Source: an optimization exercise on an open RTL-to-GDS flow (aim: small area, a short achievable clock period and few clock cycles per item). Production flows keep margins and buffers that such runs may drop. RTL that was checked went through simulation tests only; none was proved equivalent to the original. Not every run is shown, and edits may drop behaviour that the tests do not exercise. Function not checked in runs 7 to 10: the RTL went through the layout flow alone. Treat power and IR drop as tool artefacts here; the default activity estimate runs too high for this design.

Fig. 1: run 1, static IR drop
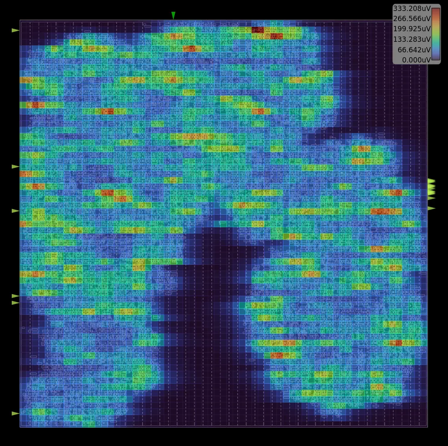
Fig. 2: run 1, cell density map
The bar under the picture is 200 um long. The die is cut into 33 by 33 equal tiles; white is low, dark blue is high, 0 to 100% covered.
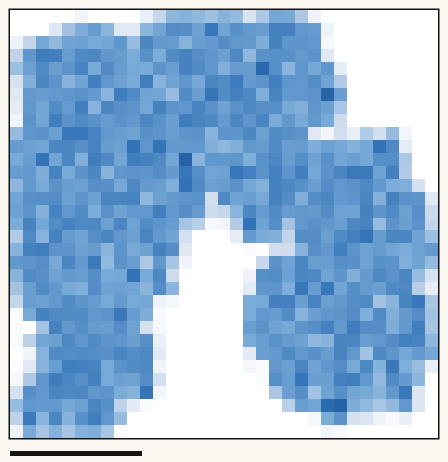
Fig. 3: run 1, PDN straps and rails
Pins as bars on the die edge.
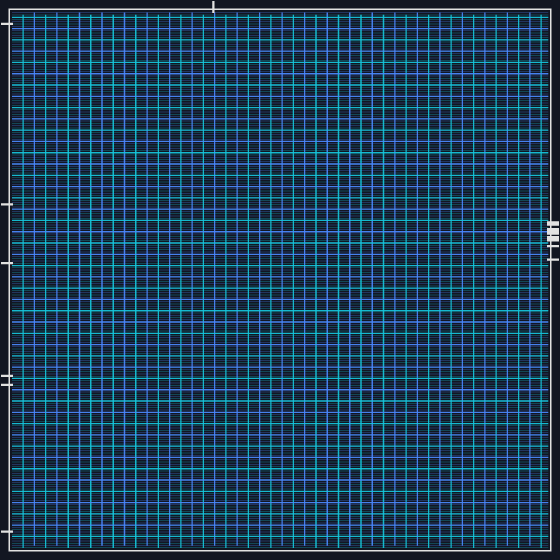
==> flow/design.v <==
module max(in0, in1, out);
  input  signed [11:0] in0, in1;
  output reg signed [11:0] out;
  always@ (*) begin
    out = (in0 >= in1) ? in0 : in1;
  end
endmodule
module unsigned_max(in0, in1, out);
  input  [11:0] in0, in1;
  output reg [11:0] out;
  always@ (*) begin
    out = (in0 >= in1) ? in0 : in1;
  end
endmodule
module PE(
    clk, rst, 
    s_in, t_in, max_in, v_in, f_in, valid_in,
    t_out, max_out, v_out, f_out, valid_out
);
input         clk, rst, valid_in;
input  [ 1:0] s_in, t_in;
input  [11:0] max_in, v_in, f_in;
output        valid_out;
output [ 1:0] t_out;
output [11:0] max_out, v_out, f_out;
parameter IDLE = 1'b0;
parameter BUSY = 1'b1;
parameter INVALID = 1'b0;
parameter VALID = 1'b1;
parameter MATCH_SCORE = 12'd8;      
parameter MISMATCH_SCORE = 12'd5;   
parameter OPEN_SCORE = -12'd7;       
parameter EXTENSION_SCORE = -12'd3;  
parameter NINF = 12'b111000000000;
reg         next_valid_out;
reg         state, next_state;
reg  [ 1:0] t_out, s_value, next_s_value;
reg  [11:0] v_diag, next_v_diag;
reg  [11:0] v_out, next_v_out;
reg  signed [11:0] f_out, next_f_out;
reg  signed [11:0] e_out, next_e_out;
reg  [11:0] max_out, next_max_out;
wire [11:0] candidate_0;
wire signed [11:0] result_00, result_01, result_10, result_11;
wire [ 1:0] s_LUT_in;
wire [11:0] max_out_0, max_out_1, max_out_2, max_out_3, max_out_4, max_out_5;
wire valid_out;
assign valid_out = next_valid_out;
assign s_LUT_in = (valid_in == VALID && state == IDLE) ? s_in : s_value;
assign result_00 = e_out + EXTENSION_SCORE;
assign result_01 = v_out + OPEN_SCORE;
assign result_10 = f_in + EXTENSION_SCORE;
assign result_11 = v_in + OPEN_SCORE;
LUT lut(
    .s(s_LUT_in),
    .t(t_in),
    .v_diag(v_diag),
    .out(candidate_0)
);
max max00(
    .in0 (max_in),
    .in1 (v_in),
    .out (max_out_0)
);
max max01(
    .in0 (max_out_0),
    .in1 (max_out),
    .out (max_out_1)
);
max max02(
    .in0 (result_00),
    .in1 (result_01),
    .out (max_out_2)
);
max max03(
    .in0 (result_10),
    .in1 (result_11),
    .out (max_out_3)
);
max max_04(
    .in0 (next_e_out),
    .in1 (next_f_out),
    .out (max_out_4)
);
max max_05(
    .in0 (candidate_0),
    .in1 (max_out_4),
    .out (max_out_5)
);
always@ (*) begin
    next_state = valid_in;
    next_v_diag = valid_in ? v_in : 12'd0;
    next_v_out = valid_in ? max_out_5 : 12'd0;
    next_f_out = valid_in ? max_out_3 : 12'd0;
    next_e_out = valid_in ? max_out_2 : 12'd0;
    next_max_out = valid_in ? max_out_1 : 12'd0;
    next_s_value = s_value;
    if (valid_in & !state) begin
        next_s_value = s_in;
        next_e_out = NINF;  
    end
end
always@ ( posedge clk or posedge rst ) begin
    if (rst) begin
        next_valid_out <= INVALID;
        state <= IDLE;
        t_out <= 2'd0;
        s_value <= 2'd0;
        v_diag <= 12'd0;
        v_out  <= 12'd0;
        f_out <= 12'd0;
        e_out <= 12'd0;
        max_out <= 12'd0;
    end
    else begin
        next_valid_out <= valid_in;
        state <= next_state;
        t_out <= t_in;
        s_value <= next_s_value;
        v_diag <= next_v_diag;
        v_out <= next_v_out;
        f_out <= next_f_out;
        e_out <= next_e_out;
        max_out <= next_max_out;
    end
end
endmodule
module LUT (
    s, t, v_diag, out
);
input      [ 1:0] s, t;
input      [11:0] v_diag;
output reg [11:0] out;
parameter MATCH_SCORE = 12'd8;      
parameter MISMATCH_SCORE = 12'd5;   
always@ (*) begin
    if (s == t) begin
        out = v_diag + MATCH_SCORE;
    end
    else begin
        if (v_diag < MISMATCH_SCORE) out = 12'd0;
        else out = v_diag - MISMATCH_SCORE;
    end
end
endmodule
module PE_array(
  clk, rst,
  s_in, t_in, max_in, v_in, f_in, valid_in,
  t_out, max_out, v_out, f_out, valid_out
);
input         clk, rst, valid_in;
input  [ 1:0] s_in, t_in;
input  [11:0] max_in, v_in, f_in;
output        valid_out;
output [ 1:0] t_out;
output [11:0] max_out, v_out, f_out;
parameter PE_LENGTH = 128;
wire        valid_outs [PE_LENGTH:0];
wire [ 1:0] t_outs     [PE_LENGTH:0];
wire [11:0] max_outs   [PE_LENGTH:0];
wire [11:0] v_outs     [PE_LENGTH:0];
wire [11:0] f_outs     [PE_LENGTH:0];
assign valid_outs[0] = valid_in;
assign t_outs[0] = t_in;
assign max_outs[0] = max_in;
assign v_outs[0] = v_in;
assign f_outs[0] = f_in;
assign valid_out = valid_outs[PE_LENGTH];
assign t_out = t_outs[PE_LENGTH];
assign max_out = max_outs[PE_LENGTH];
assign v_out = v_outs[PE_LENGTH];
assign f_out = f_outs[PE_LENGTH];
genvar i;
generate
  for (i = 1; i <= PE_LENGTH; i = i + 1) begin:pe_array
    PE pe(
      .clk(clk),
      .rst(rst),
      .s_in(s_in),
      .t_in(t_outs[i-1]),
      .f_in(f_outs[i-1]),
      .max_in(max_outs[i-1]),
      .v_in(v_outs[i-1]),
      .valid_in(valid_outs[i-1]),
      .t_out(t_outs[i]),
      .max_out(max_outs[i]),
      .v_out(v_outs[i]),
      .f_out(f_outs[i]),
      .valid_out(valid_outs[i])
    );
  end
endgenerate
endmodule
module sw(
    clk,
    reset,
    valid,
    data_s,
    data_t,
    finish,
    max
);
input  clk;
input  reset;
input  valid;
input  [1:0] data_t, data_s;
output finish;
output [11:0] max;
parameter INPUT_LENGTH = 256;
parameter PE_LENGTH = 32;
parameter MATCH_SCORE = 8;
parameter MISMATCH_SCORE = -5;
parameter OPEN_SCORE = -7;
parameter EXTENSION_SCORE = -3;
parameter IDLE = 3'd0;
parameter PROC = 3'd1;
parameter WAIT = 3'd2;
parameter END  = 3'd3;
reg  [1:0]  s_in, next_s_in;
reg  [1:0]  t_in, next_t_in;
reg         valid_in, next_valid_in;
reg  [ 2:0] state, next_state;
reg  [11:0] max, next_max, final_max, next_final_max;
wire [11:0] max_final_out, max_col_out;
wire        valid_pe_out, valid_sr_out;
wire [ 1:0] s_pe_out, t_pe_out, s_sr_out, t_sr_out;
wire [11:0] max_pe_out, v_pe_out, f_pe_out, max_sr_out, v_sr_out, f_sr_out;
reg  [15:0] counter, next_counter;
assign finish = (state == END);
PE_array #(.PE_LENGTH(PE_LENGTH)) pe_array(
    .clk(clk),
    .rst(reset),
    .valid_in(valid_in),
    .s_in(s_in),
    .t_in(t_in),
    .f_in(OPEN_SCORE),
    .max_in(0),
    .v_in(0),
    .t_out(t_pe_out),
    .max_out(max_pe_out),
    .v_out(v_pe_out),
    .f_out(f_pe_out),
    .valid_out(valid_pe_out)
);
unsigned_max max_final(
    .in0(v_pe_out),
    .in1(max_pe_out),
    .out(max_col_out)
);
unsigned_max max_running(
    .in0(max_col_out),
    .in1(max),
    .out(max_final_out)
);
always @(*) begin
    next_s_in = data_s;
    next_t_in = data_t;
    next_valid_in = valid;
end
always @(*) begin
    if (state == PROC || (state == IDLE && valid)) begin
        next_counter = counter + 1;
    end
    else begin
        next_counter = counter;
    end
end
always@(*) begin
    next_final_max = max_final_out;
    next_max = max_final_out;
    case (state)
        IDLE: begin
            if (valid) begin  
                next_state = PROC;
            end
            else next_state = IDLE;
        end
        PROC: begin  
            if (counter == 2*PE_LENGTH) begin  
                next_state = END;
            end
            else next_state = PROC;
        end
        END: begin
            next_max = max;
            next_state = END;
        end
        default: begin
            next_state = IDLE;
        end
    endcase
end
always@( posedge clk or posedge reset) begin
  if (reset) begin
    state <= IDLE;
    counter <= 0;
    final_max <= 12'd0;
    max <= 12'd0;
    s_in <= 0;
    t_in <= 0;
    valid_in <= 0;
  end
  else begin
    state <= next_state;
    counter <= next_counter;
    final_max <= next_final_max;
    max <= next_max;
    s_in <= next_s_in;
    t_in <= next_t_in;
    valid_in <= next_valid_in;
  end
end
endmodule
==> flow/run.sh <==
#!/bin/bash
# synth_recipe.tcl (not shown) runs the flow's synth.tcl, then flattens the netlist and writes it again
# the make line also repeats each setting of config.mk as NAME=value (left out here)
make -C /OpenROAD-flow-scripts/flow DESIGN_CONFIG=/design/flow/config.mk WORK_HOME=/design/flow/orfs CLKGATE_MAP_FILE= SYNTH_SCRIPT=/design/flow/synth_recipe.tcl finish
==> flow/config.mk <==
export PLATFORM = sky130hd
export DESIGN_NAME = sw
export DESIGN_NICKNAME = sw
export VERILOG_FILES = /design/flow/design.v
export SDC_FILE = /design/flow/constraint.sdc
export NUM_CORES = 4
export LEC_CHECK = 0
export CAP_MARGIN = 20
export CORE_MARGIN = 2
export CORE_UTILIZATION = 40
export SLEW_MARGIN = 20
==> flow/constraint.sdc <==
create_clock -name core_clock -period 11.0 [get_ports {clk}]
set_input_delay 2.2000 -clock core_clock [delete_from_list [all_inputs] [get_ports {clk}]]
set_output_delay 2.2000 -clock core_clock [all_outputs]
set_load 0.01 [all_outputs]
==> impl_results.md, run 1 <==
- Critical Path RT: roughly 12 ns
- Io pins: 20
- Met3 Usage GRT: 0.0178
- Routability Congestion: 0.877
- Critical Path Start: pe_array.pe_array[15].pe.v_out[0]
- Hold_buf cts: 0
- Multiplexer area fraction after synthesis: 0.0586
- Busiest layer in global routing: met2
- R2R setup slack: 1.29 ns
- Final non-clock buffer share: 0.0148
- Setup slack at placement: between 1 and 1.5 ns
- Clock sinks: 2065
- WL/cell: 18.7 um
- Clock Pin Slew Worst Setup and Hold Paths: about 0.060 ns
- Met2 routed WL: 218 mm
- Leading cell kind: multi-input combinational cells
- Worst clock skew: 0.0865 ns
- Nets: 21200
- First-pass DRT Iterations: 6
- Synthesized area per cell: 8.90 um^2
- Hold Startpoint: pe_array.pe_array[30].pe.t_out[0]
- FF-to-FF path depth: 35
- Vias in the first global route: 133000
- Commonest cells post-synth: ha_1, dfrtp_1, inv_1
- Register Area: 51700 um^2
- RSZ-0062 raised after global routing: false
- H-tree depth: 5
- Area leader, netlist: dfrtp_1
- Slew margin rel.: 0.187
- Synth Area in Adders: 0.179
- Buffer and inverter count on the worst path: 3
- # DRC: 0
- Multi-input logic area: 107000 um^2
- Die outline height: 651 um
- Share of layout cells above drive strength 1: 0.0570
- Max stage delay cell, worst path: a2111oi_0
- Final cycle utilization of the critical path: 0.883
- Final ANT Viol Nets: 0
- Met3 wire length: 15.9 mm
- FFs & Latches: 2065
- Fillers: a little over 40000
- Crit Path Class: reg -> reg
- Total track usage: 0.212
- Cell Area, Synth: 167000 um^2
- Met2 usage: 0.362
- Number of I/O port buffers: 19
- Signal inverters: about 1800
- Setup_tns: 0 ns
- Layout area overhead: 9.99%
- Post-DR vias/cell: 5.51
- CTS Root Cell: clkbuf_16
- Least-Margin Pin Slew: between 1 and 1.5 ns
- Die area: 423000 um^2
- # Post-CTS Setup Buffers: 0
- Post-Synth XOR/XNOR Area: 0.0621
- Worst hold path cell count: 0
- Most frequent cells in the layout: ha_1, dfrtp_1, inv_1
- Vias: 135000
- Utilization after layout: 0.442
- Critical Path Sink: pe_array.pe_array[16].pe.v_out[8]
- Arrival time worst endpoint: between 10 and 15 ns
- RR Endpoint: pe_array.pe_array[16].pe.v_out[8]
- Cell variety after synth: 106
- Post-synthesis sequential area ratio: 0.309
- Clock buffer count from CTS: approximately 260
- Die width: 651 um
- Area share of the largest cell type after synthesis: 0.309
- Outcome: no timing/DRC/antenna violations
- CTS tree: yes
- Main combinational cell family by area after synthesis: compound AO/OA/AOI/OAI gates
- Top layer reached by signal wires: met5
- Number of DRC markers in iteration 0: 8815
- Multi-Input Combinational: 14400
- Commonest non-fill, non-tap cell in the layout: ha_1
- CP dominant cell by count: ha_1
- Top cells by area, synth: dfrtp_1, ha_1, mux2i_1
- First-pass GRT wire length: approximately 740 mm
Testbench counts for the RTL of run 1, summed over its fixed seeds: cycles 24,960, jobs 384.
About Fig. 1:

About Fig. 2:
emptiest ninth of the die: bottom middle
tiles over 75% full: 0.50%
fullest tile: 80%
nearly empty tiles: 20%
mean over tiles: 42%
Core ar.: 417000 um^2
initial core utilization: 0.402

About Fig. 3:
[VDD] blue
[VSS] cyan
met4 straps: 47
met1 rails: 238
signal pins: 20
met5 straps: 47

==> run 2: a larger rewrite; changed files in full <==
==> flow/design.v <==
module max2 #(parameter W = 9) (in0, in1, out);
  input  [W-1:0] in0, in1;
  output [W-1:0] out;
  assign out = (in0 >= in1) ? in0 : in1;
endmodule
module PE #(parameter J = 1) (
  input        clk,
  input        load,       
  input  [1:0] t_in,       
  input  [1:0] s_port,     
  input  [8:0] v_in,       
  input  [8:0] e_in,       
  input  [8:0] r_in,       
  output [8:0] v_out,
  output [8:0] e_out,
  output [8:0] r_out,
  output [8:0] v_comb      
);
  localparam W  = (J <= 1) ? 4 : (J <= 3) ? 5 : (J <= 7) ? 6 : (J <= 15) ? 7 : (J <= 31) ? 8 : 9;
  localparam WI = (J <= 2) ? 4 : (J <= 4) ? 5 : (J <= 8) ? 6 : (J <= 16) ? 7 : (J <= 32) ? 8 : 9;
  reg  [1:0]    s;
  reg  [W-1:0]  d, f, eo, vo;
  reg  [WI-1:0] ro;
  wire [W-1:0]  vi = (J == 1) ? {W{1'b0}} : v_in[W-1:0];
  wire [W-1:0]  e  = (J == 1) ? {W{1'b0}} : e_in[W-1:0];
  wire [WI-1:0] ri = (J == 1) ? {WI{1'b0}} : r_in[WI-1:0];
  wire [WI-1:0] vr = (J == 1) ? {WI{1'b0}} : v_in[WI-1:0];
  wire          m  = (t_in == s);
  wire [W-1:0]  dn = m ? vi + 4'd8 : ((vi > 3'd5) ? vi - 3'd5 : {W{1'b0}});
  wire [W-1:0]  h, v, de, e3, h7, f3, de7, en, fn;
  max2 #(W) mx_h (.in0(d),  .in1(f),  .out(h));
  max2 #(W) mx_v (.in0(h),  .in1(e),  .out(v));
  max2 #(W) mx_de(.in0(d),  .in1(e),  .out(de));
  assign e3  = (e  > 3'd3) ? e  - 3'd3 : {W{1'b0}};
  assign h7  = (h  > 3'd7) ? h  - 3'd7 : {W{1'b0}};
  assign f3  = (f  > 3'd3) ? f  - 3'd3 : {W{1'b0}};
  assign de7 = (de > 3'd7) ? de - 3'd7 : {W{1'b0}};
  max2 #(W) mx_e (.in0(e3), .in1(h7), .out(en));
  max2 #(W) mx_f (.in0(f3), .in1(de7), .out(fn));
  wire [WI-1:0] rn;
  max2 #(WI) mx_r (.in0(ri), .in1(vr), .out(rn));
  always @(posedge clk) begin
    if (load) begin
      s <= s_port;
      d <= (t_in == s_port) ? 4'd8 : 4'd0;
      f <= {W{1'b0}};
    end else begin
      d <= dn;
      f <= fn;
    end
    eo <= en;
    vo <= v;
    ro <= rn;
  end
  assign v_out  = vo;
  assign e_out  = eo;
  assign r_out  = ro;
  assign v_comb = v;
endmodule
module PE_array #(parameter N = 32) (
  input        clk,
  input        rst,
  input        valid,       
  input  [1:0] data_s,
  input  [1:0] data_t,
  output       act_last,    
  output       done_last,   
  output [8:0] r_last,      
  output [8:0] vin_last,    
  output [8:0] v_last       
);
  reg  [N:1] vr;
  wire [N:0] vr_w = {vr, valid};
  reg  [1:0] tp [1:N-1];
  wire [1:0] tw [0:N-1];
  wire [8:0] vw [0:N];
  wire [8:0] ew [0:N];
  wire [8:0] rw [0:N];
  wire [8:0] vc [1:N];
  assign tw[0] = data_t;
  assign vw[0] = 9'd0;
  assign ew[0] = 9'd0;
  assign rw[0] = 9'd0;
  always @(posedge clk or posedge rst) begin
    if (rst) vr <= {N{1'b0}};
    else     vr <= vr_w[N-1:0];
  end
  genvar j;
  generate
    for (j = 1; j <= N-1; j = j + 1) begin : tpipe
      always @(posedge clk) tp[j] <= tw[j-1];
      assign tw[j] = tp[j];
    end
    for (j = 1; j <= N; j = j + 1) begin : pe
      PE #(.J(j)) u (
        .clk(clk),
        .load(vr_w[j-1] & ~vr_w[j]),
        .t_in(tw[j-1]),
        .s_port(data_s),
        .v_in(vw[j-1]), .e_in(ew[j-1]), .r_in(rw[j-1]),
        .v_out(vw[j]), .e_out(ew[j]), .r_out(rw[j]),
        .v_comb(vc[j])
      );
    end
  endgenerate
  assign act_last  = vr[N];
  assign done_last = vr[N] & ~vr[N-1];
  assign r_last    = rw[N-1];
  assign vin_last  = vw[N-1];
  assign v_last    = vc[N];
endmodule
module sw(
    clk,
    reset,
    valid,
    data_s,
    data_t,
    finish,
    max
);
input  clk;
input  reset;
input  valid;
input  [1:0] data_t, data_s;
output finish;
output [11:0] max;
parameter PE_LENGTH = 32;
wire       act_last, done_last;
wire [8:0] r_last, vin_last, v_last;
PE_array #(.N(PE_LENGTH)) pe_array(
    .clk(clk),
    .rst(reset),
    .valid(valid),
    .data_s(data_s),
    .data_t(data_t),
    .act_last(act_last),
    .done_last(done_last),
    .r_last(r_last),
    .vin_last(vin_last),
    .v_last(v_last)
);
reg  [8:0] best;
reg        fin;
wire [8:0] m0, m1, m2;
max2 #(9) mx0 (.in0(r_last), .in1(vin_last), .out(m0));
max2 #(9) mx1 (.in0(m0),     .in1(best),     .out(m1));
max2 #(9) mx2 (.in0(m1),     .in1(v_last),   .out(m2));
always @(posedge clk or posedge reset) begin
    if (reset) begin
        best <= 9'd0;
        fin  <= 1'b0;
    end else begin
        if (act_last) best <= m2;
        if (done_last) fin <= 1'b1;
    end
end
assign finish = fin;
assign max    = {3'd0, best};
endmodule
Fig. 4: run 2, sequential cells colored by netlist name
Other sequential cells in the stronger gray, the rest of the logic in the fainter gray.
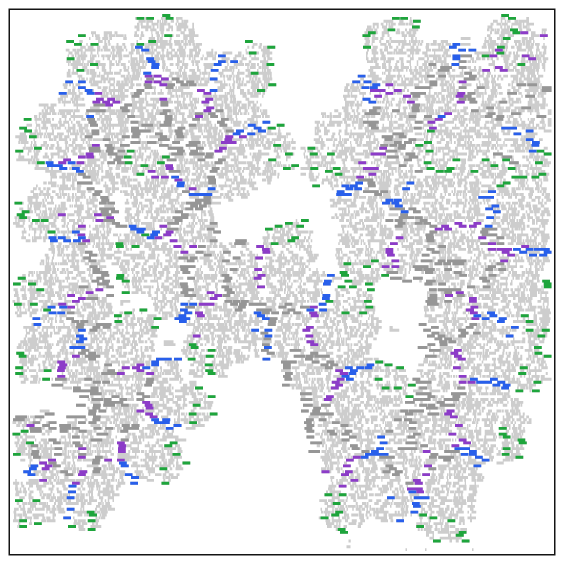
[pe_array.pe.u.f] green | flops: 231 | where: widely spread
[pe_array.pe.u.d] purple | flops: 228 | where: widely spread
[pe_array.pe.u.eo] blue | flops: 222 | where: widely spread
not colored: 604
Register Area: 26600 um^2
utilization after layout: 0.438
Seq/total area: 0.236

Fig. 5: run 2, PDN straps and rails
Pins as bars on the die edge.
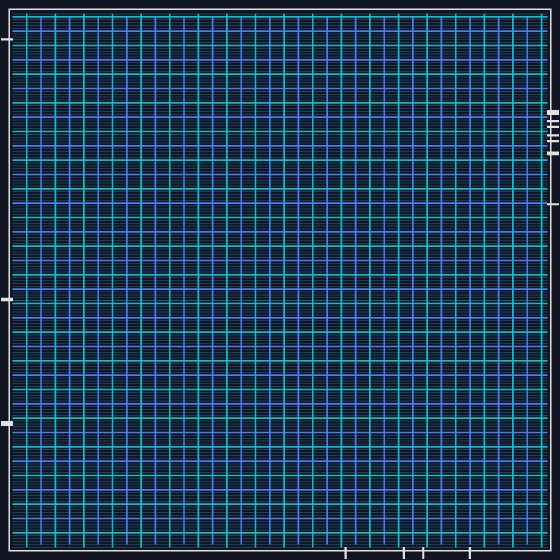
Core ar.: 257000 um^2
die outline height: 512 um

Fig. 6: run 2, routed metal, one color a layer
The bar under the picture is 200 um long. Two of the layers only.
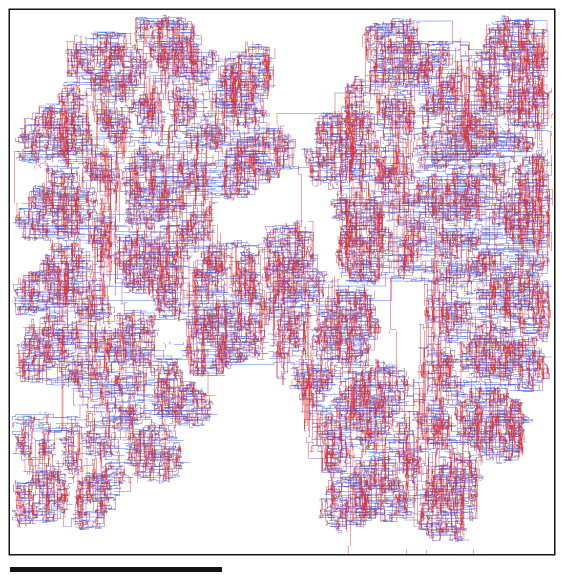
[met1] blue | wire length: 124 mm
[met2] red | wire length: 117 mm

Fig. 7: run 2, cell density map
The bar under the picture is 200 um long. The die is cut into 26 by 26 equal tiles; white is low, dark blue is high, 0 to 100% covered.
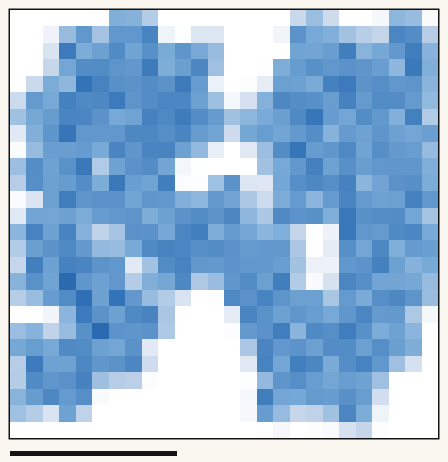
fullest tile: 77%
tiles over 75% full: 0.30%
nearly empty tiles: 18%
mean over tiles: 41%
emptiest ninth of the die: bottom middle
initial core utilization: 0.402

==> impl_results.md, run 2 <==
- Outcome: no timing/DRC/antenna violations
- # DRC: 0 (unchanged)
- Final clock-cell share: 0.0513
- FFs & Latches: 1285 (-38%)
- Min Clock Period, post-route: 6.12 ns
- Fmax achieved: ~160 MHz
- Critical Path RT: 11.77 ns (-0.03 ns)
- First-pass DRT Iterations: 8 (+2)
- Met2 routed WL: 117 mm (-46%)
- Synth Area in Adders: 0.194 (+0.0151)
- Worst clock skew: 0.0392 ns (-0.0472 ns)
- Clock buffers: between 200 and 250
- RSZ-0062 raised after global routing: false
- Hold Startpoint: pe_array.vr[5]
- Area share of the largest cell type after synthesis: 0.228 (-0.0806)
- Post-synthesis simple-gate area fraction: 0.180
- Final non-clock buffer share: 0.00451 (-0.0103)
- Met3 Usage GRT: 0.0223 (+0.00454)
- Fillers: 25600 (-37%)
- First-pass GRT wire length: 427 mm (-42%)
- Max stage delay cell, worst path: nor2_1
- Vias: 85900 (-36%)
- Arrival time worst endpoint: 6.89 ns (-3.62 ns)
- Met2 usage: 0.318 (-0.0438)
- Signal inverters: 953 (-47%)
- H-tree depth: 4 (-1)
- CTS tree: yes
- Cell Area, Synth: 103000 um^2 (-38%)
- Least-Margin Pin Slew: 1.00 ns (-0.200 ns)
- Clock sinks: 1285 (-38%)
- Clock Pin Slew Worst Setup and Hold Paths: 0.06 ns (about the same)
- Top layer reached by signal wires: met4
- Crit. End Element: flop
- EDFF count, synth: 64
- Buffer and inverter count on the worst path: 1 (-2)
- CTS Root Cell: clkbuf_16
- CP dominant cell by count: a21o_1
- Post-synthesis sequential area ratio: 0.257 (-0.0519)
- WL/cell: 16.1 um (-14%)
- Hold_buf cts: 0 (unchanged)
- Commonest cells post-synth: ha_1, dfxtp_1, nand2_1
- Ys Warns: 36
- Multi-input logic area: 72000 um^2 (-33%)
- Reg-to-Reg Start: pe_array.pe[32].u.f[4]
- R2R setup slack: 4.88 ns (+3.59 ns)
- Share of layout cells above drive strength 1: 0.0854 (+0.0284)
- Final ANT Viol Nets: 0 (unchanged)
- Setup slack at placement: 4.96 ns (+3.60 ns)
- Post-Synth XOR/XNOR Area: 0.0459 (-0.0162)
- Main combinational cell family by area after synthesis: adder cells
- Initial antenna violation count: 1
- Worst stage delay on the critical path: around 0.57 ns
- HPWL after DPL: 198 mm
- Critical Path Start: pe_array.pe[32].u.f[4]
- Most frequent cells in the layout: ha_1, dfxtp_1, nand2_1
- Slew margin rel.: 0.324 (+0.137)
- Worst hold path cell count: 0 (unchanged)
- Layout area overhead: 8.96%
- Critical Path Sink: best[0]
- Routability Congestion: 0.883 (+0.74%)
- Area after DPL: 107000 um^2
- Final Hold Viols: 0
- Clock buffer count from CTS: 159 (-40%)
- Final cycle utilization of the critical path: 0.556 (-0.327)
- Setup_tns: 0 ns (unchanged)
- Multi-Input Combinational: 9870 (-31%)
- Largest register FFs: 231
- Busiest layer in global routing: met2
- Hold crit path type: reg -> reg
- Leading cell kind: multi-input combinational cells
- Number of stages on the worst setup path: 23
- Post-DR vias/cell: 5.42 (-1.6%)
- Top cells by area, synth: dfxtp_1, ha_1, mux2_2
- Die width: 512 um (-21%)
- Asr flop ratio synth: 0.0327
- Bufs w/o clock: 63
- Largest net degree at the start of global routing: 36
- Nets: 13900 (-34%)
- FF-to-FF path depth: 23 (-34%)
- Total track usage: 0.191 (-0.0212)
- RR Endpoint: best[0]
- Met3 wire length: 9.23 mm (-42%)
- Biggest register: pe_array.pe.u.f
- Die area: 263000 um^2 (-38%)
- Vias in the first global route: 82600 (-38%)
- Multiplexer area fraction after synthesis: 0.0964 (+0.0378)
- Number of DRC markers in iteration 0: 4934 (-44%)
- # Post-CTS Setup Buffers: 0 (unchanged)
- Area leader, netlist: dfxtp_1
- Hold_ws: 0.386 ns
- Cell variety after synth: 107 (+0.94%)
- Commonest non-fill, non-tap cell in the layout: ha_1
- Io pins: 20 (unchanged)
- Synth Register Bits: 1285
- Crit Path Class: reg -> reg
- Number of I/O port buffers: 16 (-3)
- Slew Limit Fails: 0
- Synthesized area per cell: 8.31 um^2 (-6.6%)
Testbench counts for the RTL of run 2, summed over its fixed seeds: cycles 24,576, jobs 384.
--- run 3 (changed files replaced; the others as in run 2) ---
==> flow/design.v <==
module ge #(parameter W = 8, parameter K = 0) (a, b, out);
  input  [W-1:0] a, b;
  output         out;
  function automatic cout16(input [15:0] g, input [15:0] p, input cin);
    reg [15:0] gg, pp;
    integer l, i;
    begin
      gg = g; pp = p;
      for (l = 1; l < 16; l = l * 2)
        for (i = 0; i < 16; i = i + 2 * l) begin
          gg[i+2*l-1] = gg[i+2*l-1] | (pp[i+2*l-1] & gg[i+l-1]);
          pp[i+2*l-1] = pp[i+2*l-1] & pp[i+l-1];
        end
      cout16 = gg[15] | (pp[15] & cin);
    end
  endfunction
  generate
    if (K == 0) begin : k0
      wire [15:0] g = {{(16-W){1'b0}}, a & ~b};
      wire [15:0] p = {{(16-W){1'b1}}, a | ~b};
      assign out = cout16(g, p, 1'b1);
    end else begin : k4
      wire [W:0] x = {1'b0, a};
      wire [W:0] y = {1'b1, ~b};
      wire [W:0] k = 5;
      wire [W:0]   s  = x ^ y ^ k;
      wire [W+1:0] cc = {(x & y) | (k & (x | y)), 1'b0};
      wire [15:0] g = {{(15-W){1'b0}}, s & cc[W:0]};
      wire [15:0] p = {{(15-W){1'b1}}, s | cc[W:0]};
      assign out = cc[W+1] | cout16(g, p, 1'b0);
    end
  endgenerate
endmodule
module PE #(parameter J = 1) (
  input        clk,
  input        load,       
  input  [1:0] t_in,       
  input  [1:0] s_port,     
  input  [8:0] v_in,       
  input  [8:0] e_in,       
  input  [8:0] r_in,       
  output [8:0] v_out,
  output [8:0] e_out,
  output [8:0] r_out,
  output [8:0] d_reg,      
  output [8:0] f_reg       
);
  localparam W  = (J <= 1) ? 4 : (J <= 3) ? 5 : (J <= 7) ? 6 : (J <= 15) ? 7 : (J <= 31) ? 8 : 9;
  localparam WI = (J <= 2) ? 4 : (J <= 4) ? 5 : (J <= 8) ? 6 : (J <= 16) ? 7 : (J <= 32) ? 8 : 9;
  function automatic [8:0] subsat(input [8:0] x, input integer k);
    reg [8:0] y;
    reg       lt;
    integer   n;
    begin
      lt = (x < k);
      y  = x;
      subsat = lt ? 9'd0 : (x - k[8:0]);
    end
  endfunction
  reg  [1:0]    s;
  reg  [W-1:0]  d, f, eo, vo;
  reg  [WI-1:0] ro;
  wire [W-1:0]  vi = (J == 1) ? {W{1'b0}} : v_in[W-1:0];
  wire [W-1:0]  e  = (J == 1) ? {W{1'b0}} : e_in[W-1:0];
  wire [WI-1:0] ri = (J == 1) ? {WI{1'b0}} : r_in[WI-1:0];
  wire [WI-1:0] vr = (J == 1) ? {WI{1'b0}} : v_in[WI-1:0];
  wire c_de, c_df, c_ef, c_e4d, c_e4f, c_f4d, c_f4e, c_r;
  ge #(W, 0) g_de (.a(d), .b(e), .out(c_de));
  ge #(W, 0) g_df (.a(d), .b(f), .out(c_df));
  ge #(W, 0) g_ef (.a(e), .b(f), .out(c_ef));
  ge #(W, 4) g_e4d(.a(e), .b(d), .out(c_e4d));
  ge #(W, 4) g_e4f(.a(e), .b(f), .out(c_e4f));
  ge #(W, 4) g_f4d(.a(f), .b(d), .out(c_f4d));
  ge #(W, 4) g_f4e(.a(f), .b(e), .out(c_f4e));
  ge #(WI, 0) g_r (.a(ri), .b(vr), .out(c_r));
  wire sel_d = c_de & c_df;
  wire sel_e = ~c_de & c_ef;
  wire sel_f = ~c_df & ~c_ef;
  wire [W-1:0] v = ({W{sel_d}} & d) | ({W{sel_e}} & e) | ({W{sel_f}} & f);
  wire [W-1:0] e3 = subsat(e, 3);
  wire [W-1:0] f3 = subsat(f, 3);
  wire [W-1:0] d7 = subsat(d, 7);
  wire [W-1:0] e7 = subsat(e, 7);
  wire [W-1:0] f7 = subsat(f, 7);
  wire keep_e = c_e4d & c_e4f;
  wire keep_f = c_f4d & c_f4e;
  wire [W-1:0] en = keep_e ? e3 : (c_df ? d7 : f7);
  wire [W-1:0] fn = keep_f ? f3 : (c_de ? d7 : e7);
  wire          m  = (t_in == s);
  wire [W-1:0]  dn = m ? vi + 4'd8 : subsat(vi, 5);
  wire [WI-1:0] rn = c_r ? ri : vr;
  always @(posedge clk) begin
    if (load) begin
      s <= s_port;
      d <= (t_in == s_port) ? 4'd8 : 4'd0;
      f <= {W{1'b0}};
    end else begin
      d <= dn;
      f <= fn;
    end
    eo <= en;
    vo <= v;
    ro <= rn;
  end
  assign v_out  = vo;
  assign e_out  = eo;
  assign r_out  = ro;
  assign d_reg  = d;
  assign f_reg  = f;
endmodule
module PE_array #(parameter N = 32) (
  input        clk,
  input        rst,
  input        valid,       
  input  [1:0] data_s,
  input  [1:0] data_t,
  output       act_last,    
  output       done_last,   
  output [8:0] r_last,      
  output [8:0] vin_last,    
  output [8:0] e_last,      
  output [8:0] d_last,      
  output [8:0] f_last       
);
  reg  [N:1] vr;
  wire [N:0] vr_w = {vr, valid};
  reg  [1:0] tp [1:N-1];
  wire [1:0] tw [0:N-1];
  wire [8:0] vw [0:N];
  wire [8:0] ew [0:N];
  wire [8:0] rw [0:N];
  wire [8:0] dr [1:N];
  wire [8:0] fr [1:N];
  assign tw[0] = data_t;
  assign vw[0] = 9'd0;
  assign ew[0] = 9'd0;
  assign rw[0] = 9'd0;
  always @(posedge clk or posedge rst) begin
    if (rst) vr <= {N{1'b0}};
    else     vr <= vr_w[N-1:0];
  end
  genvar j;
  generate
    for (j = 1; j <= N-1; j = j + 1) begin : tpipe
      always @(posedge clk) tp[j] <= tw[j-1];
      assign tw[j] = tp[j];
    end
    for (j = 1; j <= N; j = j + 1) begin : pe
      PE #(.J(j)) u (
        .clk(clk),
        .load(vr_w[j-1] & ~vr_w[j]),
        .t_in(tw[j-1]),
        .s_port(data_s),
        .v_in(vw[j-1]), .e_in(ew[j-1]), .r_in(rw[j-1]),
        .v_out(vw[j]), .e_out(ew[j]), .r_out(rw[j]),
        .d_reg(dr[j]), .f_reg(fr[j])
      );
    end
  endgenerate
  assign act_last  = vr[N];
  assign done_last = vr[N] & ~vr[N-1];
  assign r_last    = rw[N-1];
  assign vin_last  = vw[N-1];
  assign e_last    = ew[N-1];
  assign d_last    = dr[N];
  assign f_last    = fr[N];
endmodule
module sw(
    clk,
    reset,
    valid,
    data_s,
    data_t,
    finish,
    max
);
input  clk;
input  reset;
input  valid;
input  [1:0] data_t, data_s;
output finish;
output [11:0] max;
parameter PE_LENGTH = 32;
wire       act_last, done_last;
wire [8:0] r_last, vin_last, e_last, d_last, f_last;
PE_array #(.N(PE_LENGTH)) pe_array(
    .clk(clk),
    .rst(reset),
    .valid(valid),
    .data_s(data_s),
    .data_t(data_t),
    .act_last(act_last),
    .done_last(done_last),
    .r_last(r_last),
    .vin_last(vin_last),
    .e_last(e_last),
    .d_last(d_last),
    .f_last(f_last)
);
reg  [8:0] best, best_out;
reg        fin;
wire [8:0] x [0:5];
assign x[0] = best;
assign x[1] = r_last;
assign x[2] = vin_last;
assign x[3] = d_last;
assign x[4] = e_last;
assign x[5] = f_last;
wire [5:0] c [0:5];    
wire [5:0] win;
reg  [8:0] m6;
genvar gi, gj;
generate
  for (gi = 0; gi < 6; gi = gi + 1) begin : cmp_i
    for (gj = 0; gj < 6; gj = gj + 1) begin : cmp_j
      if (gi < gj) begin : lt
        ge #(9, 0) u (.a(x[gi]), .b(x[gj]), .out(c[gi][gj]));
      end else begin : nlt
        assign c[gi][gj] = 1'b0;
      end
    end
  end
endgenerate
integer i, j;
reg w;
reg [5:0] win_r;
always @(*) begin
  for (i = 0; i < 6; i = i + 1) begin
    w = 1'b1;
    for (j = 0; j < 6; j = j + 1) begin
      if (j > i) w = w & c[i][j];
      if (j < i) w = w & ~c[j][i];
    end
    win_r[i] = w;
  end
  m6 = 9'd0;
  for (i = 0; i < 6; i = i + 1)
    m6 = m6 | ({9{win_r[i]}} & x[i]);
end
always @(posedge clk or posedge reset) begin
    if (reset) begin
        best     <= 9'd0;
        best_out <= 9'd0;
        fin      <= 1'b0;
    end else begin
        if (act_last) begin
            best     <= m6;
            best_out <= m6;
        end
        if (done_last) fin <= 1'b1;
    end
end
assign finish = fin;
assign max    = {3'd0, best_out};
endmodule
Fig. 8: run 3, cell density map
The bar under the picture is 200 um long. The die is cut into 26 by 26 equal tiles; white is low, dark blue is high, 0 to 100% covered.
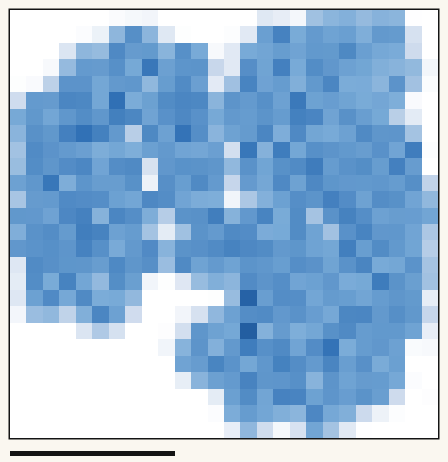
nearly empty tiles: 20%
fullest tile: 81%
tiles over 75% full: 0.30%
emptiest ninth of the die: bottom left

Fig. 9: run 3, static IR drop
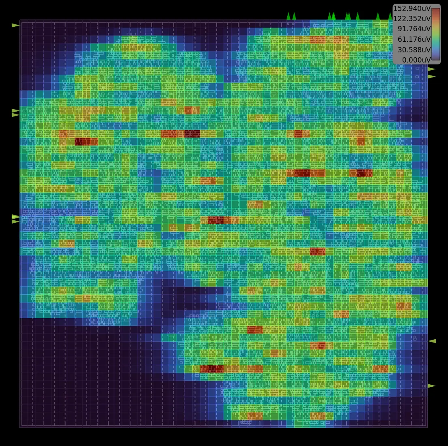

Fig. 10: run 3, PDN straps and rails
Pins as bars on the die edge.
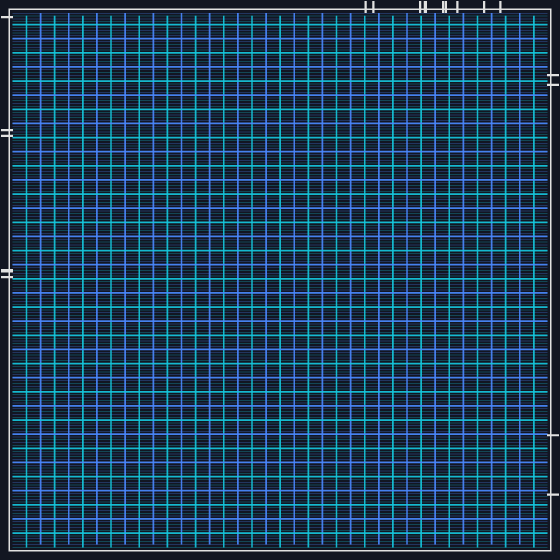
die width: 520 um
die outline height: 520 um
Core ar.: 265000 um^2

Fig. 11: run 3, sequential cells colored by netlist name
Other sequential cells in the stronger gray, the rest of the logic in the fainter gray.
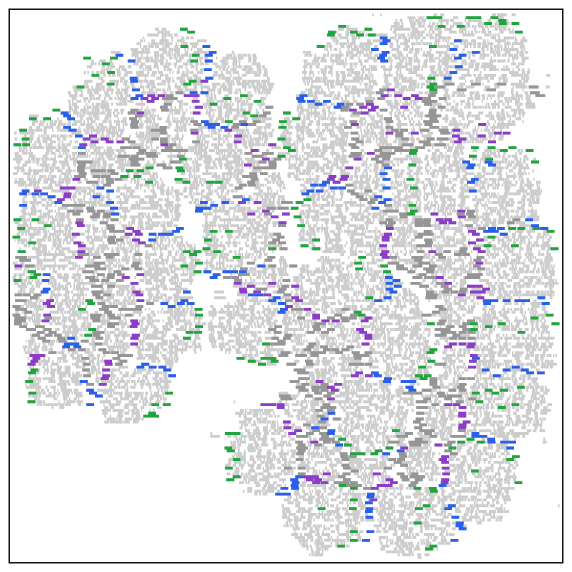
[pe_array.pe.u.eo] blue | flops: 222 | where: widely spread
[pe_array.pe.u.f] green | flops: 231 | where: widely spread
[pe_array.pe.u.d] purple | flops: 228
utilization after layout: 0.435
Seq/total area: 0.230

==> impl_results.md, run 3 <==
- Outcome: no timing/DRC/antenna violations
- Initial core utilization: 0.402 (-0.000406)
- Signal inverters: 1452 (+52%)
- Final clock-cell share: 0.0473 (-0.00406)
- Critical Path RT: 8.80 ns (-2.97 ns)
- Routability Congestion: 0.926 (+4.9%)
- Initial antenna violation count: 3 (+2)
- Arrival time worst endpoint: 2.14 ns (-4.75 ns)
- Post-DR vias/cell: 5.53 (+2.1%)
- Hold Startpoint: pe_array.vr[11]
- Slew margin rel.: 0.219 (-0.105)
- Main combinational cell family by area after synthesis: adder cells
- Setup_tns: 0 ns (unchanged)
- Clock buffers: 212 (-2.8%)
- Clock sinks: 1285 (unchanged)
- Fmax achieved: 231 MHz (+41%)
- Final cycle utilization of the critical path: 0.394 (-0.162)
- Post-synthesis simple-gate area fraction: 0.167 (-0.0135)
- Die area: 270000 um^2 (+3.0%)
- Met2 routed WL: 133 mm (+14%)
- Worst clock skew: 0.0416 ns (+0.00238 ns)
- WL/cell: 17.6 um (+9.3%)
- Area leader, netlist: dfxtp_1
- First-pass GRT wire length: 474 mm (+11%)
- Met3 Usage GRT: 0.0224 (+0.000113)
- Top cells by area, synth: dfxtp_1, ha_1, inv_1
- RR Endpoint: pe_array.pe[10].u.f[5]
- Critical Path Start: best_out[4]
- Cell Area, Synth: 106000 um^2 (+3.0%)
- Clock Pin Slew Worst Setup and Hold Paths: 0.06 ns (about the same)
- H-tree depth: 4 (unchanged)
- EDFF count, synth: 64 (unchanged)
- Reg-to-Reg Start: pe_array.pe[10].u.f[2]
- Min Clock Period, post-route: 4.34 ns (-1.78 ns)
- Commonest cells post-synth: inv_1, ha_1, dfxtp_1
- Final non-clock buffer share: 0.00506 (+0.000547)
- Post-Synth XOR/XNOR Area: 0.0459 (about the same)
- Synth Area in Adders: 0.199 (+0.00579)
- Vias: 92200 (+7.4%)
- Cell variety after synth: 109 (+1.9%)
- Leading cell kind: multi-input combinational cells
- Area after DPL: 110000 um^2 (+2.8%)
- Post-synthesis sequential area ratio: 0.250 (-0.00744)
- Worst stage delay on the critical path: 0.67 ns (+0.10 ns)
- Max stage delay cell, worst path: dfrtp_1
- Busiest layer in global routing: met2
- Register Area: 26600 um^2 (unchanged)
- Worst hold path cell count: 0 (unchanged)
- Nets: 14400 (+3.1%)
- Crit. End Element: output port
- Synth Register Bits: 1285 (unchanged)
- Final Hold Viols: 0 (unchanged)
- Critical Path Sink: max[4]
- Slew Limit Fails: 0 (unchanged)
- # Post-CTS Setup Buffers: 0 (unchanged)
- FF-to-FF path depth: 11 (-52%)
- Area share of the largest cell type after synthesis: 0.222 (-0.00661)
- Io pins: 20 (unchanged)
- Crit Path Class: reg -> out
- Number of DRC markers in iteration 0: 7254 (+47%)
- FFs & Latches: 1285 (unchanged)
- R2R setup slack: 7.19 ns (+2.31 ns)
- Asr flop ratio synth: 0.0327 (unchanged)
- Hold crit path type: reg -> reg
- Multiplexer area fraction after synthesis: 0.0725 (-0.0239)
- CTS tree: yes
- Hold_buf cts: 0 (unchanged)
- Buffer and inverter count on the worst path: 1 (unchanged)
- Total track usage: 0.210 (+0.0186)
- # DRC: 0 (unchanged)
- Met2 usage: 0.344 (+0.0252)
- Least-Margin Pin Slew: 1.17 ns (+0.167 ns)
Testbench counts for the RTL of run 3, summed over its fixed seeds: cycles 24,576, jobs 384.
## Run 4: what changed since run 3
==> flow/flow/run.sh (new file) <==
#!/bin/bash
# The standard layout, with port buffers of a fixed, stronger cell
# (buffer_ports otherwise picks a slow delay buffer for every port).
set -euo pipefail
export BUFFER_PORTS_ARGS="-buffer_cell sky130_fd_sc_hd__buf_4"
bash standard.sh > standard.log 2>&1
==> flow/standard.sh (new file) <==
#!/bin/bash
# synth_recipe.tcl (not shown) runs the flow's synth.tcl, then flattens the netlist and writes it again
# the make line also repeats each setting of config.mk as NAME=value (left out here)
make -C /OpenROAD-flow-scripts/flow DESIGN_CONFIG=/design/flow/config.mk WORK_HOME=/design/flow/orfs CLKGATE_MAP_FILE= SYNTH_SCRIPT=/design/flow/synth_recipe.tcl "${@:-finish}"
removed: flow/run.sh
Fig. 12: run 4, routed metal, one color a layer
The bar under the picture is 200 um long. Two of the layers only.
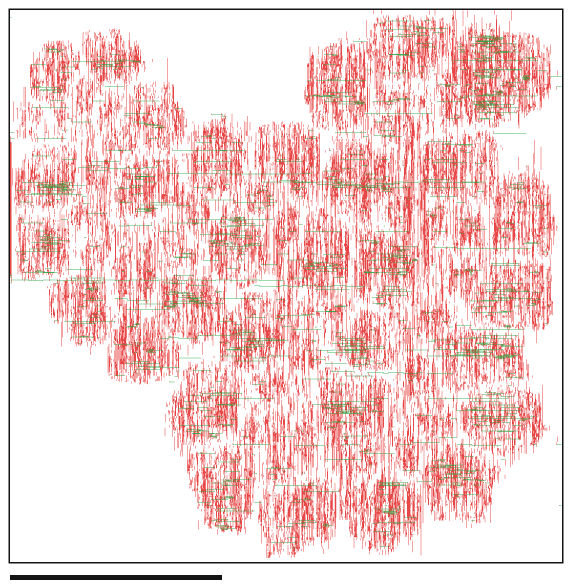
[met3] green | wire length: 14100 um
[met2] red | wire length: 136 mm

Fig. 13: run 4, cell density map
The bar under the picture is 200 um long. The die is cut into 26 by 26 equal tiles; white is low, dark blue is high, 0 to 100% covered.
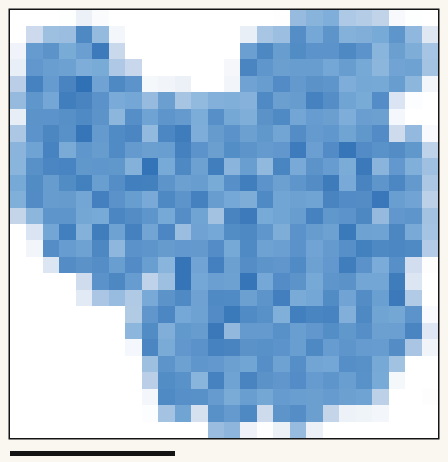
fullest tile: 74%
mean over tiles: 41%
nearly empty tiles: 21%
emptiest ninth of the die: bottom left
initial core utilization: 0.402
utilization after layout: 0.435

Fig. 14: run 4, static IR drop
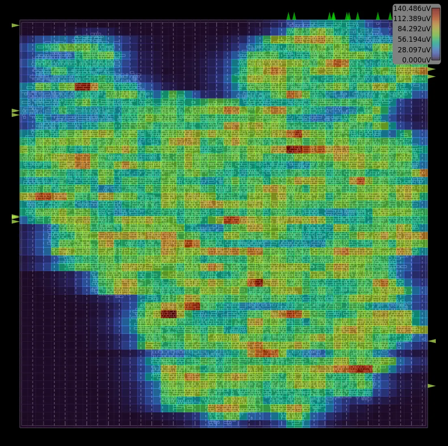

Fig. 15: run 4, sequential cells colored by netlist name
Other sequential cells in the stronger gray, the rest of the logic in the fainter gray.
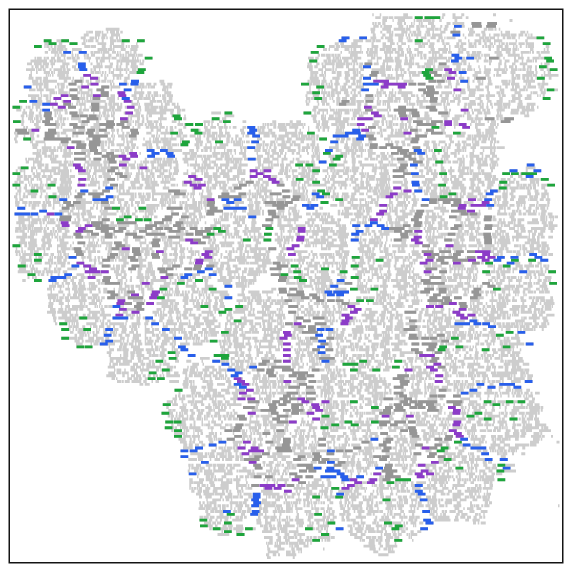
[pe_array.pe.u.d] purple | flops: 228 | where: widely spread
[pe_array.pe.u.f] green | flops: 231 | where: widely spread
[pe_array.pe.u.eo] blue | flops: 222 | where: widely spread
not colored: 604
Seq/total area: 0.231

==> impl_results.md, run 4 <==
- Fmax achieved: 256 MHz (+11%)
- Met2 usage: 0.349 (+0.00540)
- Hold_buf cts: 0 (unchanged)
- Die width: 520 um (unchanged)
- Post-Syn Instances: 13200
- FP Rows: roughly 190
- Post-synthesis sequential area ratio: 0.250 (unchanged)
- Busiest layer in global routing: met2
- Critical Path RT: 8.80 ns (about the same)
- RR Endpoint: pe_array.pe[29].u.eo[7]
- R2R setup slack: 7.29 ns (+0.10 ns)
- FFs & Latches: 1285 (unchanged)
- Crit Path Class: reg -> out
- Met3 Usage GRT: 0.0203 (-0.00211)
- Area share of the largest cell type after synthesis: 0.222 (unchanged)
- Commonest cells post-synth: inv_1, ha_1, dfxtp_1
- CTS Root Cell: clkbuf_16
- Share of layout cells above drive strength 1: 0.0641
- Final cycle utilization of the critical path: 0.355 (-0.0395)
- Synth Area in Adders: 0.199 (unchanged)
- Clock buffer count from CTS: between 150 and 200
- Critical Path Sink: max[4]
- Clock Pin Slew Worst Setup and Hold Paths: 0.06 ns (about the same)
- Min Clock Period, post-route: 3.90 ns (-0.435 ns)
- Multiplexer area fraction after synthesis: 0.0725 (unchanged)
- Asr flop ratio synth: 0.0327 (unchanged)
- Met2 routed WL: 136 mm (+1.7%)
- Reg-to-Reg Start: pe_array.pe[29].u.f[2]
- WL/cell: 17.7 um (+0.36%)
- Arrival time worst endpoint: 1.70 ns (-0.44 ns)
- Post-CTS Resized: 0
- Setup_tns: 0 ns (unchanged)
- Slew margin rel.: 0.262 (+0.0428)
- Nets: 14400 (+0.042%)
- Outcome: no timing/DRC/antenna violations
- Vias: 92600 (+0.46%)
- Routability Congestion: 0.932 (+0.63%)
- Worst setup SP type: flop
- Max stage delay cell, worst path: dfrtp_1
- Hold crit path type: reg -> reg
- CTS tree: yes
- Hold Startpoint: pe_array.tp[13][1]
- Clock buffers: 221 (+4.2%)
- Final non-clock buffer share: 0.00448 (-0.000581)
- Cell variety after synth: 109 (unchanged)
- Gr ovfl total: 0
- Number of DRC markers in iteration 0: 7307 (+0.73%)
- Area leader, netlist: dfxtp_1
- Worst stage delay on the critical path: 0.65 ns (-0.02 ns)
- Leading cell kind: multi-input combinational cells
- Least-Margin Pin Slew: 1.09 ns (-0.0786 ns)
- Post-synthesis simple-gate area fraction: 0.167 (unchanged)
- # Post-CTS Setup Buffers: 0 (unchanged)
- Post-DR vias/cell: 5.55 (+0.44%)
- Synth Register Bits: 1285 (unchanged)
- Main combinational cell family by area after synthesis: adder cells
- Area after DPL: 110000 um^2 (about the same)
- Buffer and inverter count on the worst path: 1 (unchanged)
- Critical Path Start: best_out[4]
- Cell Area, Synth: 106000 um^2 (unchanged)
- Post-synthesis compound-gate area fraction: 0.199
- Crit. End Element: output port
- First-pass GRT wire length: 477 mm (+0.50%)
- Io pins: 20 (unchanged)
- FF-to-FF path depth: 11 (unchanged)
- Total track usage: 0.210 (about the same)
- Post-Synth XOR/XNOR Area: 0.0459 (unchanged)
- Die area: 270000 um^2 (unchanged)
- Final Hold Viols: 0 (unchanged)
- # DRC: 0 (unchanged)
- Largest register FFs: around 230
- Clock sinks: 1285 (unchanged)
- Signal inverters: 1452 (unchanged)
- Top cells by area, synth: dfxtp_1, ha_1, inv_1
- Slew Limit Fails: 0 (unchanged)
- Initial antenna violation count: 5 (+2)
- EDFF count, synth: 64 (unchanged)
- Register Area: 26600 um^2 (unchanged)
- Worst hold path cell count: 0 (unchanged)
- Worst clock skew: 0.0889 ns (+0.0473 ns)
- Final clock-cell share: 0.0465 (-0.000823)
- Crit path max-delay family: flip-flops
- Core ar.: 265000 um^2 (unchanged)
- Die outline height: 520 um (unchanged)
- H-tree depth: 4 (unchanged)
## Run 5: what changed since run 4
--- a/flow/design.v
+++ b/flow/design.v
@@ -198,8 +198,8 @@
     .f_last(f_last)
 );
-reg  [8:0] best, best_out;
+reg  [8:0] best_n, best_out;    
 reg        fin;
 wire [8:0] x [0:5];
-assign x[0] = best;
+assign x[0] = ~best_n;
 assign x[1] = r_last;
 assign x[2] = vin_last;
@@ -240,10 +240,10 @@
 always @(posedge clk or posedge reset) begin
     if (reset) begin
-        best     <= 9'd0;
+        best_n   <= 9'h1ff;
         best_out <= 9'd0;
         fin      <= 1'b0;
     end else begin
         if (act_last) begin
-            best     <= m6;
+            best_n   <= ~m6;
             best_out <= m6;
         end
Fig. 16: run 5, routed metal, one color a layer
The bar under the picture is 200 um long. Two of the layers only.
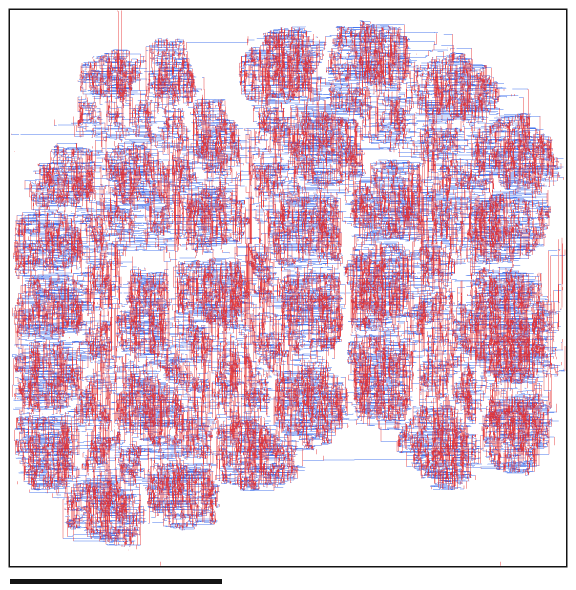
[met2] red | wire length: 140 mm
[met1] blue | wire length: 143 mm

Fig. 17: run 5, sequential cells colored by netlist name
Other sequential cells in the stronger gray, the rest of the logic in the fainter gray.
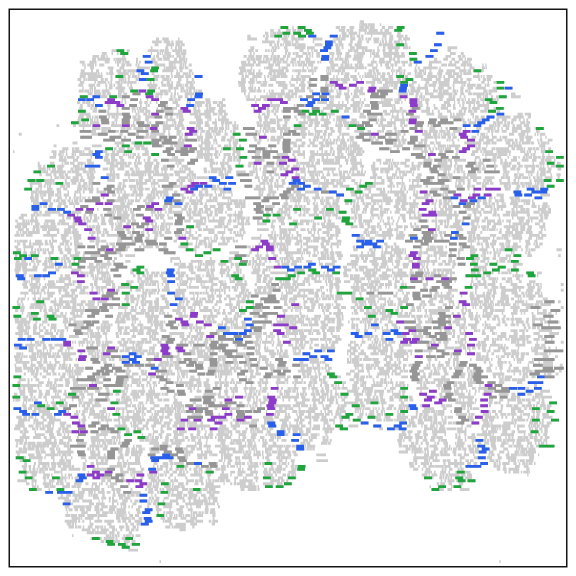
[pe_array.pe.u.eo] blue | flops: 222 | where: widely spread
[pe_array.pe.u.f] green | flops: 231 | where: widely spread
[pe_array.pe.u.d] purple | flops: 228
utilization after layout: 0.435
Seq/total area: 0.230
Register Area: 26800 um^2

Fig. 18: run 5, cell density map
The bar under the picture is 200 um long. The die is cut into 26 by 26 equal tiles; white is low, dark blue is high, 0 to 100% covered.
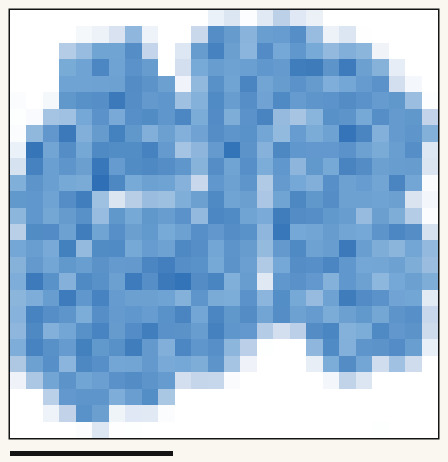
fullest tile: 74%
mean over tiles: 41%
nearly empty tiles: 19%

Fig. 19: run 5, static IR drop
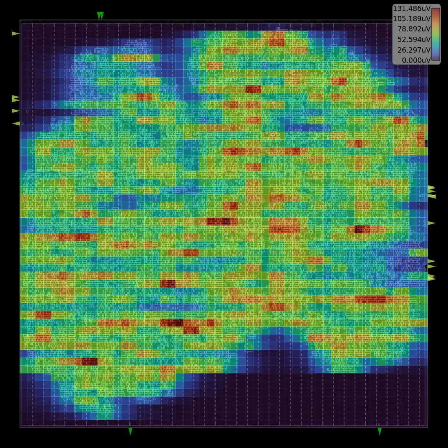

==> impl_results.md, run 5 <==
- Area leader, netlist: dfxtp_1
- Die outline height: 524 um (+0.73%)
- Commonest cells post-synth: inv_1, ha_1, nor2_1
- First-pass GRT wire length: 493 mm (+3.5%)
- Slew margin rel.: 0.211 (-0.0507)
- CTS Root Cell: clkbuf_16
- Met3 Usage GRT: 0.0240 (+0.00372)
- Worst clock skew: 0.0480 ns (-0.0408 ns)
- Routability Congestion: 0.952 (+2.2%)
- Buffer and inverter count on the worst path: 1 (unchanged)
- R2R setup slack: 7.29 ns (about the same)
- Setup_tns: 0 ns (unchanged)
- FP Rows: 190 (+0.53%)
- Post-Synth XOR/XNOR Area: 0.0454 (-0.000505)
- Post-synthesis sequential area ratio: 0.248 (-0.00144)
- Final non-clock buffer share: 0.00456 (+0.0000837)
- RSZ-0062 raised after global routing: false
- Post-DR vias/cell: 5.66 (+1.8%)
- Layout area overhead: 7.94%
- Post-synthesis simple-gate area fraction: 0.178 (+0.0111)
- Critical Path Start: pe_array.pe[32].u.f[6]
- Post-CTS Resized: 0 (unchanged)
- Cell Area, Synth: 108000 um^2 (+1.5%)
- Final ANT Viol Nets: 0
- Final cycle utilization of the critical path: 0.337 (-0.0175)
- Gr ovfl total: 0 (unchanged)
- Nets: 14600 (+1.8%)
- H-tree depth: 4 (unchanged)
- Vias in the first global route: 90800
- Multiplexer area fraction after synthesis: 0.0742 (+0.00173)
- Hold_buf cts: 0 (unchanged)
- Least-Margin Pin Slew: 1.18 ns (+0.0823 ns)
- Slew Limit Fails: 0 (unchanged)
- Number of DRC markers in iteration 0: 7850 (+7.4%)
- Crit Path Class: reg -> reg
- Worst hold path cell count: 0 (unchanged)
- Well Taps: 3552
- Main synth FF type: dfxtp_1
- HPWL after DPL: 231 mm
- Critical Path RT: 11.76 ns (+2.96 ns)
- Worst setup SP type: flop
- Area share of the largest cell type after synthesis: 0.218 (-0.00322)
- Fillers: 26800
- Synth Area in Adders: 0.182 (-0.0176)
- Fmax achieved: 270 MHz (+5.2%)
- Top cells by area, synth: dfxtp_1, ha_1, inv_1
- Total track usage: 0.216 (+0.00615)
- RR Endpoint: best_n[7]
- Crit path max-delay family: compound AO/OA/AOI/OAI gates
- Initial core utilization: 0.403 (+0.000547)
- Clock buffers: 205 (-7.2%)
- Met2 routed WL: 140 mm (+3.4%)
- Synth Register Bits: 1294 (+0.70%)
- Share of layout cells above drive strength 1: 0.0559 (-0.00824)
- Vias: 95800 (+3.5%)
- Min Clock Period, post-route: 3.71 ns (-0.193 ns)
- Die area: 274000 um^2 (+1.5%)
- Main combinational cell family by area after synthesis: compound AO/OA/AOI/OAI gates
- Core ar.: 268000 um^2 (+1.3%)
- Clock Pin Slew Worst Setup and Hold Paths: 0.06 ns (about the same)
- Leading cell kind: multi-input combinational cells
- Signal inverters: 1424 (-1.9%)
- Hold Startpoint: pe_array.tp[29][0]
- Post-Syn Instances: 13500 (+2.4%)
- Io pins: 20 (unchanged)
- Area after DPL: 111000 um^2 (+1.4%)
- FF-to-FF path depth: 8 (-3)
- Max stage delay cell, worst path: nor4b_2
- Cell variety after synth: 102 (-6.4%)
- Post-synthesis compound-gate area fraction: 0.207 (+0.00795)
- WL/cell: 18.2 um (+2.6%)
- Final Hold Viols: 0 (unchanged)
- Reg-to-Reg Start: pe_array.pe[32].u.f[6]
- Most frequent cells in the layout: inv_1, ha_1, nor2_1
- Worst stage delay on the critical path: 0.84 ns (+0.19 ns)
- # Post-CTS Setup Buffers: 0 (unchanged)
- Outcome: no timing/DRC/antenna violations
- # DRC: 0 (unchanged)
- Setup slack at placement: 7.03 ns
- Clock buffer count from CTS: 160 (-2.4%)
- Arrival time worst endpoint: 4.47 ns (+2.77 ns)
- Met2 usage: 0.359 (+0.0100)
- Asr flop ratio synth: 0.0394 (+0.00673)
- FFs & Latches: 1294 (+0.70%)
- Worst path cell trace: inv_1, ha_1, a2111o_1, o32ai_1, nor4b_2, a32oi_1, o2111a_1, a22o_1
- Hold crit path type: reg -> reg
- Critical Path Sink: best_n[7]
- Clock sinks: 1294 (+0.70%)
- Largest register FFs: 231 (unchanged)
- Final clock-cell share: 0.0451 (-0.00137)
- EDFF count, synth: 64 (unchanged)
- Met1 Use GR: 0.292
- Ys Warns: between 40 and 50
- Synthesized area per cell: 8.00 um^2
- Busiest layer in global routing: met2
- Multi-Input Combinational: 10300
- Initial antenna violation count: 3 (-2)
- CTS tree: yes
- Die width: 524 um (+0.73%)
- Crit. End Element: flop
Testbench counts for the RTL of run 5, summed over its fixed seeds: cycles 24,576, jobs 384.
## Run 6: what changed since run 5
--- a/flow/config.mk
+++ b/flow/config.mk
@@ -9,3 +9,5 @@
 export CORE_MARGIN = 2
 export CORE_UTILIZATION = 40
+export CTS_CLUSTER_DIAMETER = 100
+export CTS_CLUSTER_SIZE = 24
 export SLEW_MARGIN = 20
Fig. 20: run 6, cell density map
The bar under the picture is 200 um long. The die is cut into 26 by 26 equal tiles; white is low, dark blue is high, 0 to 100% covered.
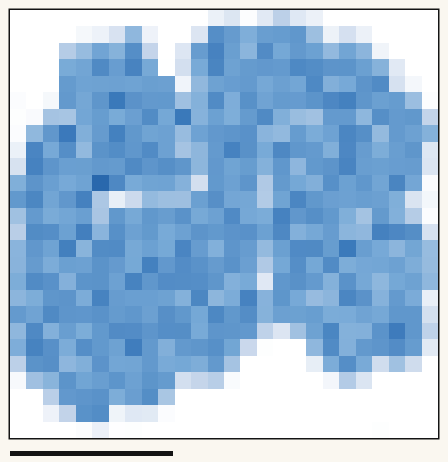
fullest tile: 77%
nearly empty tiles: 19%
mean over tiles: 40%
initial core utilization: 0.403
Core ar.: 268000 um^2
utilization after layout: 0.426

Fig. 21: run 6, static IR drop
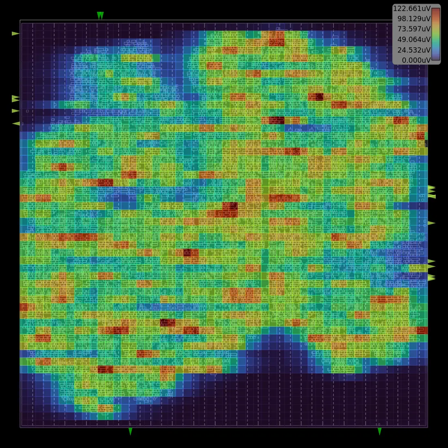

Fig. 22: run 6, sequential cells colored by netlist name
Other sequential cells in the stronger gray, the rest of the logic in the fainter gray.
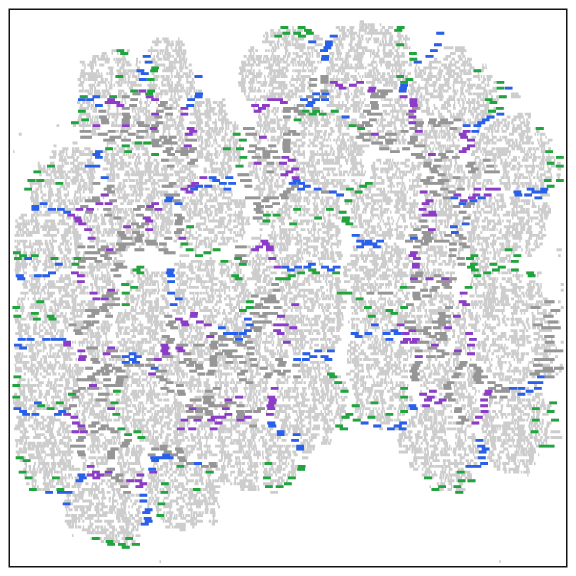
[pe_array.pe.u.d] purple | flops: 228
[pe_array.pe.u.f] green | flops: 231 | where: widely spread
[pe_array.pe.u.eo] blue | flops: 222 | where: widely spread
not colored: 613

Fig. 23: run 6, routed metal, one color a layer
The bar under the picture is 200 um long. Two of the layers only.
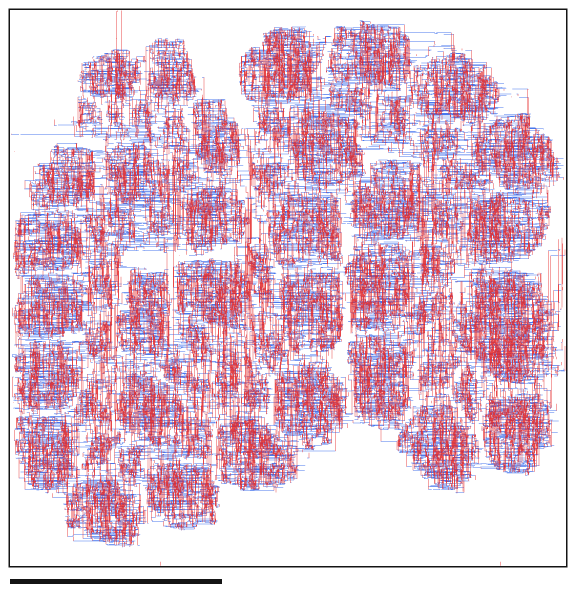
[met2] red | wire length: 140 mm
[met1] blue | wire length: 142 mm

==> impl_results.md, run 6 <==
- Number of DRC markers in iteration 0: 7751 (-1.3%)
- Crit Path Class: reg -> reg
- Final non-clock buffer share: 0.00461 (+0.0000525)
- Leading cell kind: multi-input combinational cells
- Post-Syn Instances: 13500 (unchanged)
- Commonest cells post-synth: inv_1, ha_1, nor2_1
- Initial antenna violation count: 3 (unchanged)
- Post-CTS Resized: 0 (unchanged)
- Cell Area, Synth: 108000 um^2 (unchanged)
- Top cells by area, synth: dfxtp_1, ha_1, inv_1
- Fillers: 27100 (+0.85%)
- Synth Register Bits: 1294 (unchanged)
- Met1 Use GR: 0.291 (-0.000886)
- Worst setup margin: approximately 7.3 ns
- FF-to-FF path depth: 8 (unchanged)
- Min Clock Period, post-route: 3.68 ns (-0.0274 ns)
- Post-synthesis compound-gate area fraction: 0.207 (unchanged)
- Clock Pin Slew Worst Setup and Hold Paths: 0.10 ns (+0.04 ns)
- Clock sinks: 1294 (unchanged)
- Die width: 524 um (unchanged)
- EDFF count, synth: 64 (unchanged)
- Worst hold path cell count: 0 (unchanged)
- Post-Synth XOR/XNOR Area: 0.0454 (unchanged)
- Clock buffer count from CTS: 82 (-49%)
- Crit. End Element: flop
- Post-synthesis sequential area ratio: 0.248 (unchanged)
- RSZ-0062 raised after global routing: false
- Met3 Usage GRT: 0.0218 (-0.00221)
- Least-Margin Pin Slew: 1.20 ns (+0.0214 ns)
- Most numerous cell in the Yosys netlist: inv_1
- Setup slack at placement: 7.03 ns (unchanged)
- Area leader, netlist: dfxtp_1
- Vias: 95200 (-0.68%)
- Io pins: 20 (unchanged)
- Critical Path Sink: best_n[6]
- Final cycle utilization of the critical path: 0.335 (-0.00249)
- Multi-Input Combinational: 10300 (unchanged)
- Buffer and inverter count on the worst path: 1 (unchanged)
- Hold crit path type: reg -> reg
- Worst path cell trace: inv_1, ha_1, a2111o_1, o32ai_1, nor4b_2, a31oi_1, o311a_1, a32o_1
- Worst clock skew: 0.0397 ns (-0.00833 ns)
- Fmax achieved: 272 MHz (+0.74%)
- HPWL after DPL: 231 mm (unchanged)
- WL/cell: 18.2 um (about the same)
- Critical Path Start: pe_array.pe[32].u.f[6]
- FFs & Latches: 1294 (unchanged)
- CTS tree: yes
- Area after DPL: 111000 um^2 (unchanged)
- Cell variety after synth: 102 (unchanged)
- Vias in the first global route: 90000 (-0.85%)
- Largest register FFs: 231 (unchanged)
- FP Rows: 190 (unchanged)
- Most frequent cells in the layout: inv_1, ha_1, nor2_1
- Worst stage delay on the critical path: 0.84 ns (about the same)
- Die outline height: 524 um (unchanged)
- Slew margin rel.: 0.197 (-0.0144)
- Reg-to-Reg Start: pe_array.pe[32].u.f[6]
- Post-DR vias/cell: 5.66 (+0.13%)
- # DRC: 0 (unchanged)
- Nets: 14600 (-0.54%)
- Layout area overhead: 5.70%
- CTS Root Cell: clkbuf_16
- Gr ovfl total: 0 (unchanged)
- Hold Startpoint: pe_array.tp[29][0]
- Hold_buf cts: 0 (unchanged)
- Signal inverters: 1424 (unchanged)
- Met2 routed WL: 140 mm (+0.23%)
- Asr flop ratio synth: 0.0394 (unchanged)
- Multiplexer area fraction after synthesis: 0.0742 (unchanged)
- Synthesized area per cell: 8.00 um^2 (unchanged)
- Post-synthesis simple-gate area fraction: 0.178 (unchanged)
- Busiest layer in global routing: met2
- RR Endpoint: best_n[6]
- Critical Path RT: 11.71 ns (-0.05 ns)
- Slew Limit Fails: 0 (unchanged)
- Final Hold Viols: 0 (unchanged)
- Total track usage: 0.214 (-0.00151)
- Multi-input logic area: 74200 um^2
- Met2 usage: 0.360 (+0.000769)
- Clock buffers: 107 (-48%)
- Final clock-cell share: 0.0250 (-0.0200)
- Die area: 274000 um^2 (unchanged)
- R2R setup slack: 7.32 ns (+0.03 ns)
- Register Area: 26800 um^2 (unchanged)
- Area share of the largest cell type after synthesis: 0.218 (unchanged)
- Crit path max-delay family: compound AO/OA/AOI/OAI gates
- Setup_tns: 0 ns (unchanged)
- Synth Area in Adders: 0.182 (unchanged)
- Max stage delay cell, worst path: nor4b_2
- Outcome: no timing/DRC/antenna violations
- # Post-CTS Setup Buffers: 0 (unchanged)
- Final ANT Viol Nets: 0 (unchanged)
- Well Taps: 3552 (unchanged)
- Arrival time worst endpoint: 4.39 ns (-0.08 ns)
- First-pass GRT wire length: 490 mm (-0.66%)
- Seq/total area: 0.235 (+0.00486)
- Worst setup SP type: flop
## Run 7: what changed since run 6
--- a/flow/design.v
+++ b/flow/design.v
@@ -21,12 +21,17 @@
       assign out = cout16(g, p, 1'b1);
     end else begin : k4
-      wire [W:0] x = {1'b0, a};
-      wire [W:0] y = {1'b1, ~b};
-      wire [W:0] k = 5;
-      wire [W:0]   s  = x ^ y ^ k;
-      wire [W+1:0] cc = {(x & y) | (k & (x | y)), 1'b0};
-      wire [15:0] g = {{(15-W){1'b0}}, s & cc[W:0]};
-      wire [15:0] p = {{(15-W){1'b1}}, s | cc[W:0]};
-      assign out = cc[W+1] | cout16(g, p, 1'b0);
+      wire [W-3:0] ah = a[W-1:2], bh = b[W-1:2];
+      wire [15:0] g = {{(18-W){1'b0}}, ah & ~bh};
+      wire [15:0] p = {{(18-W){1'b1}}, ah | ~bh};
+      wire hge = cout16(g, p, 1'b1);
+      reg  [W-3:0] t;
+      integer n;
+      always @(*) begin
+        t[0] = 1'b1;
+        for (n = 1; n < W-2; n = n + 1) t[n] = t[n-1] & ah[n-1];
+      end
+      wire inc = &((ah ^ bh) ~^ t);
+      wire lge = (a[1] & ~b[1]) | ((a[1] | ~b[1]) & (a[0] | ~b[0]));
+      assign out = hge | (inc & lge);
     end
   endgenerate
--- a/flow/config.mk
+++ b/flow/config.mk
@@ -9,5 +9,3 @@
 export CORE_MARGIN = 2
 export CORE_UTILIZATION = 40
-export CTS_CLUSTER_DIAMETER = 100
-export CTS_CLUSTER_SIZE = 24
 export SLEW_MARGIN = 20
Fig. 24: run 7, PDN straps and rails
Pins as bars on the die edge.
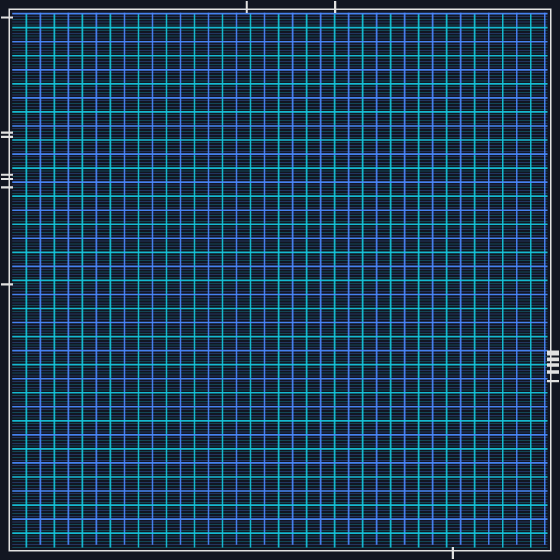
[VDD] blue
[VSS] cyan
rows: 190
met5 straps: 38
met1 rails: 191
signal pins: 20
met4 straps: 38
Core ar.: 268000 um^2
die outline height: 523 um

Fig. 25: run 7, sequential cells colored by netlist name
Other sequential cells in the stronger gray, the rest of the logic in the fainter gray.
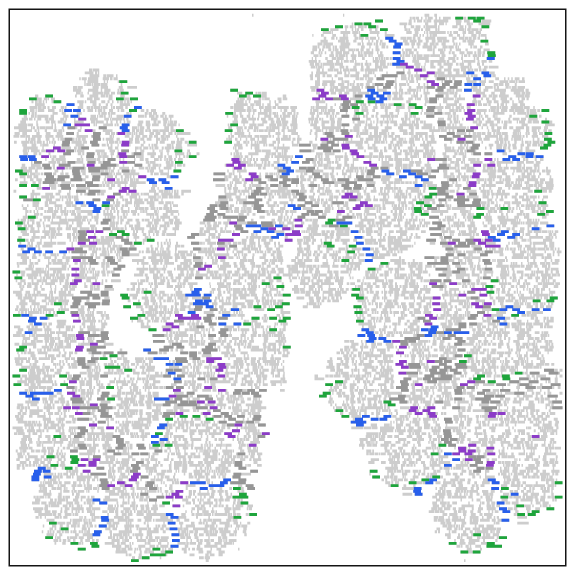
[pe_array.pe.u.eo] blue | flops: 222 | where: widely spread
[pe_array.pe.u.f] green | flops: 231 | where: widely spread
[pe_array.pe.u.d] purple | flops: 228

Fig. 26: run 7, static IR drop
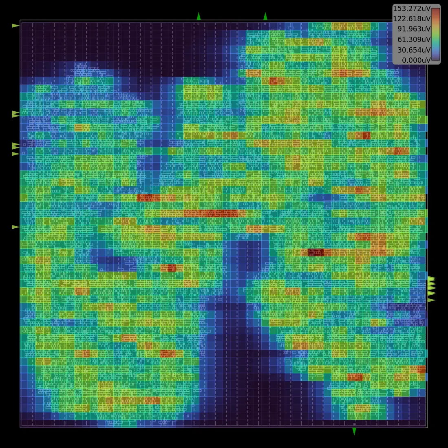

Fig. 27: run 7, routed metal, one color a layer
The bar under the picture is 200 um long. Two of the layers only.
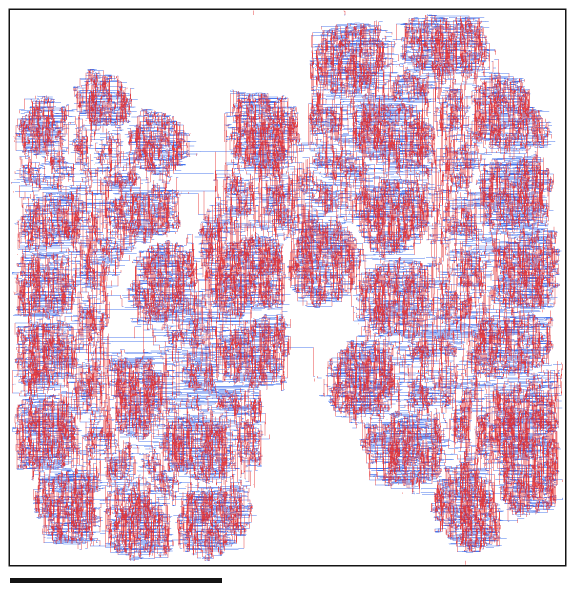
[met2] red | wire length: 146 mm
[met1] blue | wire length: 148 mm
WL final: 320 mm
vias: 100000
total track usage: 0.224

==> impl_results.md, run 7 <==
- Outcome: no timing/DRC/antenna violations
- WL/cell: 18.3 um (+0.52%)
- Die area: 274000 um^2 (-0.26%)
- Buffer and inverter count on the worst path: 1 (unchanged)
- Post-Syn Instances: 14300 (+5.6%)
- FF-to-FF path depth: 8 (unchanged)
- Fillers: 27200 (+0.61%)
- Setup slack at placement: 7.06 ns (+0.0258 ns)
- # Post-CTS Setup Buffers: 0 (unchanged)
- FP Rows: 190 (unchanged)
- Critical Path RT: 8.80 ns (-2.91 ns)
- # DRC: 0 (unchanged)
- Gr ovfl total: 0 (unchanged)
- Met1 Use GR: 0.311 (+0.0195)
- CTS tree: yes
- R2R setup slack: 7.44 ns (+0.12 ns)
- Worst clock skew: 0.0664 ns (+0.0267 ns)
- RSZ-0062 raised after global routing: false
- CTS Root Cell: clkbuf_16
- First-pass GRT wire length: 512 mm (+4.5%)
- Number of DRC markers in iteration 0: 9078 (+17%)
- Multiplexer area fraction after synthesis: 0.0388 (-0.0354)
- Signal inverters: 1388 (-2.5%)
- Post-CTS Resized: 0 (unchanged)
- Io pins: 20 (unchanged)
- Multi-Input Combinational: 10900 (+5.9%)
- Area leader, netlist: dfxtp_1
- Arrival time worst endpoint: 1.39 ns (-3.00 ns)
- Worst stage delay on the critical path: 0.40 ns (-0.44 ns)
- Worst path cell trace: buf_4
- Initial core utilization: 0.402 (about the same)
- Setup_tns: 0 ns (unchanged)
- Leading cell kind: multi-input combinational cells
- Commonest cells post-synth: a21oi_1, nor2_1, inv_1
- Synth Area in Adders: 0.152 (-0.0298)
- Crit path max-delay family: flip-flops
- Vias in the first global route: 93900 (+4.4%)
- Reg-to-Reg Start: pe_array.pe[32].u.f[6]
- Final ANT Viol Nets: 0 (unchanged)
- Most frequent cells in the layout: a21oi_1, nor2_1, inv_1
- Post-DR vias/cell: 5.72 (+1.0%)
- Max stage delay cell, worst path: dfrtp_1
- Well Taps: 3552 (unchanged)
- Largest register FFs: 231 (unchanged)
- Synth Register Bits: 1294 (unchanged)
- Final Hold Viols: 0 (unchanged)
- Register Area: 26800 um^2 (unchanged)
- Cell Area, Synth: 108000 um^2 (-0.26%)
- Crit Path Class: reg -> out
- Seq/total area: 0.231 (-0.00361)
- Worst setup SP type: flop
- Clock buffer count from CTS: 161 (+96%)
- Least-Margin Pin Slew: 1.10 ns (-0.0945 ns)
- Met3 Usage GRT: 0.0234 (+0.00157)
- Slew Limit Fails: 0 (unchanged)
- EDFF count, synth: 64 (unchanged)
- Multi-input logic area: 73500 um^2 (-0.99%)
- Top cells by area, synth: dfxtp_1, ha_1, a21oi_1
- Met2 usage: 0.369 (+0.00882)
- Most numerous cell in the Yosys netlist: a21oi_1
- Area after DPL: 111000 um^2 (-0.68%)
- Final non-clock buffer share: 0.00582 (+0.00121)
- FFs & Latches: 1294 (unchanged)
- Clock buffers: 194 (+81%)
- RR Endpoint: best_n[1]
- Met2 routed WL: 146 mm (+3.6%)
- Utilization after layout: 0.433 (+0.00741)
- Clock Pin Slew Worst Setup and Hold Paths: 0.06 ns (-0.04 ns)
## Run 8: what changed since run 7
==> flow/flow/run.sh (replaced) <==
#!/bin/bash
# The standard layout, with two changes to how it is optimised (the SDC, and
# so the clock period and I/O constraints, stay as given):
#  - port buffers of a fixed, stronger cell (buffer_ports otherwise picks a
#    slow delay buffer for every port);
#  - timing repair aims for a setup slack margin of 7.6 ns instead of 0, so
#    the resizer works on the paths that set the achieved period.
set -euo pipefail
export BUFFER_PORTS_ARGS="-buffer_cell sky130_fd_sc_hd__buf_4"
export SETUP_SLACK_MARGIN=7.6
bash standard.sh > standard.log 2>&1
Fig. 28: run 8, cell density map
The bar under the picture is 200 um long. The die is cut into 26 by 26 equal tiles; white is low, dark blue is high, 0 to 100% covered.
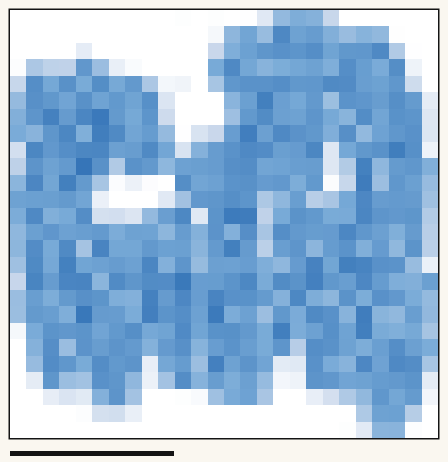
initial core utilization: 0.402
utilization after layout: 0.434

Fig. 29: run 8, routed metal, one color a layer
The bar under the picture is 200 um long. Two of the layers only.
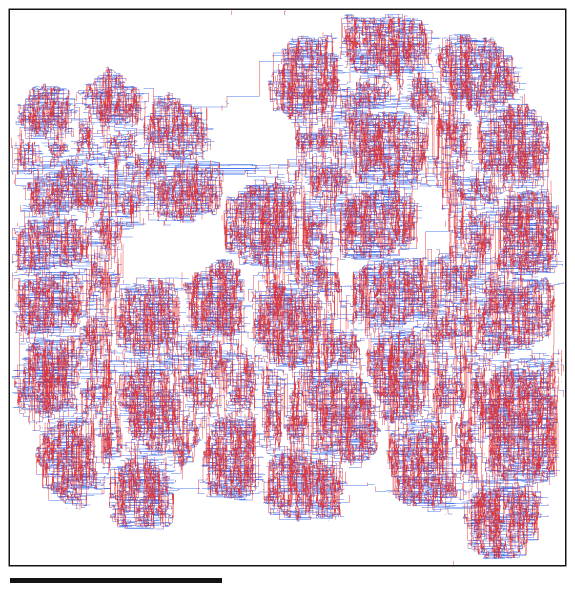
[met1] blue | wire length: 146 mm
[met2] red | wire length: 146 mm
WL final: 320 mm
total track usage: 0.225

Fig. 30: run 8, sequential cells colored by netlist name
Other sequential cells in the stronger gray, the rest of the logic in the fainter gray.
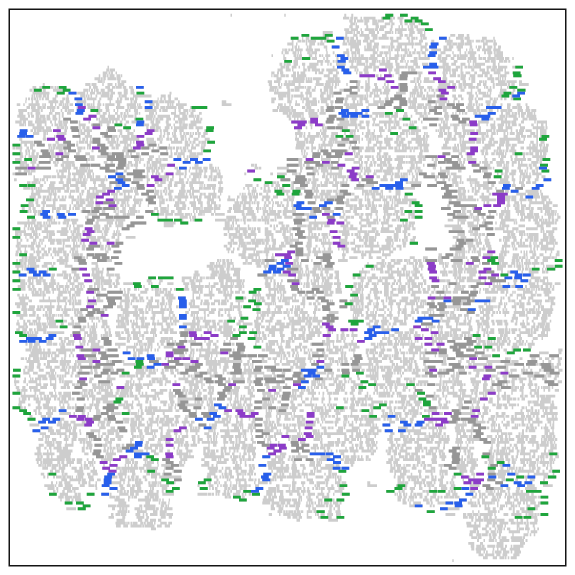
[pe_array.pe.u.d] purple | flops: 228
[pe_array.pe.u.eo] blue | flops: 222 | where: widely spread
[pe_array.pe.u.f] green | flops: 231 | where: widely spread
Seq/total area: 0.231

Fig. 31: run 8, PDN straps and rails
Pins as bars on the die edge.
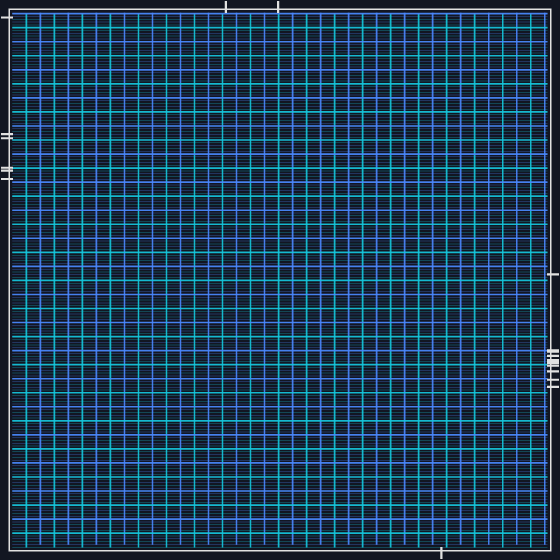
[VSS] cyan
[VDD] blue
met1 rails: 191
met4 straps: 38
die width: 523 um

==> impl_results.md, run 8 <==
- Outcome: no timing/DRC/antenna violations
- Area after DPL: 111000 um^2 (about the same)
- Synth Area in Adders: 0.152 (unchanged)
- First-pass GRT wire length: 512 mm (about the same)
- Well Taps: 3552 (unchanged)
- Vias in the first global route: 94300 (+0.46%)
- Post-DR vias/cell: 5.72 (about the same)
- # Post-CTS Setup Buffers: 7 (+7)
- Worst path cell trace: buf_6
- RR Endpoint: best_n[2]
- CTS Root Cell: clkbuf_16
- R2R setup slack: 7.68 ns (+0.24 ns)
- Crit path max-delay family: flip-flops
- Setup slack at placement: 7.11 ns (+0.0554 ns)
- Signal inverters: 1388 (unchanged)
- Core ar.: 268000 um^2 (unchanged)
- # DRC: 0 (unchanged)
- Least-Margin Pin Slew: 1.12 ns (+0.0176 ns)
- Die area: 274000 um^2 (unchanged)
- CTS tree: yes
- WL/cell: 18.2 um (-0.32%)
- Worst stage delay on the critical path: 0.42 ns (+0.02 ns)
- Most frequent cells in the layout: a21oi_1, nor2_1, inv_1
- Number of DRC markers in iteration 0: 9325 (+2.7%)
- Clock buffers: 195 (+0.52%)
- Max stage delay cell, worst path: dfrtp_1
- Synth Register Bits: 1294 (unchanged)
- Clock buffer count from CTS: 152 (-5.6%)
- Leading cell kind: multi-input combinational cells
- Area leader, netlist: dfxtp_1
- Critical Path RT: 8.80 ns (about the same)
- Worst setup SP type: flop
- Io pins: 20 (unchanged)
- Crit Path Class: reg -> out
- Gr ovfl total: 0 (unchanged)
- Post-CTS Resized: 15 (+15)
- Reg-to-Reg Start: pe_array.pe[31].u.vo[4]
- EDFF count, synth: 64 (unchanged)
- Post-Syn Instances: 14300 (unchanged)
- Vias: 100000 (+0.0060%)
- Cell Area, Synth: 108000 um^2 (unchanged)
- Setup_tns: 0 ns (unchanged)
- Met2 usage: 0.370 (+0.00149)
- Slew Limit Fails: 0 (unchanged)
- Worst clock skew: 0.0326 ns (-0.0338 ns)
- Register Area: 26800 um^2 (about the same)
## Run 9: what changed since run 8
--- a/flow/design.v
+++ b/flow/design.v
@@ -53,21 +53,11 @@
   localparam W  = (J <= 1) ? 4 : (J <= 3) ? 5 : (J <= 7) ? 6 : (J <= 15) ? 7 : (J <= 31) ? 8 : 9;
   localparam WI = (J <= 2) ? 4 : (J <= 4) ? 5 : (J <= 8) ? 6 : (J <= 16) ? 7 : (J <= 32) ? 8 : 9;
-  function automatic [8:0] subsat(input [8:0] x, input integer k);
-    reg [8:0] y;
-    reg       lt;
-    integer   n;
-    begin
-      lt = (x < k);
-      y  = x;
-      subsat = lt ? 9'd0 : (x - k[8:0]);
-    end
-  endfunction
   reg  [1:0]    s;
   reg  [W-1:0]  d, f, eo, vo;
   reg  [WI-1:0] ro;
-  wire [W-1:0]  vi = (J == 1) ? {W{1'b0}} : v_in[W-1:0];
-  wire [W-1:0]  e  = (J == 1) ? {W{1'b0}} : e_in[W-1:0];
-  wire [WI-1:0] ri = (J == 1) ? {WI{1'b0}} : r_in[WI-1:0];
-  wire [WI-1:0] vr = (J == 1) ? {WI{1'b0}} : v_in[WI-1:0];
+  wire [W-1:0]  vi = (J == 1) ? 7 : v_in[W-1:0];
+  wire [W-1:0]  e  = (J == 1) ? 0 : e_in[W-1:0];
+  wire [WI-1:0] ri = (J == 1) ? 7 : r_in[WI-1:0];
+  wire [WI-1:0] vr = (J == 1) ? 7 : v_in[WI-1:0];
   wire c_de, c_df, c_ef, c_e4d, c_e4f, c_f4d, c_f4e, c_r;
   ge #(W, 0) g_de (.a(d), .b(e), .out(c_de));
@@ -83,9 +73,9 @@
   wire sel_f = ~c_df & ~c_ef;
   wire [W-1:0] v = ({W{sel_d}} & d) | ({W{sel_e}} & e) | ({W{sel_f}} & f);
-  wire [W-1:0] e3 = subsat(e, 3);
-  wire [W-1:0] f3 = subsat(f, 3);
-  wire [W-1:0] d7 = subsat(d, 7);
-  wire [W-1:0] e7 = subsat(e, 7);
-  wire [W-1:0] f7 = subsat(f, 7);
+  wire [W-1:0] e3 = e - 2'd3;
+  wire [W-1:0] f3 = f - 2'd3;
+  wire [W-1:0] d7 = d - 3'd7;
+  wire [W-1:0] e7 = e - 3'd7;
+  wire [W-1:0] f7 = f - 3'd7;
   wire keep_e = c_e4d & c_e4f;
   wire keep_f = c_f4d & c_f4e;
@@ -93,10 +83,10 @@
   wire [W-1:0] fn = keep_f ? f3 : (c_de ? d7 : e7);
   wire          m  = (t_in == s);
-  wire [W-1:0]  dn = m ? vi + 4'd8 : subsat(vi, 5);
+  wire [W-1:0]  dn = m ? vi + 4'd8 : ((vi > 4'd12) ? vi - 3'd5 : 4'd7);
   wire [WI-1:0] rn = c_r ? ri : vr;
   always @(posedge clk) begin
     if (load) begin
       s <= s_port;
-      d <= (t_in == s_port) ? 4'd8 : 4'd0;
+      d <= (t_in == s_port) ? 4'd15 : 4'd7;
       f <= {W{1'b0}};
     end else begin
@@ -108,9 +98,9 @@
     ro <= rn;
   end
-  assign v_out  = vo;
-  assign e_out  = eo;
-  assign r_out  = ro;
-  assign d_reg  = d;
-  assign f_reg  = f;
+  assign v_out = vo;
+  assign e_out = eo;
+  assign r_out = ro;
+  assign d_reg = d;
+  assign f_reg = f;
 endmodule
 module PE_array #(parameter N = 32) (
@@ -138,7 +128,7 @@
   wire [8:0] fr [1:N];
   assign tw[0] = data_t;
-  assign vw[0] = 9'd0;
+  assign vw[0] = 9'd7;
   assign ew[0] = 9'd0;
-  assign rw[0] = 9'd0;
+  assign rw[0] = 9'd7;
   always @(posedge clk or posedge rst) begin
     if (rst) vr <= {N{1'b0}};
@@ -203,8 +193,8 @@
     .f_last(f_last)
 );
-reg  [8:0] best_n, best_out;    
-reg        fin;
+reg  [8:0] best, best_out;
+reg        fin_n, fin;    
 wire [8:0] x [0:5];
-assign x[0] = ~best_n;
+assign x[0] = best;
 assign x[1] = r_last;
 assign x[2] = vin_last;
@@ -214,5 +204,5 @@
 wire [5:0] c [0:5];    
 wire [5:0] win;
-reg  [8:0] m6;
+reg  [8:0] m6, m6u;
 genvar gi, gj;
 generate
@@ -240,19 +230,23 @@
   end
   m6 = 9'd0;
-  for (i = 0; i < 6; i = i + 1)
-    m6 = m6 | ({9{win_r[i]}} & x[i]);
+  m6u = 9'd0;
+  for (i = 0; i < 6; i = i + 1) begin
+    m6  = m6  | ({9{win_r[i]}} & x[i]);
+    m6u = m6u | ({9{win_r[i]}} & (x[i] - 9'd7));    
+  end
 end
 always @(posedge clk or posedge reset) begin
     if (reset) begin
-        best_n   <= 9'h1ff;
-        best_out <= 9'd0;
+        best     <= 9'd7;
+        fin_n    <= 1'b1;
         fin      <= 1'b0;
     end else begin
-        if (act_last) begin
-            best_n   <= ~m6;
-            best_out <= m6;
-        end
-        if (done_last) fin <= 1'b1;
-    end
+        if (act_last) best <= m6;
+        fin_n <= ~done_last & fin_n;
+        fin   <= done_last | ~fin_n;
+    end
+end
+always @(posedge clk) begin
+    if (act_last) best_out <= m6u;
 end
 assign finish = fin;
--- a/flow/config.mk
+++ b/flow/config.mk
@@ -9,3 +9,5 @@
 export CORE_MARGIN = 2
 export CORE_UTILIZATION = 40
+export CTS_CLUSTER_DIAMETER = 100
+export CTS_CLUSTER_SIZE = 24
 export SLEW_MARGIN = 20
Fig. 32: run 9, static IR drop
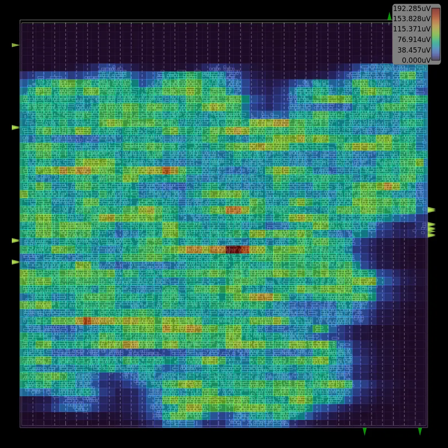

Fig. 33: run 9, sequential cells colored by netlist name
Other sequential cells in the stronger gray, the rest of the logic in the fainter gray.
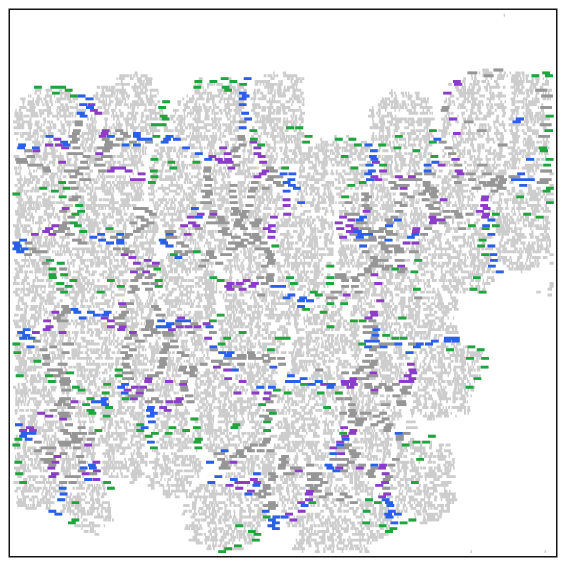
Register Area: 26900 um^2
utilization after layout: 0.424
Seq/total area: 0.244

Fig. 34: run 9, cell density map
The bar under the picture is 200 um long. The die is cut into 26 by 26 equal tiles; white is low, dark blue is high, 0 to 100% covered.
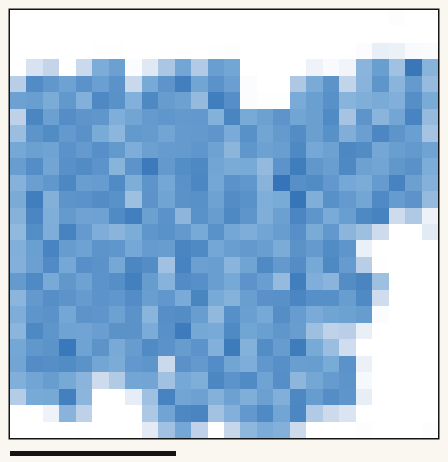
nearly empty tiles: 23%
fullest tile: 72%
emptiest ninth of the die: bottom right

Fig. 35: run 9, PDN straps and rails
Pins as bars on the die edge.
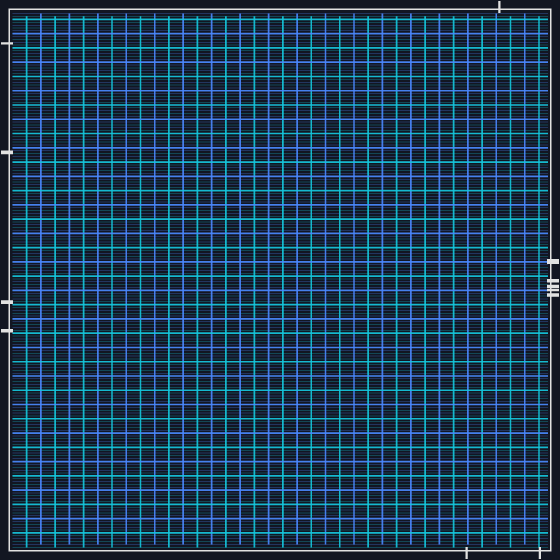
[VDD] blue
[VSS] cyan
met1 rails: 188
met4 straps: 37
signal pins: 20
die outline height: 515 um

==> impl_results.md, run 9 <==
- Outcome: no timing/DRC/antenna violations
- First-pass GRT wire length: 481 mm (-5.9%)
- EDFF count, synth: 73 (+14%)
- Post-DR vias/cell: 5.64 (-1.3%)
- Critical Path RT: 8.80 ns (about the same)
- Setup_tns: 0 ns (unchanged)
- CTS tree: yes
- Core ar.: 260000 um^2 (-3.1%)
- Crit path max-delay family: flip-flops
- Met2 usage: 0.377 (+0.00676)
- WL final: 303 mm (-5.1%)
- RR Endpoint: best_out[2]
- CTS Root Cell: clkbuf_16
- Crit Path Class: reg -> out
- Hold_buf cts: 0
- Leading cell kind: multi-input combinational cells
- Worst path cell trace: buf_6
- # Post-CTS Setup Buffers: 2 (-5)
- Area after DPL: 107000 um^2 (-2.8%)
- Clock buffer count from CTS: 75 (-51%)
- Slew Limit Fails: 0 (unchanged)
- Post-Syn Instances: 12900 (-9.6%)
- Worst clock skew: 0.0415 ns (+0.00885 ns)
- Cell Area, Synth: 104000 um^2 (-3.1%)
- Max stage delay cell, worst path: edfxtp_1
- Well Taps: 3402 (-4.2%)
- Synth Register Bits: 1295 (+0.077%)
- Synth Area in Adders: 0.161 (+0.00919)
- Clock buffers: 101 (-48%)
- Total track usage: 0.221 (-0.00365)
- # DRC: 0 (unchanged)
- Signal inverters: 1313 (-5.4%)
- Post-CTS Resized: 22 (+7)
- Initial core utilization: 0.402 (about the same)
- Least-Margin Pin Slew: 1.12 ns (+0.00292 ns)
- Area leader, netlist: dfxtp_1
- Gr ovfl total: 0 (unchanged)
- Number of DRC markers in iteration 0: 7735 (-17%)
## Run 10: what changed since run 9
--- a/flow/config.mk
+++ b/flow/config.mk
@@ -8,5 +8,5 @@
 export CAP_MARGIN = 20
 export CORE_MARGIN = 2
-export CORE_UTILIZATION = 40
+export CORE_UTILIZATION = 55
 export CTS_CLUSTER_DIAMETER = 100
 export CTS_CLUSTER_SIZE = 24
Fig. 36: run 10, static IR drop
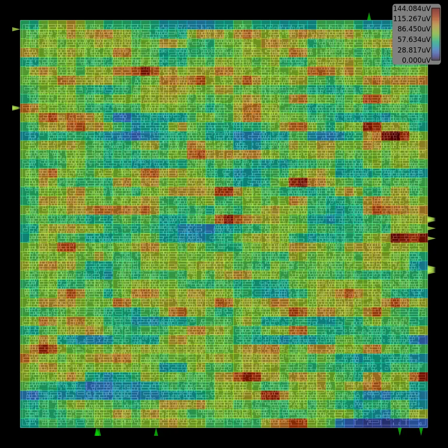

Fig. 37: run 10, routed metal, one color a layer
The bar under the picture is 100 um long. Two of the layers only.
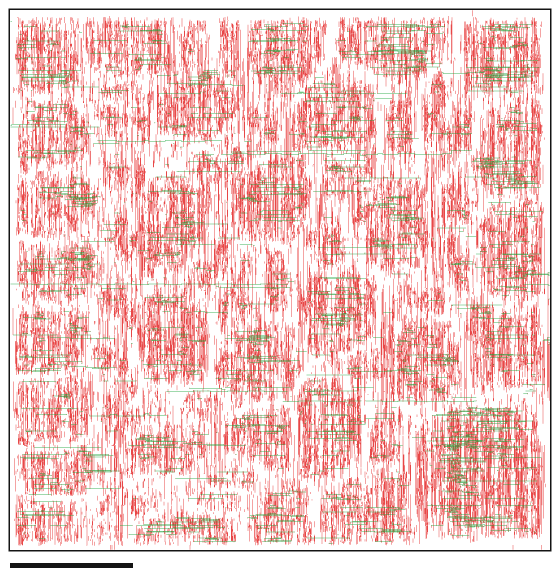
[met3] green | wire length: 18600 um
[met2] red | wire length: 143 mm
WL final: 308 mm
vias: 92600
total track usage: 0.308

Fig. 38: run 10, sequential cells colored by netlist name
Other sequential cells in the stronger gray, the rest of the logic in the fainter gray.
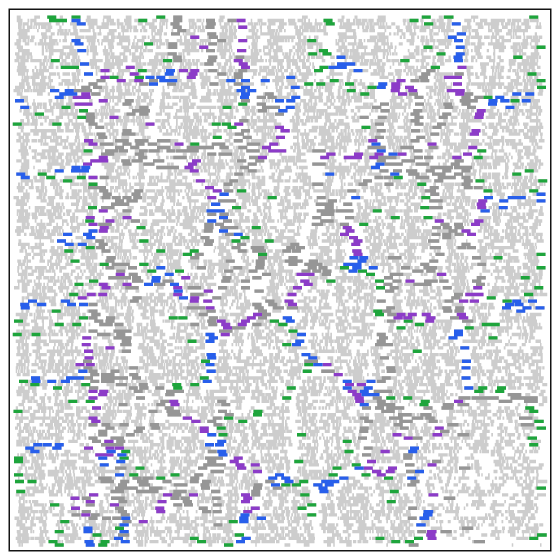
utilization after layout: 0.578
Seq/total area: 0.247

Fig. 39: run 10, cell density map
The bar under the picture is 100 um long. The die is cut into 22 by 22 equal tiles; white is low, dark blue is high, 0 to 100% covered.
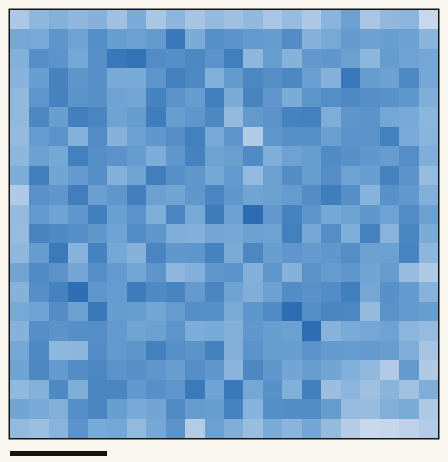
initial core utilization: 0.555
Core ar.: 188000 um^2

==> impl_results.md, run 10 <==
- Outcome: no timing/DRC/antenna violations
- Worst path cell trace: buf_6
- Slew Limit Fails: 0 (unchanged)
- Post-CTS Resized: 27 (+23%)
- Die outline height: 440 um (-15%)
- Met3 wire length: 18.6 mm
- # DRC: 0 (unchanged)
- Signal inverters: 1313 (unchanged)
- Clock buffer count from CTS: 74 (-1.3%)
- Synth Area in Adders: 0.161 (unchanged)
- Post-DR vias/cell: 6.14 (+8.8%)
- Leading cell kind: multi-input combinational cells
- EDFF count, synth: 73 (unchanged)
- Finished Layout Cells: about 15000
- Main synth FF type: dfxtp_1
- Hold_buf cts: 0 (unchanged)
- Clock buffers: 100 (-0.99%)
- RR Endpoint: pe_array.pe[32].u.f[0]
- Area after DPL: 106000 um^2 (-1.1%)
- Cell Area, Synth: 104000 um^2 (unchanged)
- First-pass GRT wire length: 490 mm (+1.9%)
- Setup_tns: 0 ns (unchanged)
- CTS tree: yes
- WL/cell: 20.4 um
- Met2 usage: 0.515 (+0.138)
- Worst setup margin: roughly 7.5 ns
- Reg-to-Reg Start: pe_array.pe[32].u.d[3]
- Slew margin rel.: 0.208
- Register Area: 26900 um^2 (unchanged)
- Critical Path RT: 8.80 ns (about the same)
- Post-Syn Instances: 12900 (unchanged)
- Crit path max-delay family: flip-flops
- CTS Root Cell: clkbuf_16
- Area share of the largest cell type after synthesis: 0.226
- Worst hold path cell count: 0
- Placed insts: 15000
- Crit Path Class: reg -> out
- Well Taps: 2495 (-27%)
- Max stage delay cell, worst path: edfxtp_1
- Least-Margin Pin Slew: 1.18 ns (+0.0537 ns)
- Multi-input gate share of total cell area: 0.650
- Commonest non-fill, non-tap cell in the layout: inv_1
- Gr ovfl total: 0 (unchanged)
- Synth Register Bits: 1295 (unchanged)
- # Post-CTS Setup Buffers: 1 (-1)
- Worst clock skew: 0.0305 ns (-0.0110 ns)
- Area leader, netlist: dfxtp_1
- Number of DRC markers in iteration 0: 8014 (+3.6%)
## Run 11: what changed since run 10
--- a/flow/design.v
+++ b/flow/design.v
@@ -194,5 +194,5 @@
 );
 reg  [8:0] best, best_out;
-reg        fin_n, fin;    
+reg        fin;
 wire [8:0] x [0:5];
 assign x[0] = best;
@@ -239,14 +239,13 @@
     if (reset) begin
         best     <= 9'd7;
-        fin_n    <= 1'b1;
+        best_out <= 9'd0;
         fin      <= 1'b0;
     end else begin
-        if (act_last) best <= m6;
-        fin_n <= ~done_last & fin_n;
-        fin   <= done_last | ~fin_n;
-    end
-end
-always @(posedge clk) begin
-    if (act_last) best_out <= m6u;
+        if (act_last) begin
+            best     <= m6;
+            best_out <= m6u;
+        end
+        if (done_last) fin <= 1'b1;
+    end
 end
 assign finish = fin;
--- a/flow/config.mk
+++ b/flow/config.mk
@@ -8,5 +8,5 @@
 export CAP_MARGIN = 20
 export CORE_MARGIN = 2
-export CORE_UTILIZATION = 55
+export CORE_UTILIZATION = 40
 export CTS_CLUSTER_DIAMETER = 100
 export CTS_CLUSTER_SIZE = 24
Fig. 40: run 11, static IR drop
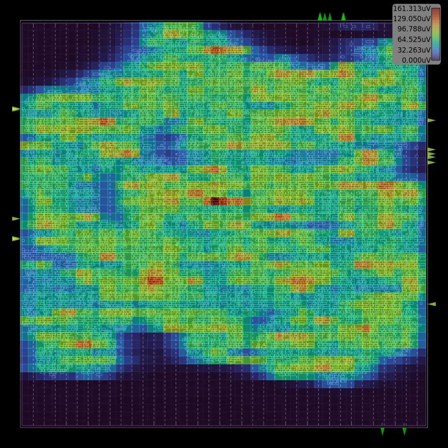

Fig. 41: run 11, cell density map
The bar under the picture is 200 um long. The die is cut into 26 by 26 equal tiles; white is low, dark blue is high, 0 to 100% covered.
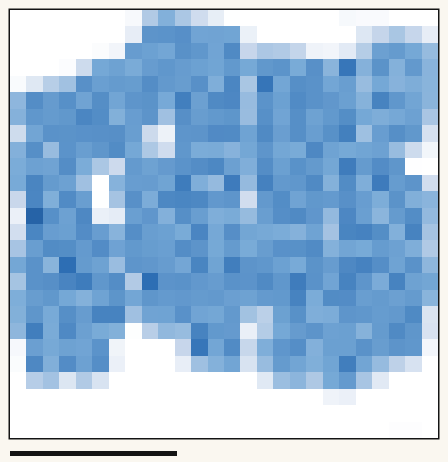
fullest tile: 80%
nearly empty tiles: 21%
tiles over 75% full: 0.30%
mean over tiles: 40%

Fig. 42: run 11, sequential cells colored by netlist name
Other sequential cells in the stronger gray, the rest of the logic in the fainter gray.
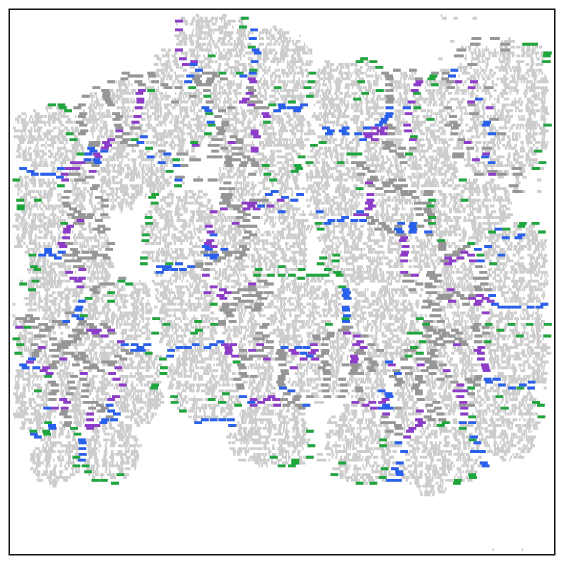
[pe_array.pe.u.f] green | flops: 231 | where: widely spread
[pe_array.pe.u.d] purple | flops: 228
[pe_array.pe.u.eo] blue | flops: 222
not colored: 613

Fig. 43: run 11, PDN straps and rails
Pins as bars on the die edge.
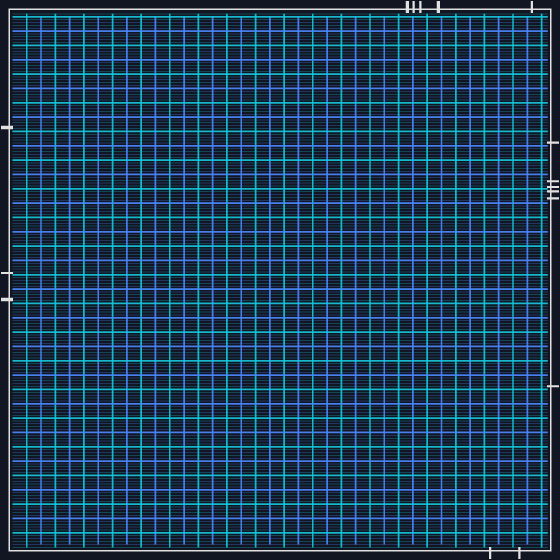
[VSS] cyan
[VDD] blue
met1 rails: 187
rows: 186
die outline height: 512 um
Core ar.: 257000 um^2
die width: 512 um

==> impl_results.md, run 11 <==
- Register Area: 26800 um^2 (-0.27%)
- Synth Area in Adders: 0.163 (+0.00145)
- First-pass DRT Iterations: 10
- Min-Delay Endpoint: pe_array.vr[16]
- Critical Path Start: best_out[2]
- Critical Path RT: 8.80 ns (about the same)
- Final cycle utilization of the critical path: 0.322
- Reg-to-Reg Start: pe_array.pe[31].u.eo[4]
- Met1 Use GR: 0.282
- Slew Limit Fails: 0 (unchanged)
- Final clock-cell share: 0.0205
- Post-CTS Resized: 20 (-26%)
- EDFF count, synth: 64 (-12%)
- Area share of the largest cell type after synthesis: 0.228 (+0.00227)
- Initial core utilization: 0.402 (-0.152)
- Commonest non-fill, non-tap cell in the layout: inv_1
- Utilization after layout: 0.422 (-0.156)
- Synth Register Bits: 1294 (-0.077%)
- Max stage delay cell, worst path: dfrtp_2
- R2R setup slack: approximately 8 ns
- Routability Congestion: 0.927
- Worst setup margin: 7.46 ns (-0.0216 ns)
- Post-synthesis compound-gate area fraction: 0.193
- Ys Warns: 48
- Post-Syn Instances: 12800 (-0.67%)
- Placed insts: 15700 (+4.9%)
- # DRC: 0 (unchanged)
- RR Endpoint: best[6]
- Asr flop ratio synth: 0.0394
- Met3 wire length: 14.3 mm (-23%)
- Finished Layout Cells: 15800 (+4.9%)
- Number of stages on the worst setup path: 1
- Worst path cell trace: buf_6
- # Post-CTS Setup Buffers: 6 (+5)
- Initial antenna violation count: 2
- Worst setup SP type: flop
- CP Max Fanout: 2
- Least-Margin Pin Slew: 1.11 ns (-0.0623 ns)
- FF-to-FF path depth: 8
- Hold_buf cts: 0 (unchanged)
- Setup_tns: 0 ns (unchanged)
- Signal inverters: 1353 (+3.0%)
- Crit. End Element: output port
- Number of DRC markers in iteration 0: 7574 (-5.5%)
- FFs & Latches: roughly 1300
- Worst hold path cell count: 0 (unchanged)
- Total track usage: 0.210 (-0.0977)
- Met2 routed WL: 134 mm
- CTS Root Cell: clkbuf_16
- Vias: 87900 (-5.1%)
- Multi-input gate share of total cell area: 0.639 (-0.0110)
- Diode count: 1
- Outcome: no timing/DRC/antenna violations
- Worst clock skew: 0.0322 ns (+0.00171 ns)
- Clock buffer count from CTS: 70 (-5.4%)
- Post-synthesis sequential area ratio: 0.259
- Leading cell kind: multi-input combinational cells
- Final non-clock buffer share: 0.00756
- Slew margin rel.: 0.257 (+0.0488)
- Main combinational cell family by area after synthesis: compound AO/OA/AOI/OAI gates
- Gr ovfl total: 0 (unchanged)
- Cell Area, Synth: 103000 um^2 (-0.99%)
- HPWL after DPL: 213 mm
- Vias in the first global route: 84200
- Met2 usage: 0.356 (-0.159)
- Main synth FF type: dfxtp_1
- Final ANT Viol Nets: 0
- Crit path max-delay family: flip-flops
- FP Rows: 186
- Max cap viols: 0
- Multi-Input Combinational: 9572
- Well Taps: 3384 (+36%)
- CTS tree: yes
- Post-DR vias/cell: 5.55 (-9.5%)
- Die area: approximately 260000 um^2
- Crit Path Class: reg -> out
- Area leader, netlist: dfxtp_1
- Area after DPL: 106000 um^2 (-0.28%)
- Seq/total area: 0.247 (about the same)
- Clock buffers: 99 (-1.0%)
- Met3 Usage GRT: 0.0189
- WL final: 286 mm (-7.2%)
- Min Clock Period, post-route: 3.54 ns
- First-pass GRT wire length: 460 mm (-6.2%)
- WL/cell: 18.1 um (-12%)
Testbench counts for the RTL of run 11, summed over its fixed seeds: cycles 24,576, jobs 384.
## Run 12: what changed since run 11
--- a/flow/design.v
+++ b/flow/design.v
@@ -42,4 +42,5 @@
   input  [1:0] t_in,       
   input  [1:0] s_port,     
+  input        m_load,     
   input  [8:0] v_in,       
   input  [8:0] e_in,       
@@ -88,5 +89,5 @@
     if (load) begin
       s <= s_port;
-      d <= (t_in == s_port) ? 4'd15 : 4'd7;
+      d <= m_load ? 4'd15 : 4'd7;
       f <= {W{1'b0}};
     end else begin
@@ -135,4 +136,8 @@
     else     vr <= vr_w[N-1:0];
   end
+  reg  [1:0] t1;
+  always @(posedge clk) if (valid & ~vr[1]) t1 <= data_t;
+  wire m_first = (data_t == data_s);    
+  wire m_rest  = (t1 == data_s);
   genvar j;
   generate
@@ -147,4 +152,5 @@
         .t_in(tw[j-1]),
         .s_port(data_s),
+        .m_load((j == 1) ? m_first : m_rest),
         .v_in(vw[j-1]), .e_in(ew[j-1]), .r_in(rw[j-1]),
         .v_out(vw[j]), .e_out(ew[j]), .r_out(rw[j]),
@@ -194,5 +200,5 @@
 );
 reg  [8:0] best, best_out;
-reg        fin;
+reg        fin_n, fin;    
 wire [8:0] x [0:5];
 assign x[0] = best;
@@ -239,13 +245,14 @@
     if (reset) begin
         best     <= 9'd7;
-        best_out <= 9'd0;
+        fin_n    <= 1'b1;
         fin      <= 1'b0;
     end else begin
-        if (act_last) begin
-            best     <= m6;
-            best_out <= m6u;
-        end
-        if (done_last) fin <= 1'b1;
-    end
+        if (act_last) best <= m6;
+        fin_n <= ~done_last & fin_n;
+        fin   <= done_last | ~fin_n;
+    end
+end
+always @(posedge clk) begin
+    best_out <= act_last ? m6u : best - 9'd7;
 end
 assign finish = fin;
--- a/flow/config.mk
+++ b/flow/config.mk
@@ -8,5 +8,5 @@
 export CAP_MARGIN = 20
 export CORE_MARGIN = 2
-export CORE_UTILIZATION = 40
+export CORE_UTILIZATION = 55
 export CTS_CLUSTER_DIAMETER = 100
 export CTS_CLUSTER_SIZE = 24
Fig. 44: run 12, static IR drop
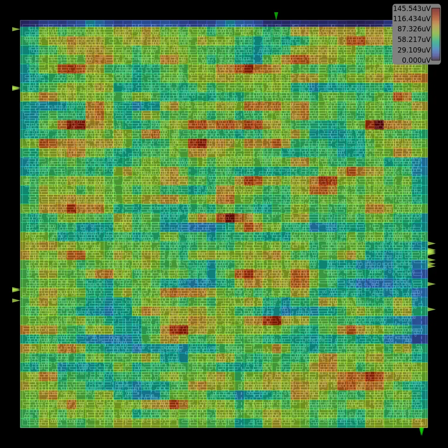

Fig. 45: run 12, PDN straps and rails
Pins as bars on the die edge.
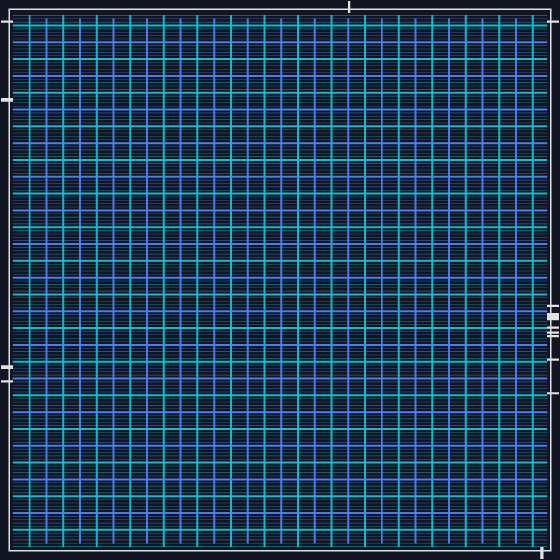
Core ar.: 186000 um^2
die width: 437 um

Fig. 46: run 12, sequential cells colored by netlist name
Other sequential cells in the stronger gray, the rest of the logic in the fainter gray.
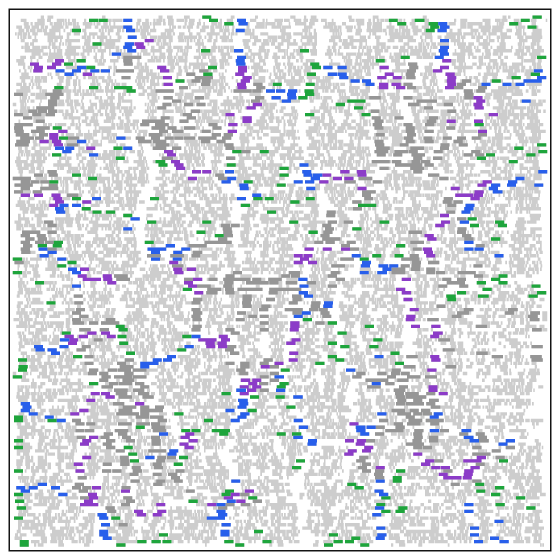
[pe_array.pe.u.eo] blue | flops: 222 | where: widely spread
[pe_array.pe.u.d] purple | flops: 228 | where: widely spread
[pe_array.pe.u.f] green | flops: 231 | where: widely spread

Fig. 47: run 12, routed metal, one color a layer
The bar under the picture is 100 um long. Two of the layers only.
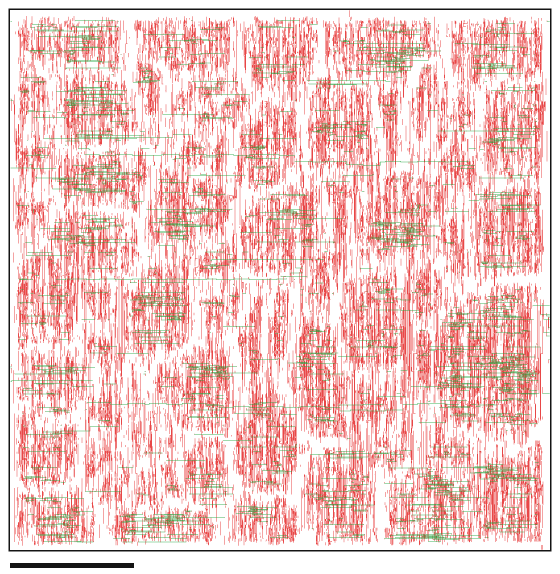
[met2] red | wire length: 138 mm
[met3] green | wire length: 18900 um

==> impl_results.md, run 12 <==
- Worst hold path cell count: 0 (unchanged)
- FF-to-FF path depth: 12 (+4)
- Worst setup SP type: flop
- Clock buffers: 98 (-1.0%)
- Met2 usage: 0.504 (+0.148)
- Final ANT Viol Nets: 0 (unchanged)
- Well Taps: 2480 (-27%)
- WL final: 298 mm (+4.3%)
- Gr ovfl total: 0 (unchanged)
- Post-synthesis compound-gate area fraction: 0.190 (-0.00277)
- R2R setup slack: 7.68 ns (-0.09 ns)
- Min-Delay Endpoint: pe_array.tp[24][1]
- Reg-to-Reg Start: pe_array.pe[32].u.f[4]
- Outcome: no timing/DRC/antenna violations
- Synth Register Bits: 1297 (+0.23%)
- Multi-Input Combinational: 9623 (+0.53%)
- Worst setup margin: 7.47 ns (+0.0153 ns)
- Post-synthesis sequential area ratio: 0.261 (+0.00123)
- Seq/total area: 0.251 (+0.00368)
- Number of stages on the worst setup path: 1 (unchanged)
- Final cycle utilization of the critical path: 0.321 (-0.00139)
- Finished Layout Cells: 15000 (-5.5%)
- Worst path cell trace: buf_6
- Min Clock Period, post-route: 3.53 ns (-0.0153 ns)
- CTS Root Cell: clkbuf_16
- Leading cell kind: multi-input combinational cells
- Least-Margin Pin Slew: 1.09 ns (-0.0271 ns)
- Critical Path Start: fin
- Met3 Usage GRT: 0.0314 (+0.0125)
- First-pass GRT wire length: 476 mm (+3.5%)
- Number of DRC markers in iteration 0: 8393 (+11%)
- Utilization after layout: 0.577 (+0.154)
- Clock buffer count from CTS: 74 (+5.7%)
- Post-CTS Resized: 34 (+70%)
- Routability Congestion: 0.988 (+6.6%)
- Asr flop ratio synth: 0.0332 (-0.00626)
- Critical Path RT: 8.80 ns (about the same)
- Met2 routed WL: 138 mm (+3.0%)
- Total track usage: 0.301 (+0.0910)
- Max stage delay cell, worst path: dfrtp_2
- Max cap viols: 0 (unchanged)
- Main combinational cell family by area after synthesis: compound AO/OA/AOI/OAI gates
Testbench counts for the RTL of run 12, summed over its fixed seeds: cycles 24,576, jobs 384.

==> notes/layouts.md <==
Pictures saved along the way, in no particular order.

PDN straps and rails.
Pins as bars on the die edge.
shot_01.png
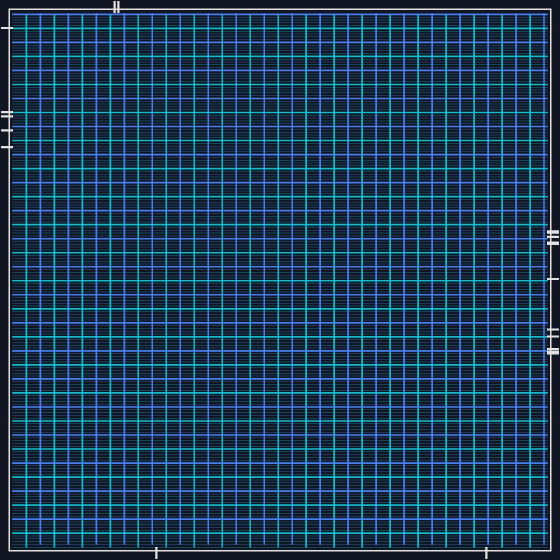
shot_02.png
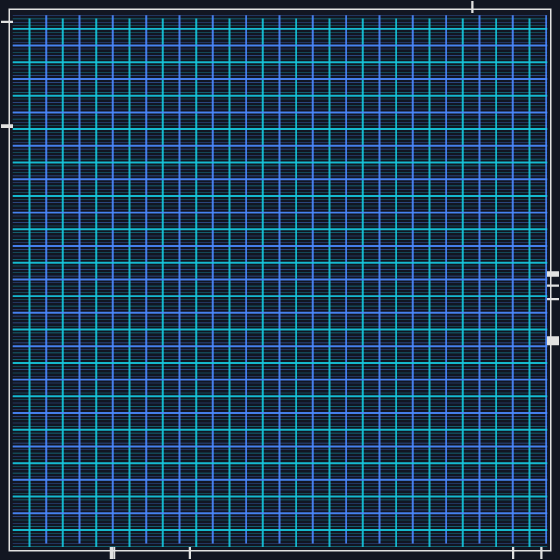
- largest die: shot_01.png
| from | picture |
|---|---|
| run 10 | shot_02.png |
| run 6 | shot_01.png |

Key to shot_02.png:
[VDD] blue
[VSS] cyan
signal pins: 20
met4 straps: 32
rows: 159
met5 straps: 31
met1 rails: 160


==> screenshots <==
Routed metal, one color a layer.
The bar under the picture is 200 um long. Two of the layers only.
Plate I
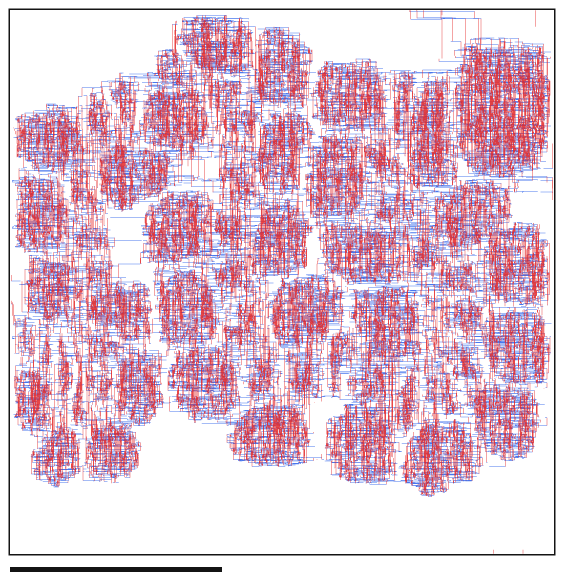
Plate II
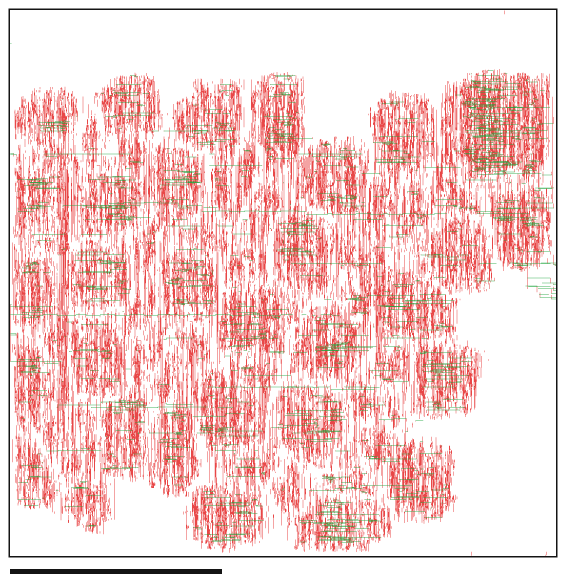
Plate III
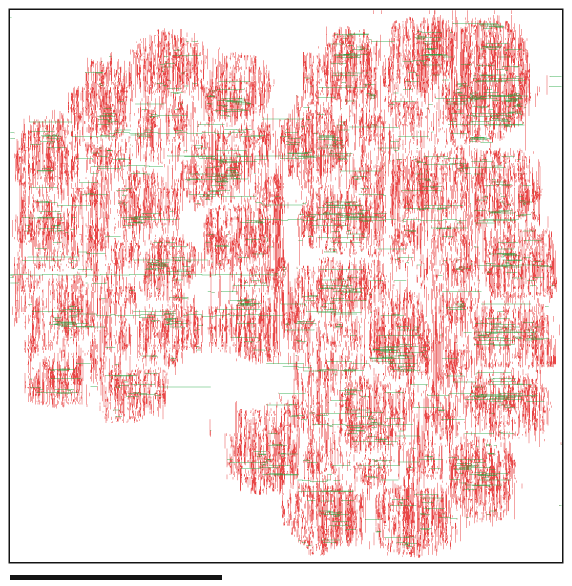
Plate IV
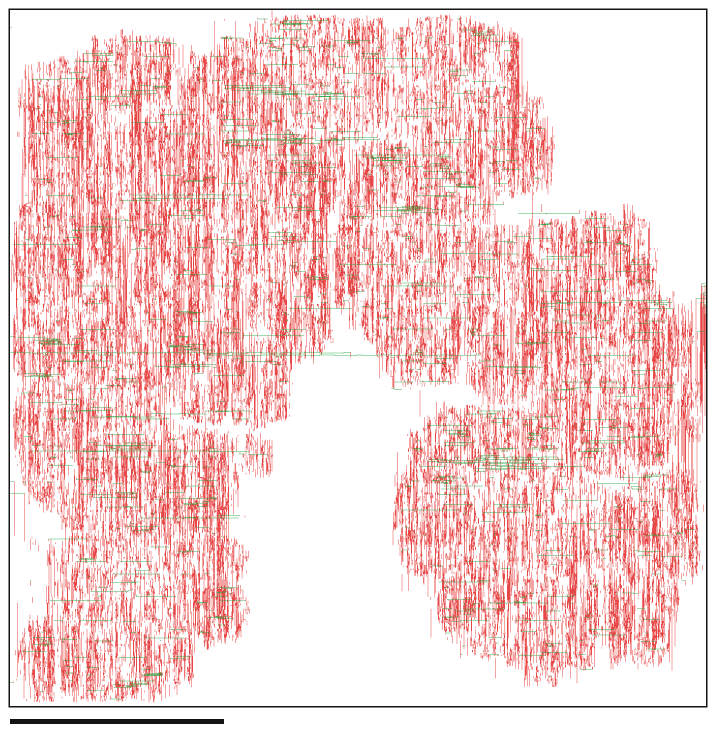
Of these, most wire: Plate IV
Of these, largest die: Plate IV
run 1: Plate IV
run 9: Plate II
run 3: Plate III
run 11: Plate I

Key to Plate I:
[met1] blue | wire length: 130 mm
[met2] red | wire length: 134 mm

[port drivers added, routing unchanged]
How much do the figures lean on ideal ports? The routed layouts below were timed once more, with nothing changed but the port constraints. Step 1 (the two cells are an assumption about what drives the block):
set clk [get_ports {clk}]
set_driving_cell -lib_cell sky130_fd_sc_hd__clkbuf_16 $clk
set_driving_cell -lib_cell sky130_fd_sc_hd__buf_2 [delete_from_list [all_inputs] $clk]
Step 2 also shifts input and output timing later by t, the mid clock arrival at the registers, as if the neighbouring blocks saw the same clock. a / b / c = no drivers / after step 1 / after step 2; a / b = the first two.
run | t, ns | slack for setup (ns) | hold WS [ns] | latest minus earliest clock arrival (ns) | worst slew at a driven data input, ns
run 1 | 1.014 | 1.288 / 1.288 / 1.288 | 0.390 / 0.390 / 0.390 | 0.093 / 0.093 | 0.05
run 2 | 0.913 | 4.883 / 4.883 / 4.883 | 0.386 / 0.386 / 0.386 | 0.046 / 0.046 | 0.03
run 3 | 0.894 | 6.663 / 6.575 / 7.023 | 0.370 / 0.370 / 0.370 | 0.050 / 0.050 | 0.03
run 4 | 0.908 | 7.098 / 6.997 / 7.133 | 0.360 / 0.360 / 0.360 | 0.111 / 0.111 | 0.12
run 5 | 0.921 | 7.290 / 7.290 / 7.048 | 0.356 / 0.356 / 0.356 | 0.048 / 0.049 | 0.10
run 6 | 0.838 | 7.318 / 7.318 / 7.046 | 0.388 / 0.388 / 0.388 | 0.057 / 0.057 | 0.10
run 7 | 0.913 | 7.413 / 7.318 / 7.073 | 0.367 / 0.367 / 0.367 | 0.073 / 0.074 | 0.03
run 8 | 0.885 | 7.420 / 7.332 / 7.099 | 0.373 / 0.373 / 0.373 | 0.048 / 0.049 | 0.03
run 9 | 0.829 | 7.262 / 7.165 / 6.970 | 0.393 / 0.393 / 0.393 | 0.056 / 0.056 | 0.11
run 10 | 0.805 | 7.479 / 7.395 / 6.972 | 0.390 / 0.390 / 0.390 | 0.037 / 0.037 | 0.08
run 11 | 0.825 | 7.457 / 7.363 / 7.026 | 0.394 / 0.394 / 0.394 | 0.044 / 0.044 | 0.03
run 12 | 0.815 | 7.472 / 7.383 / 7.194 | 0.358 / 0.358 / 0.358 | 0.032 / 0.032 | 0.09
After both steps setup and hold are still met in every run listed. The setup slack of run 10, which loses most, moves by -0.084 ns with the drivers and by -0.507 ns with both steps.
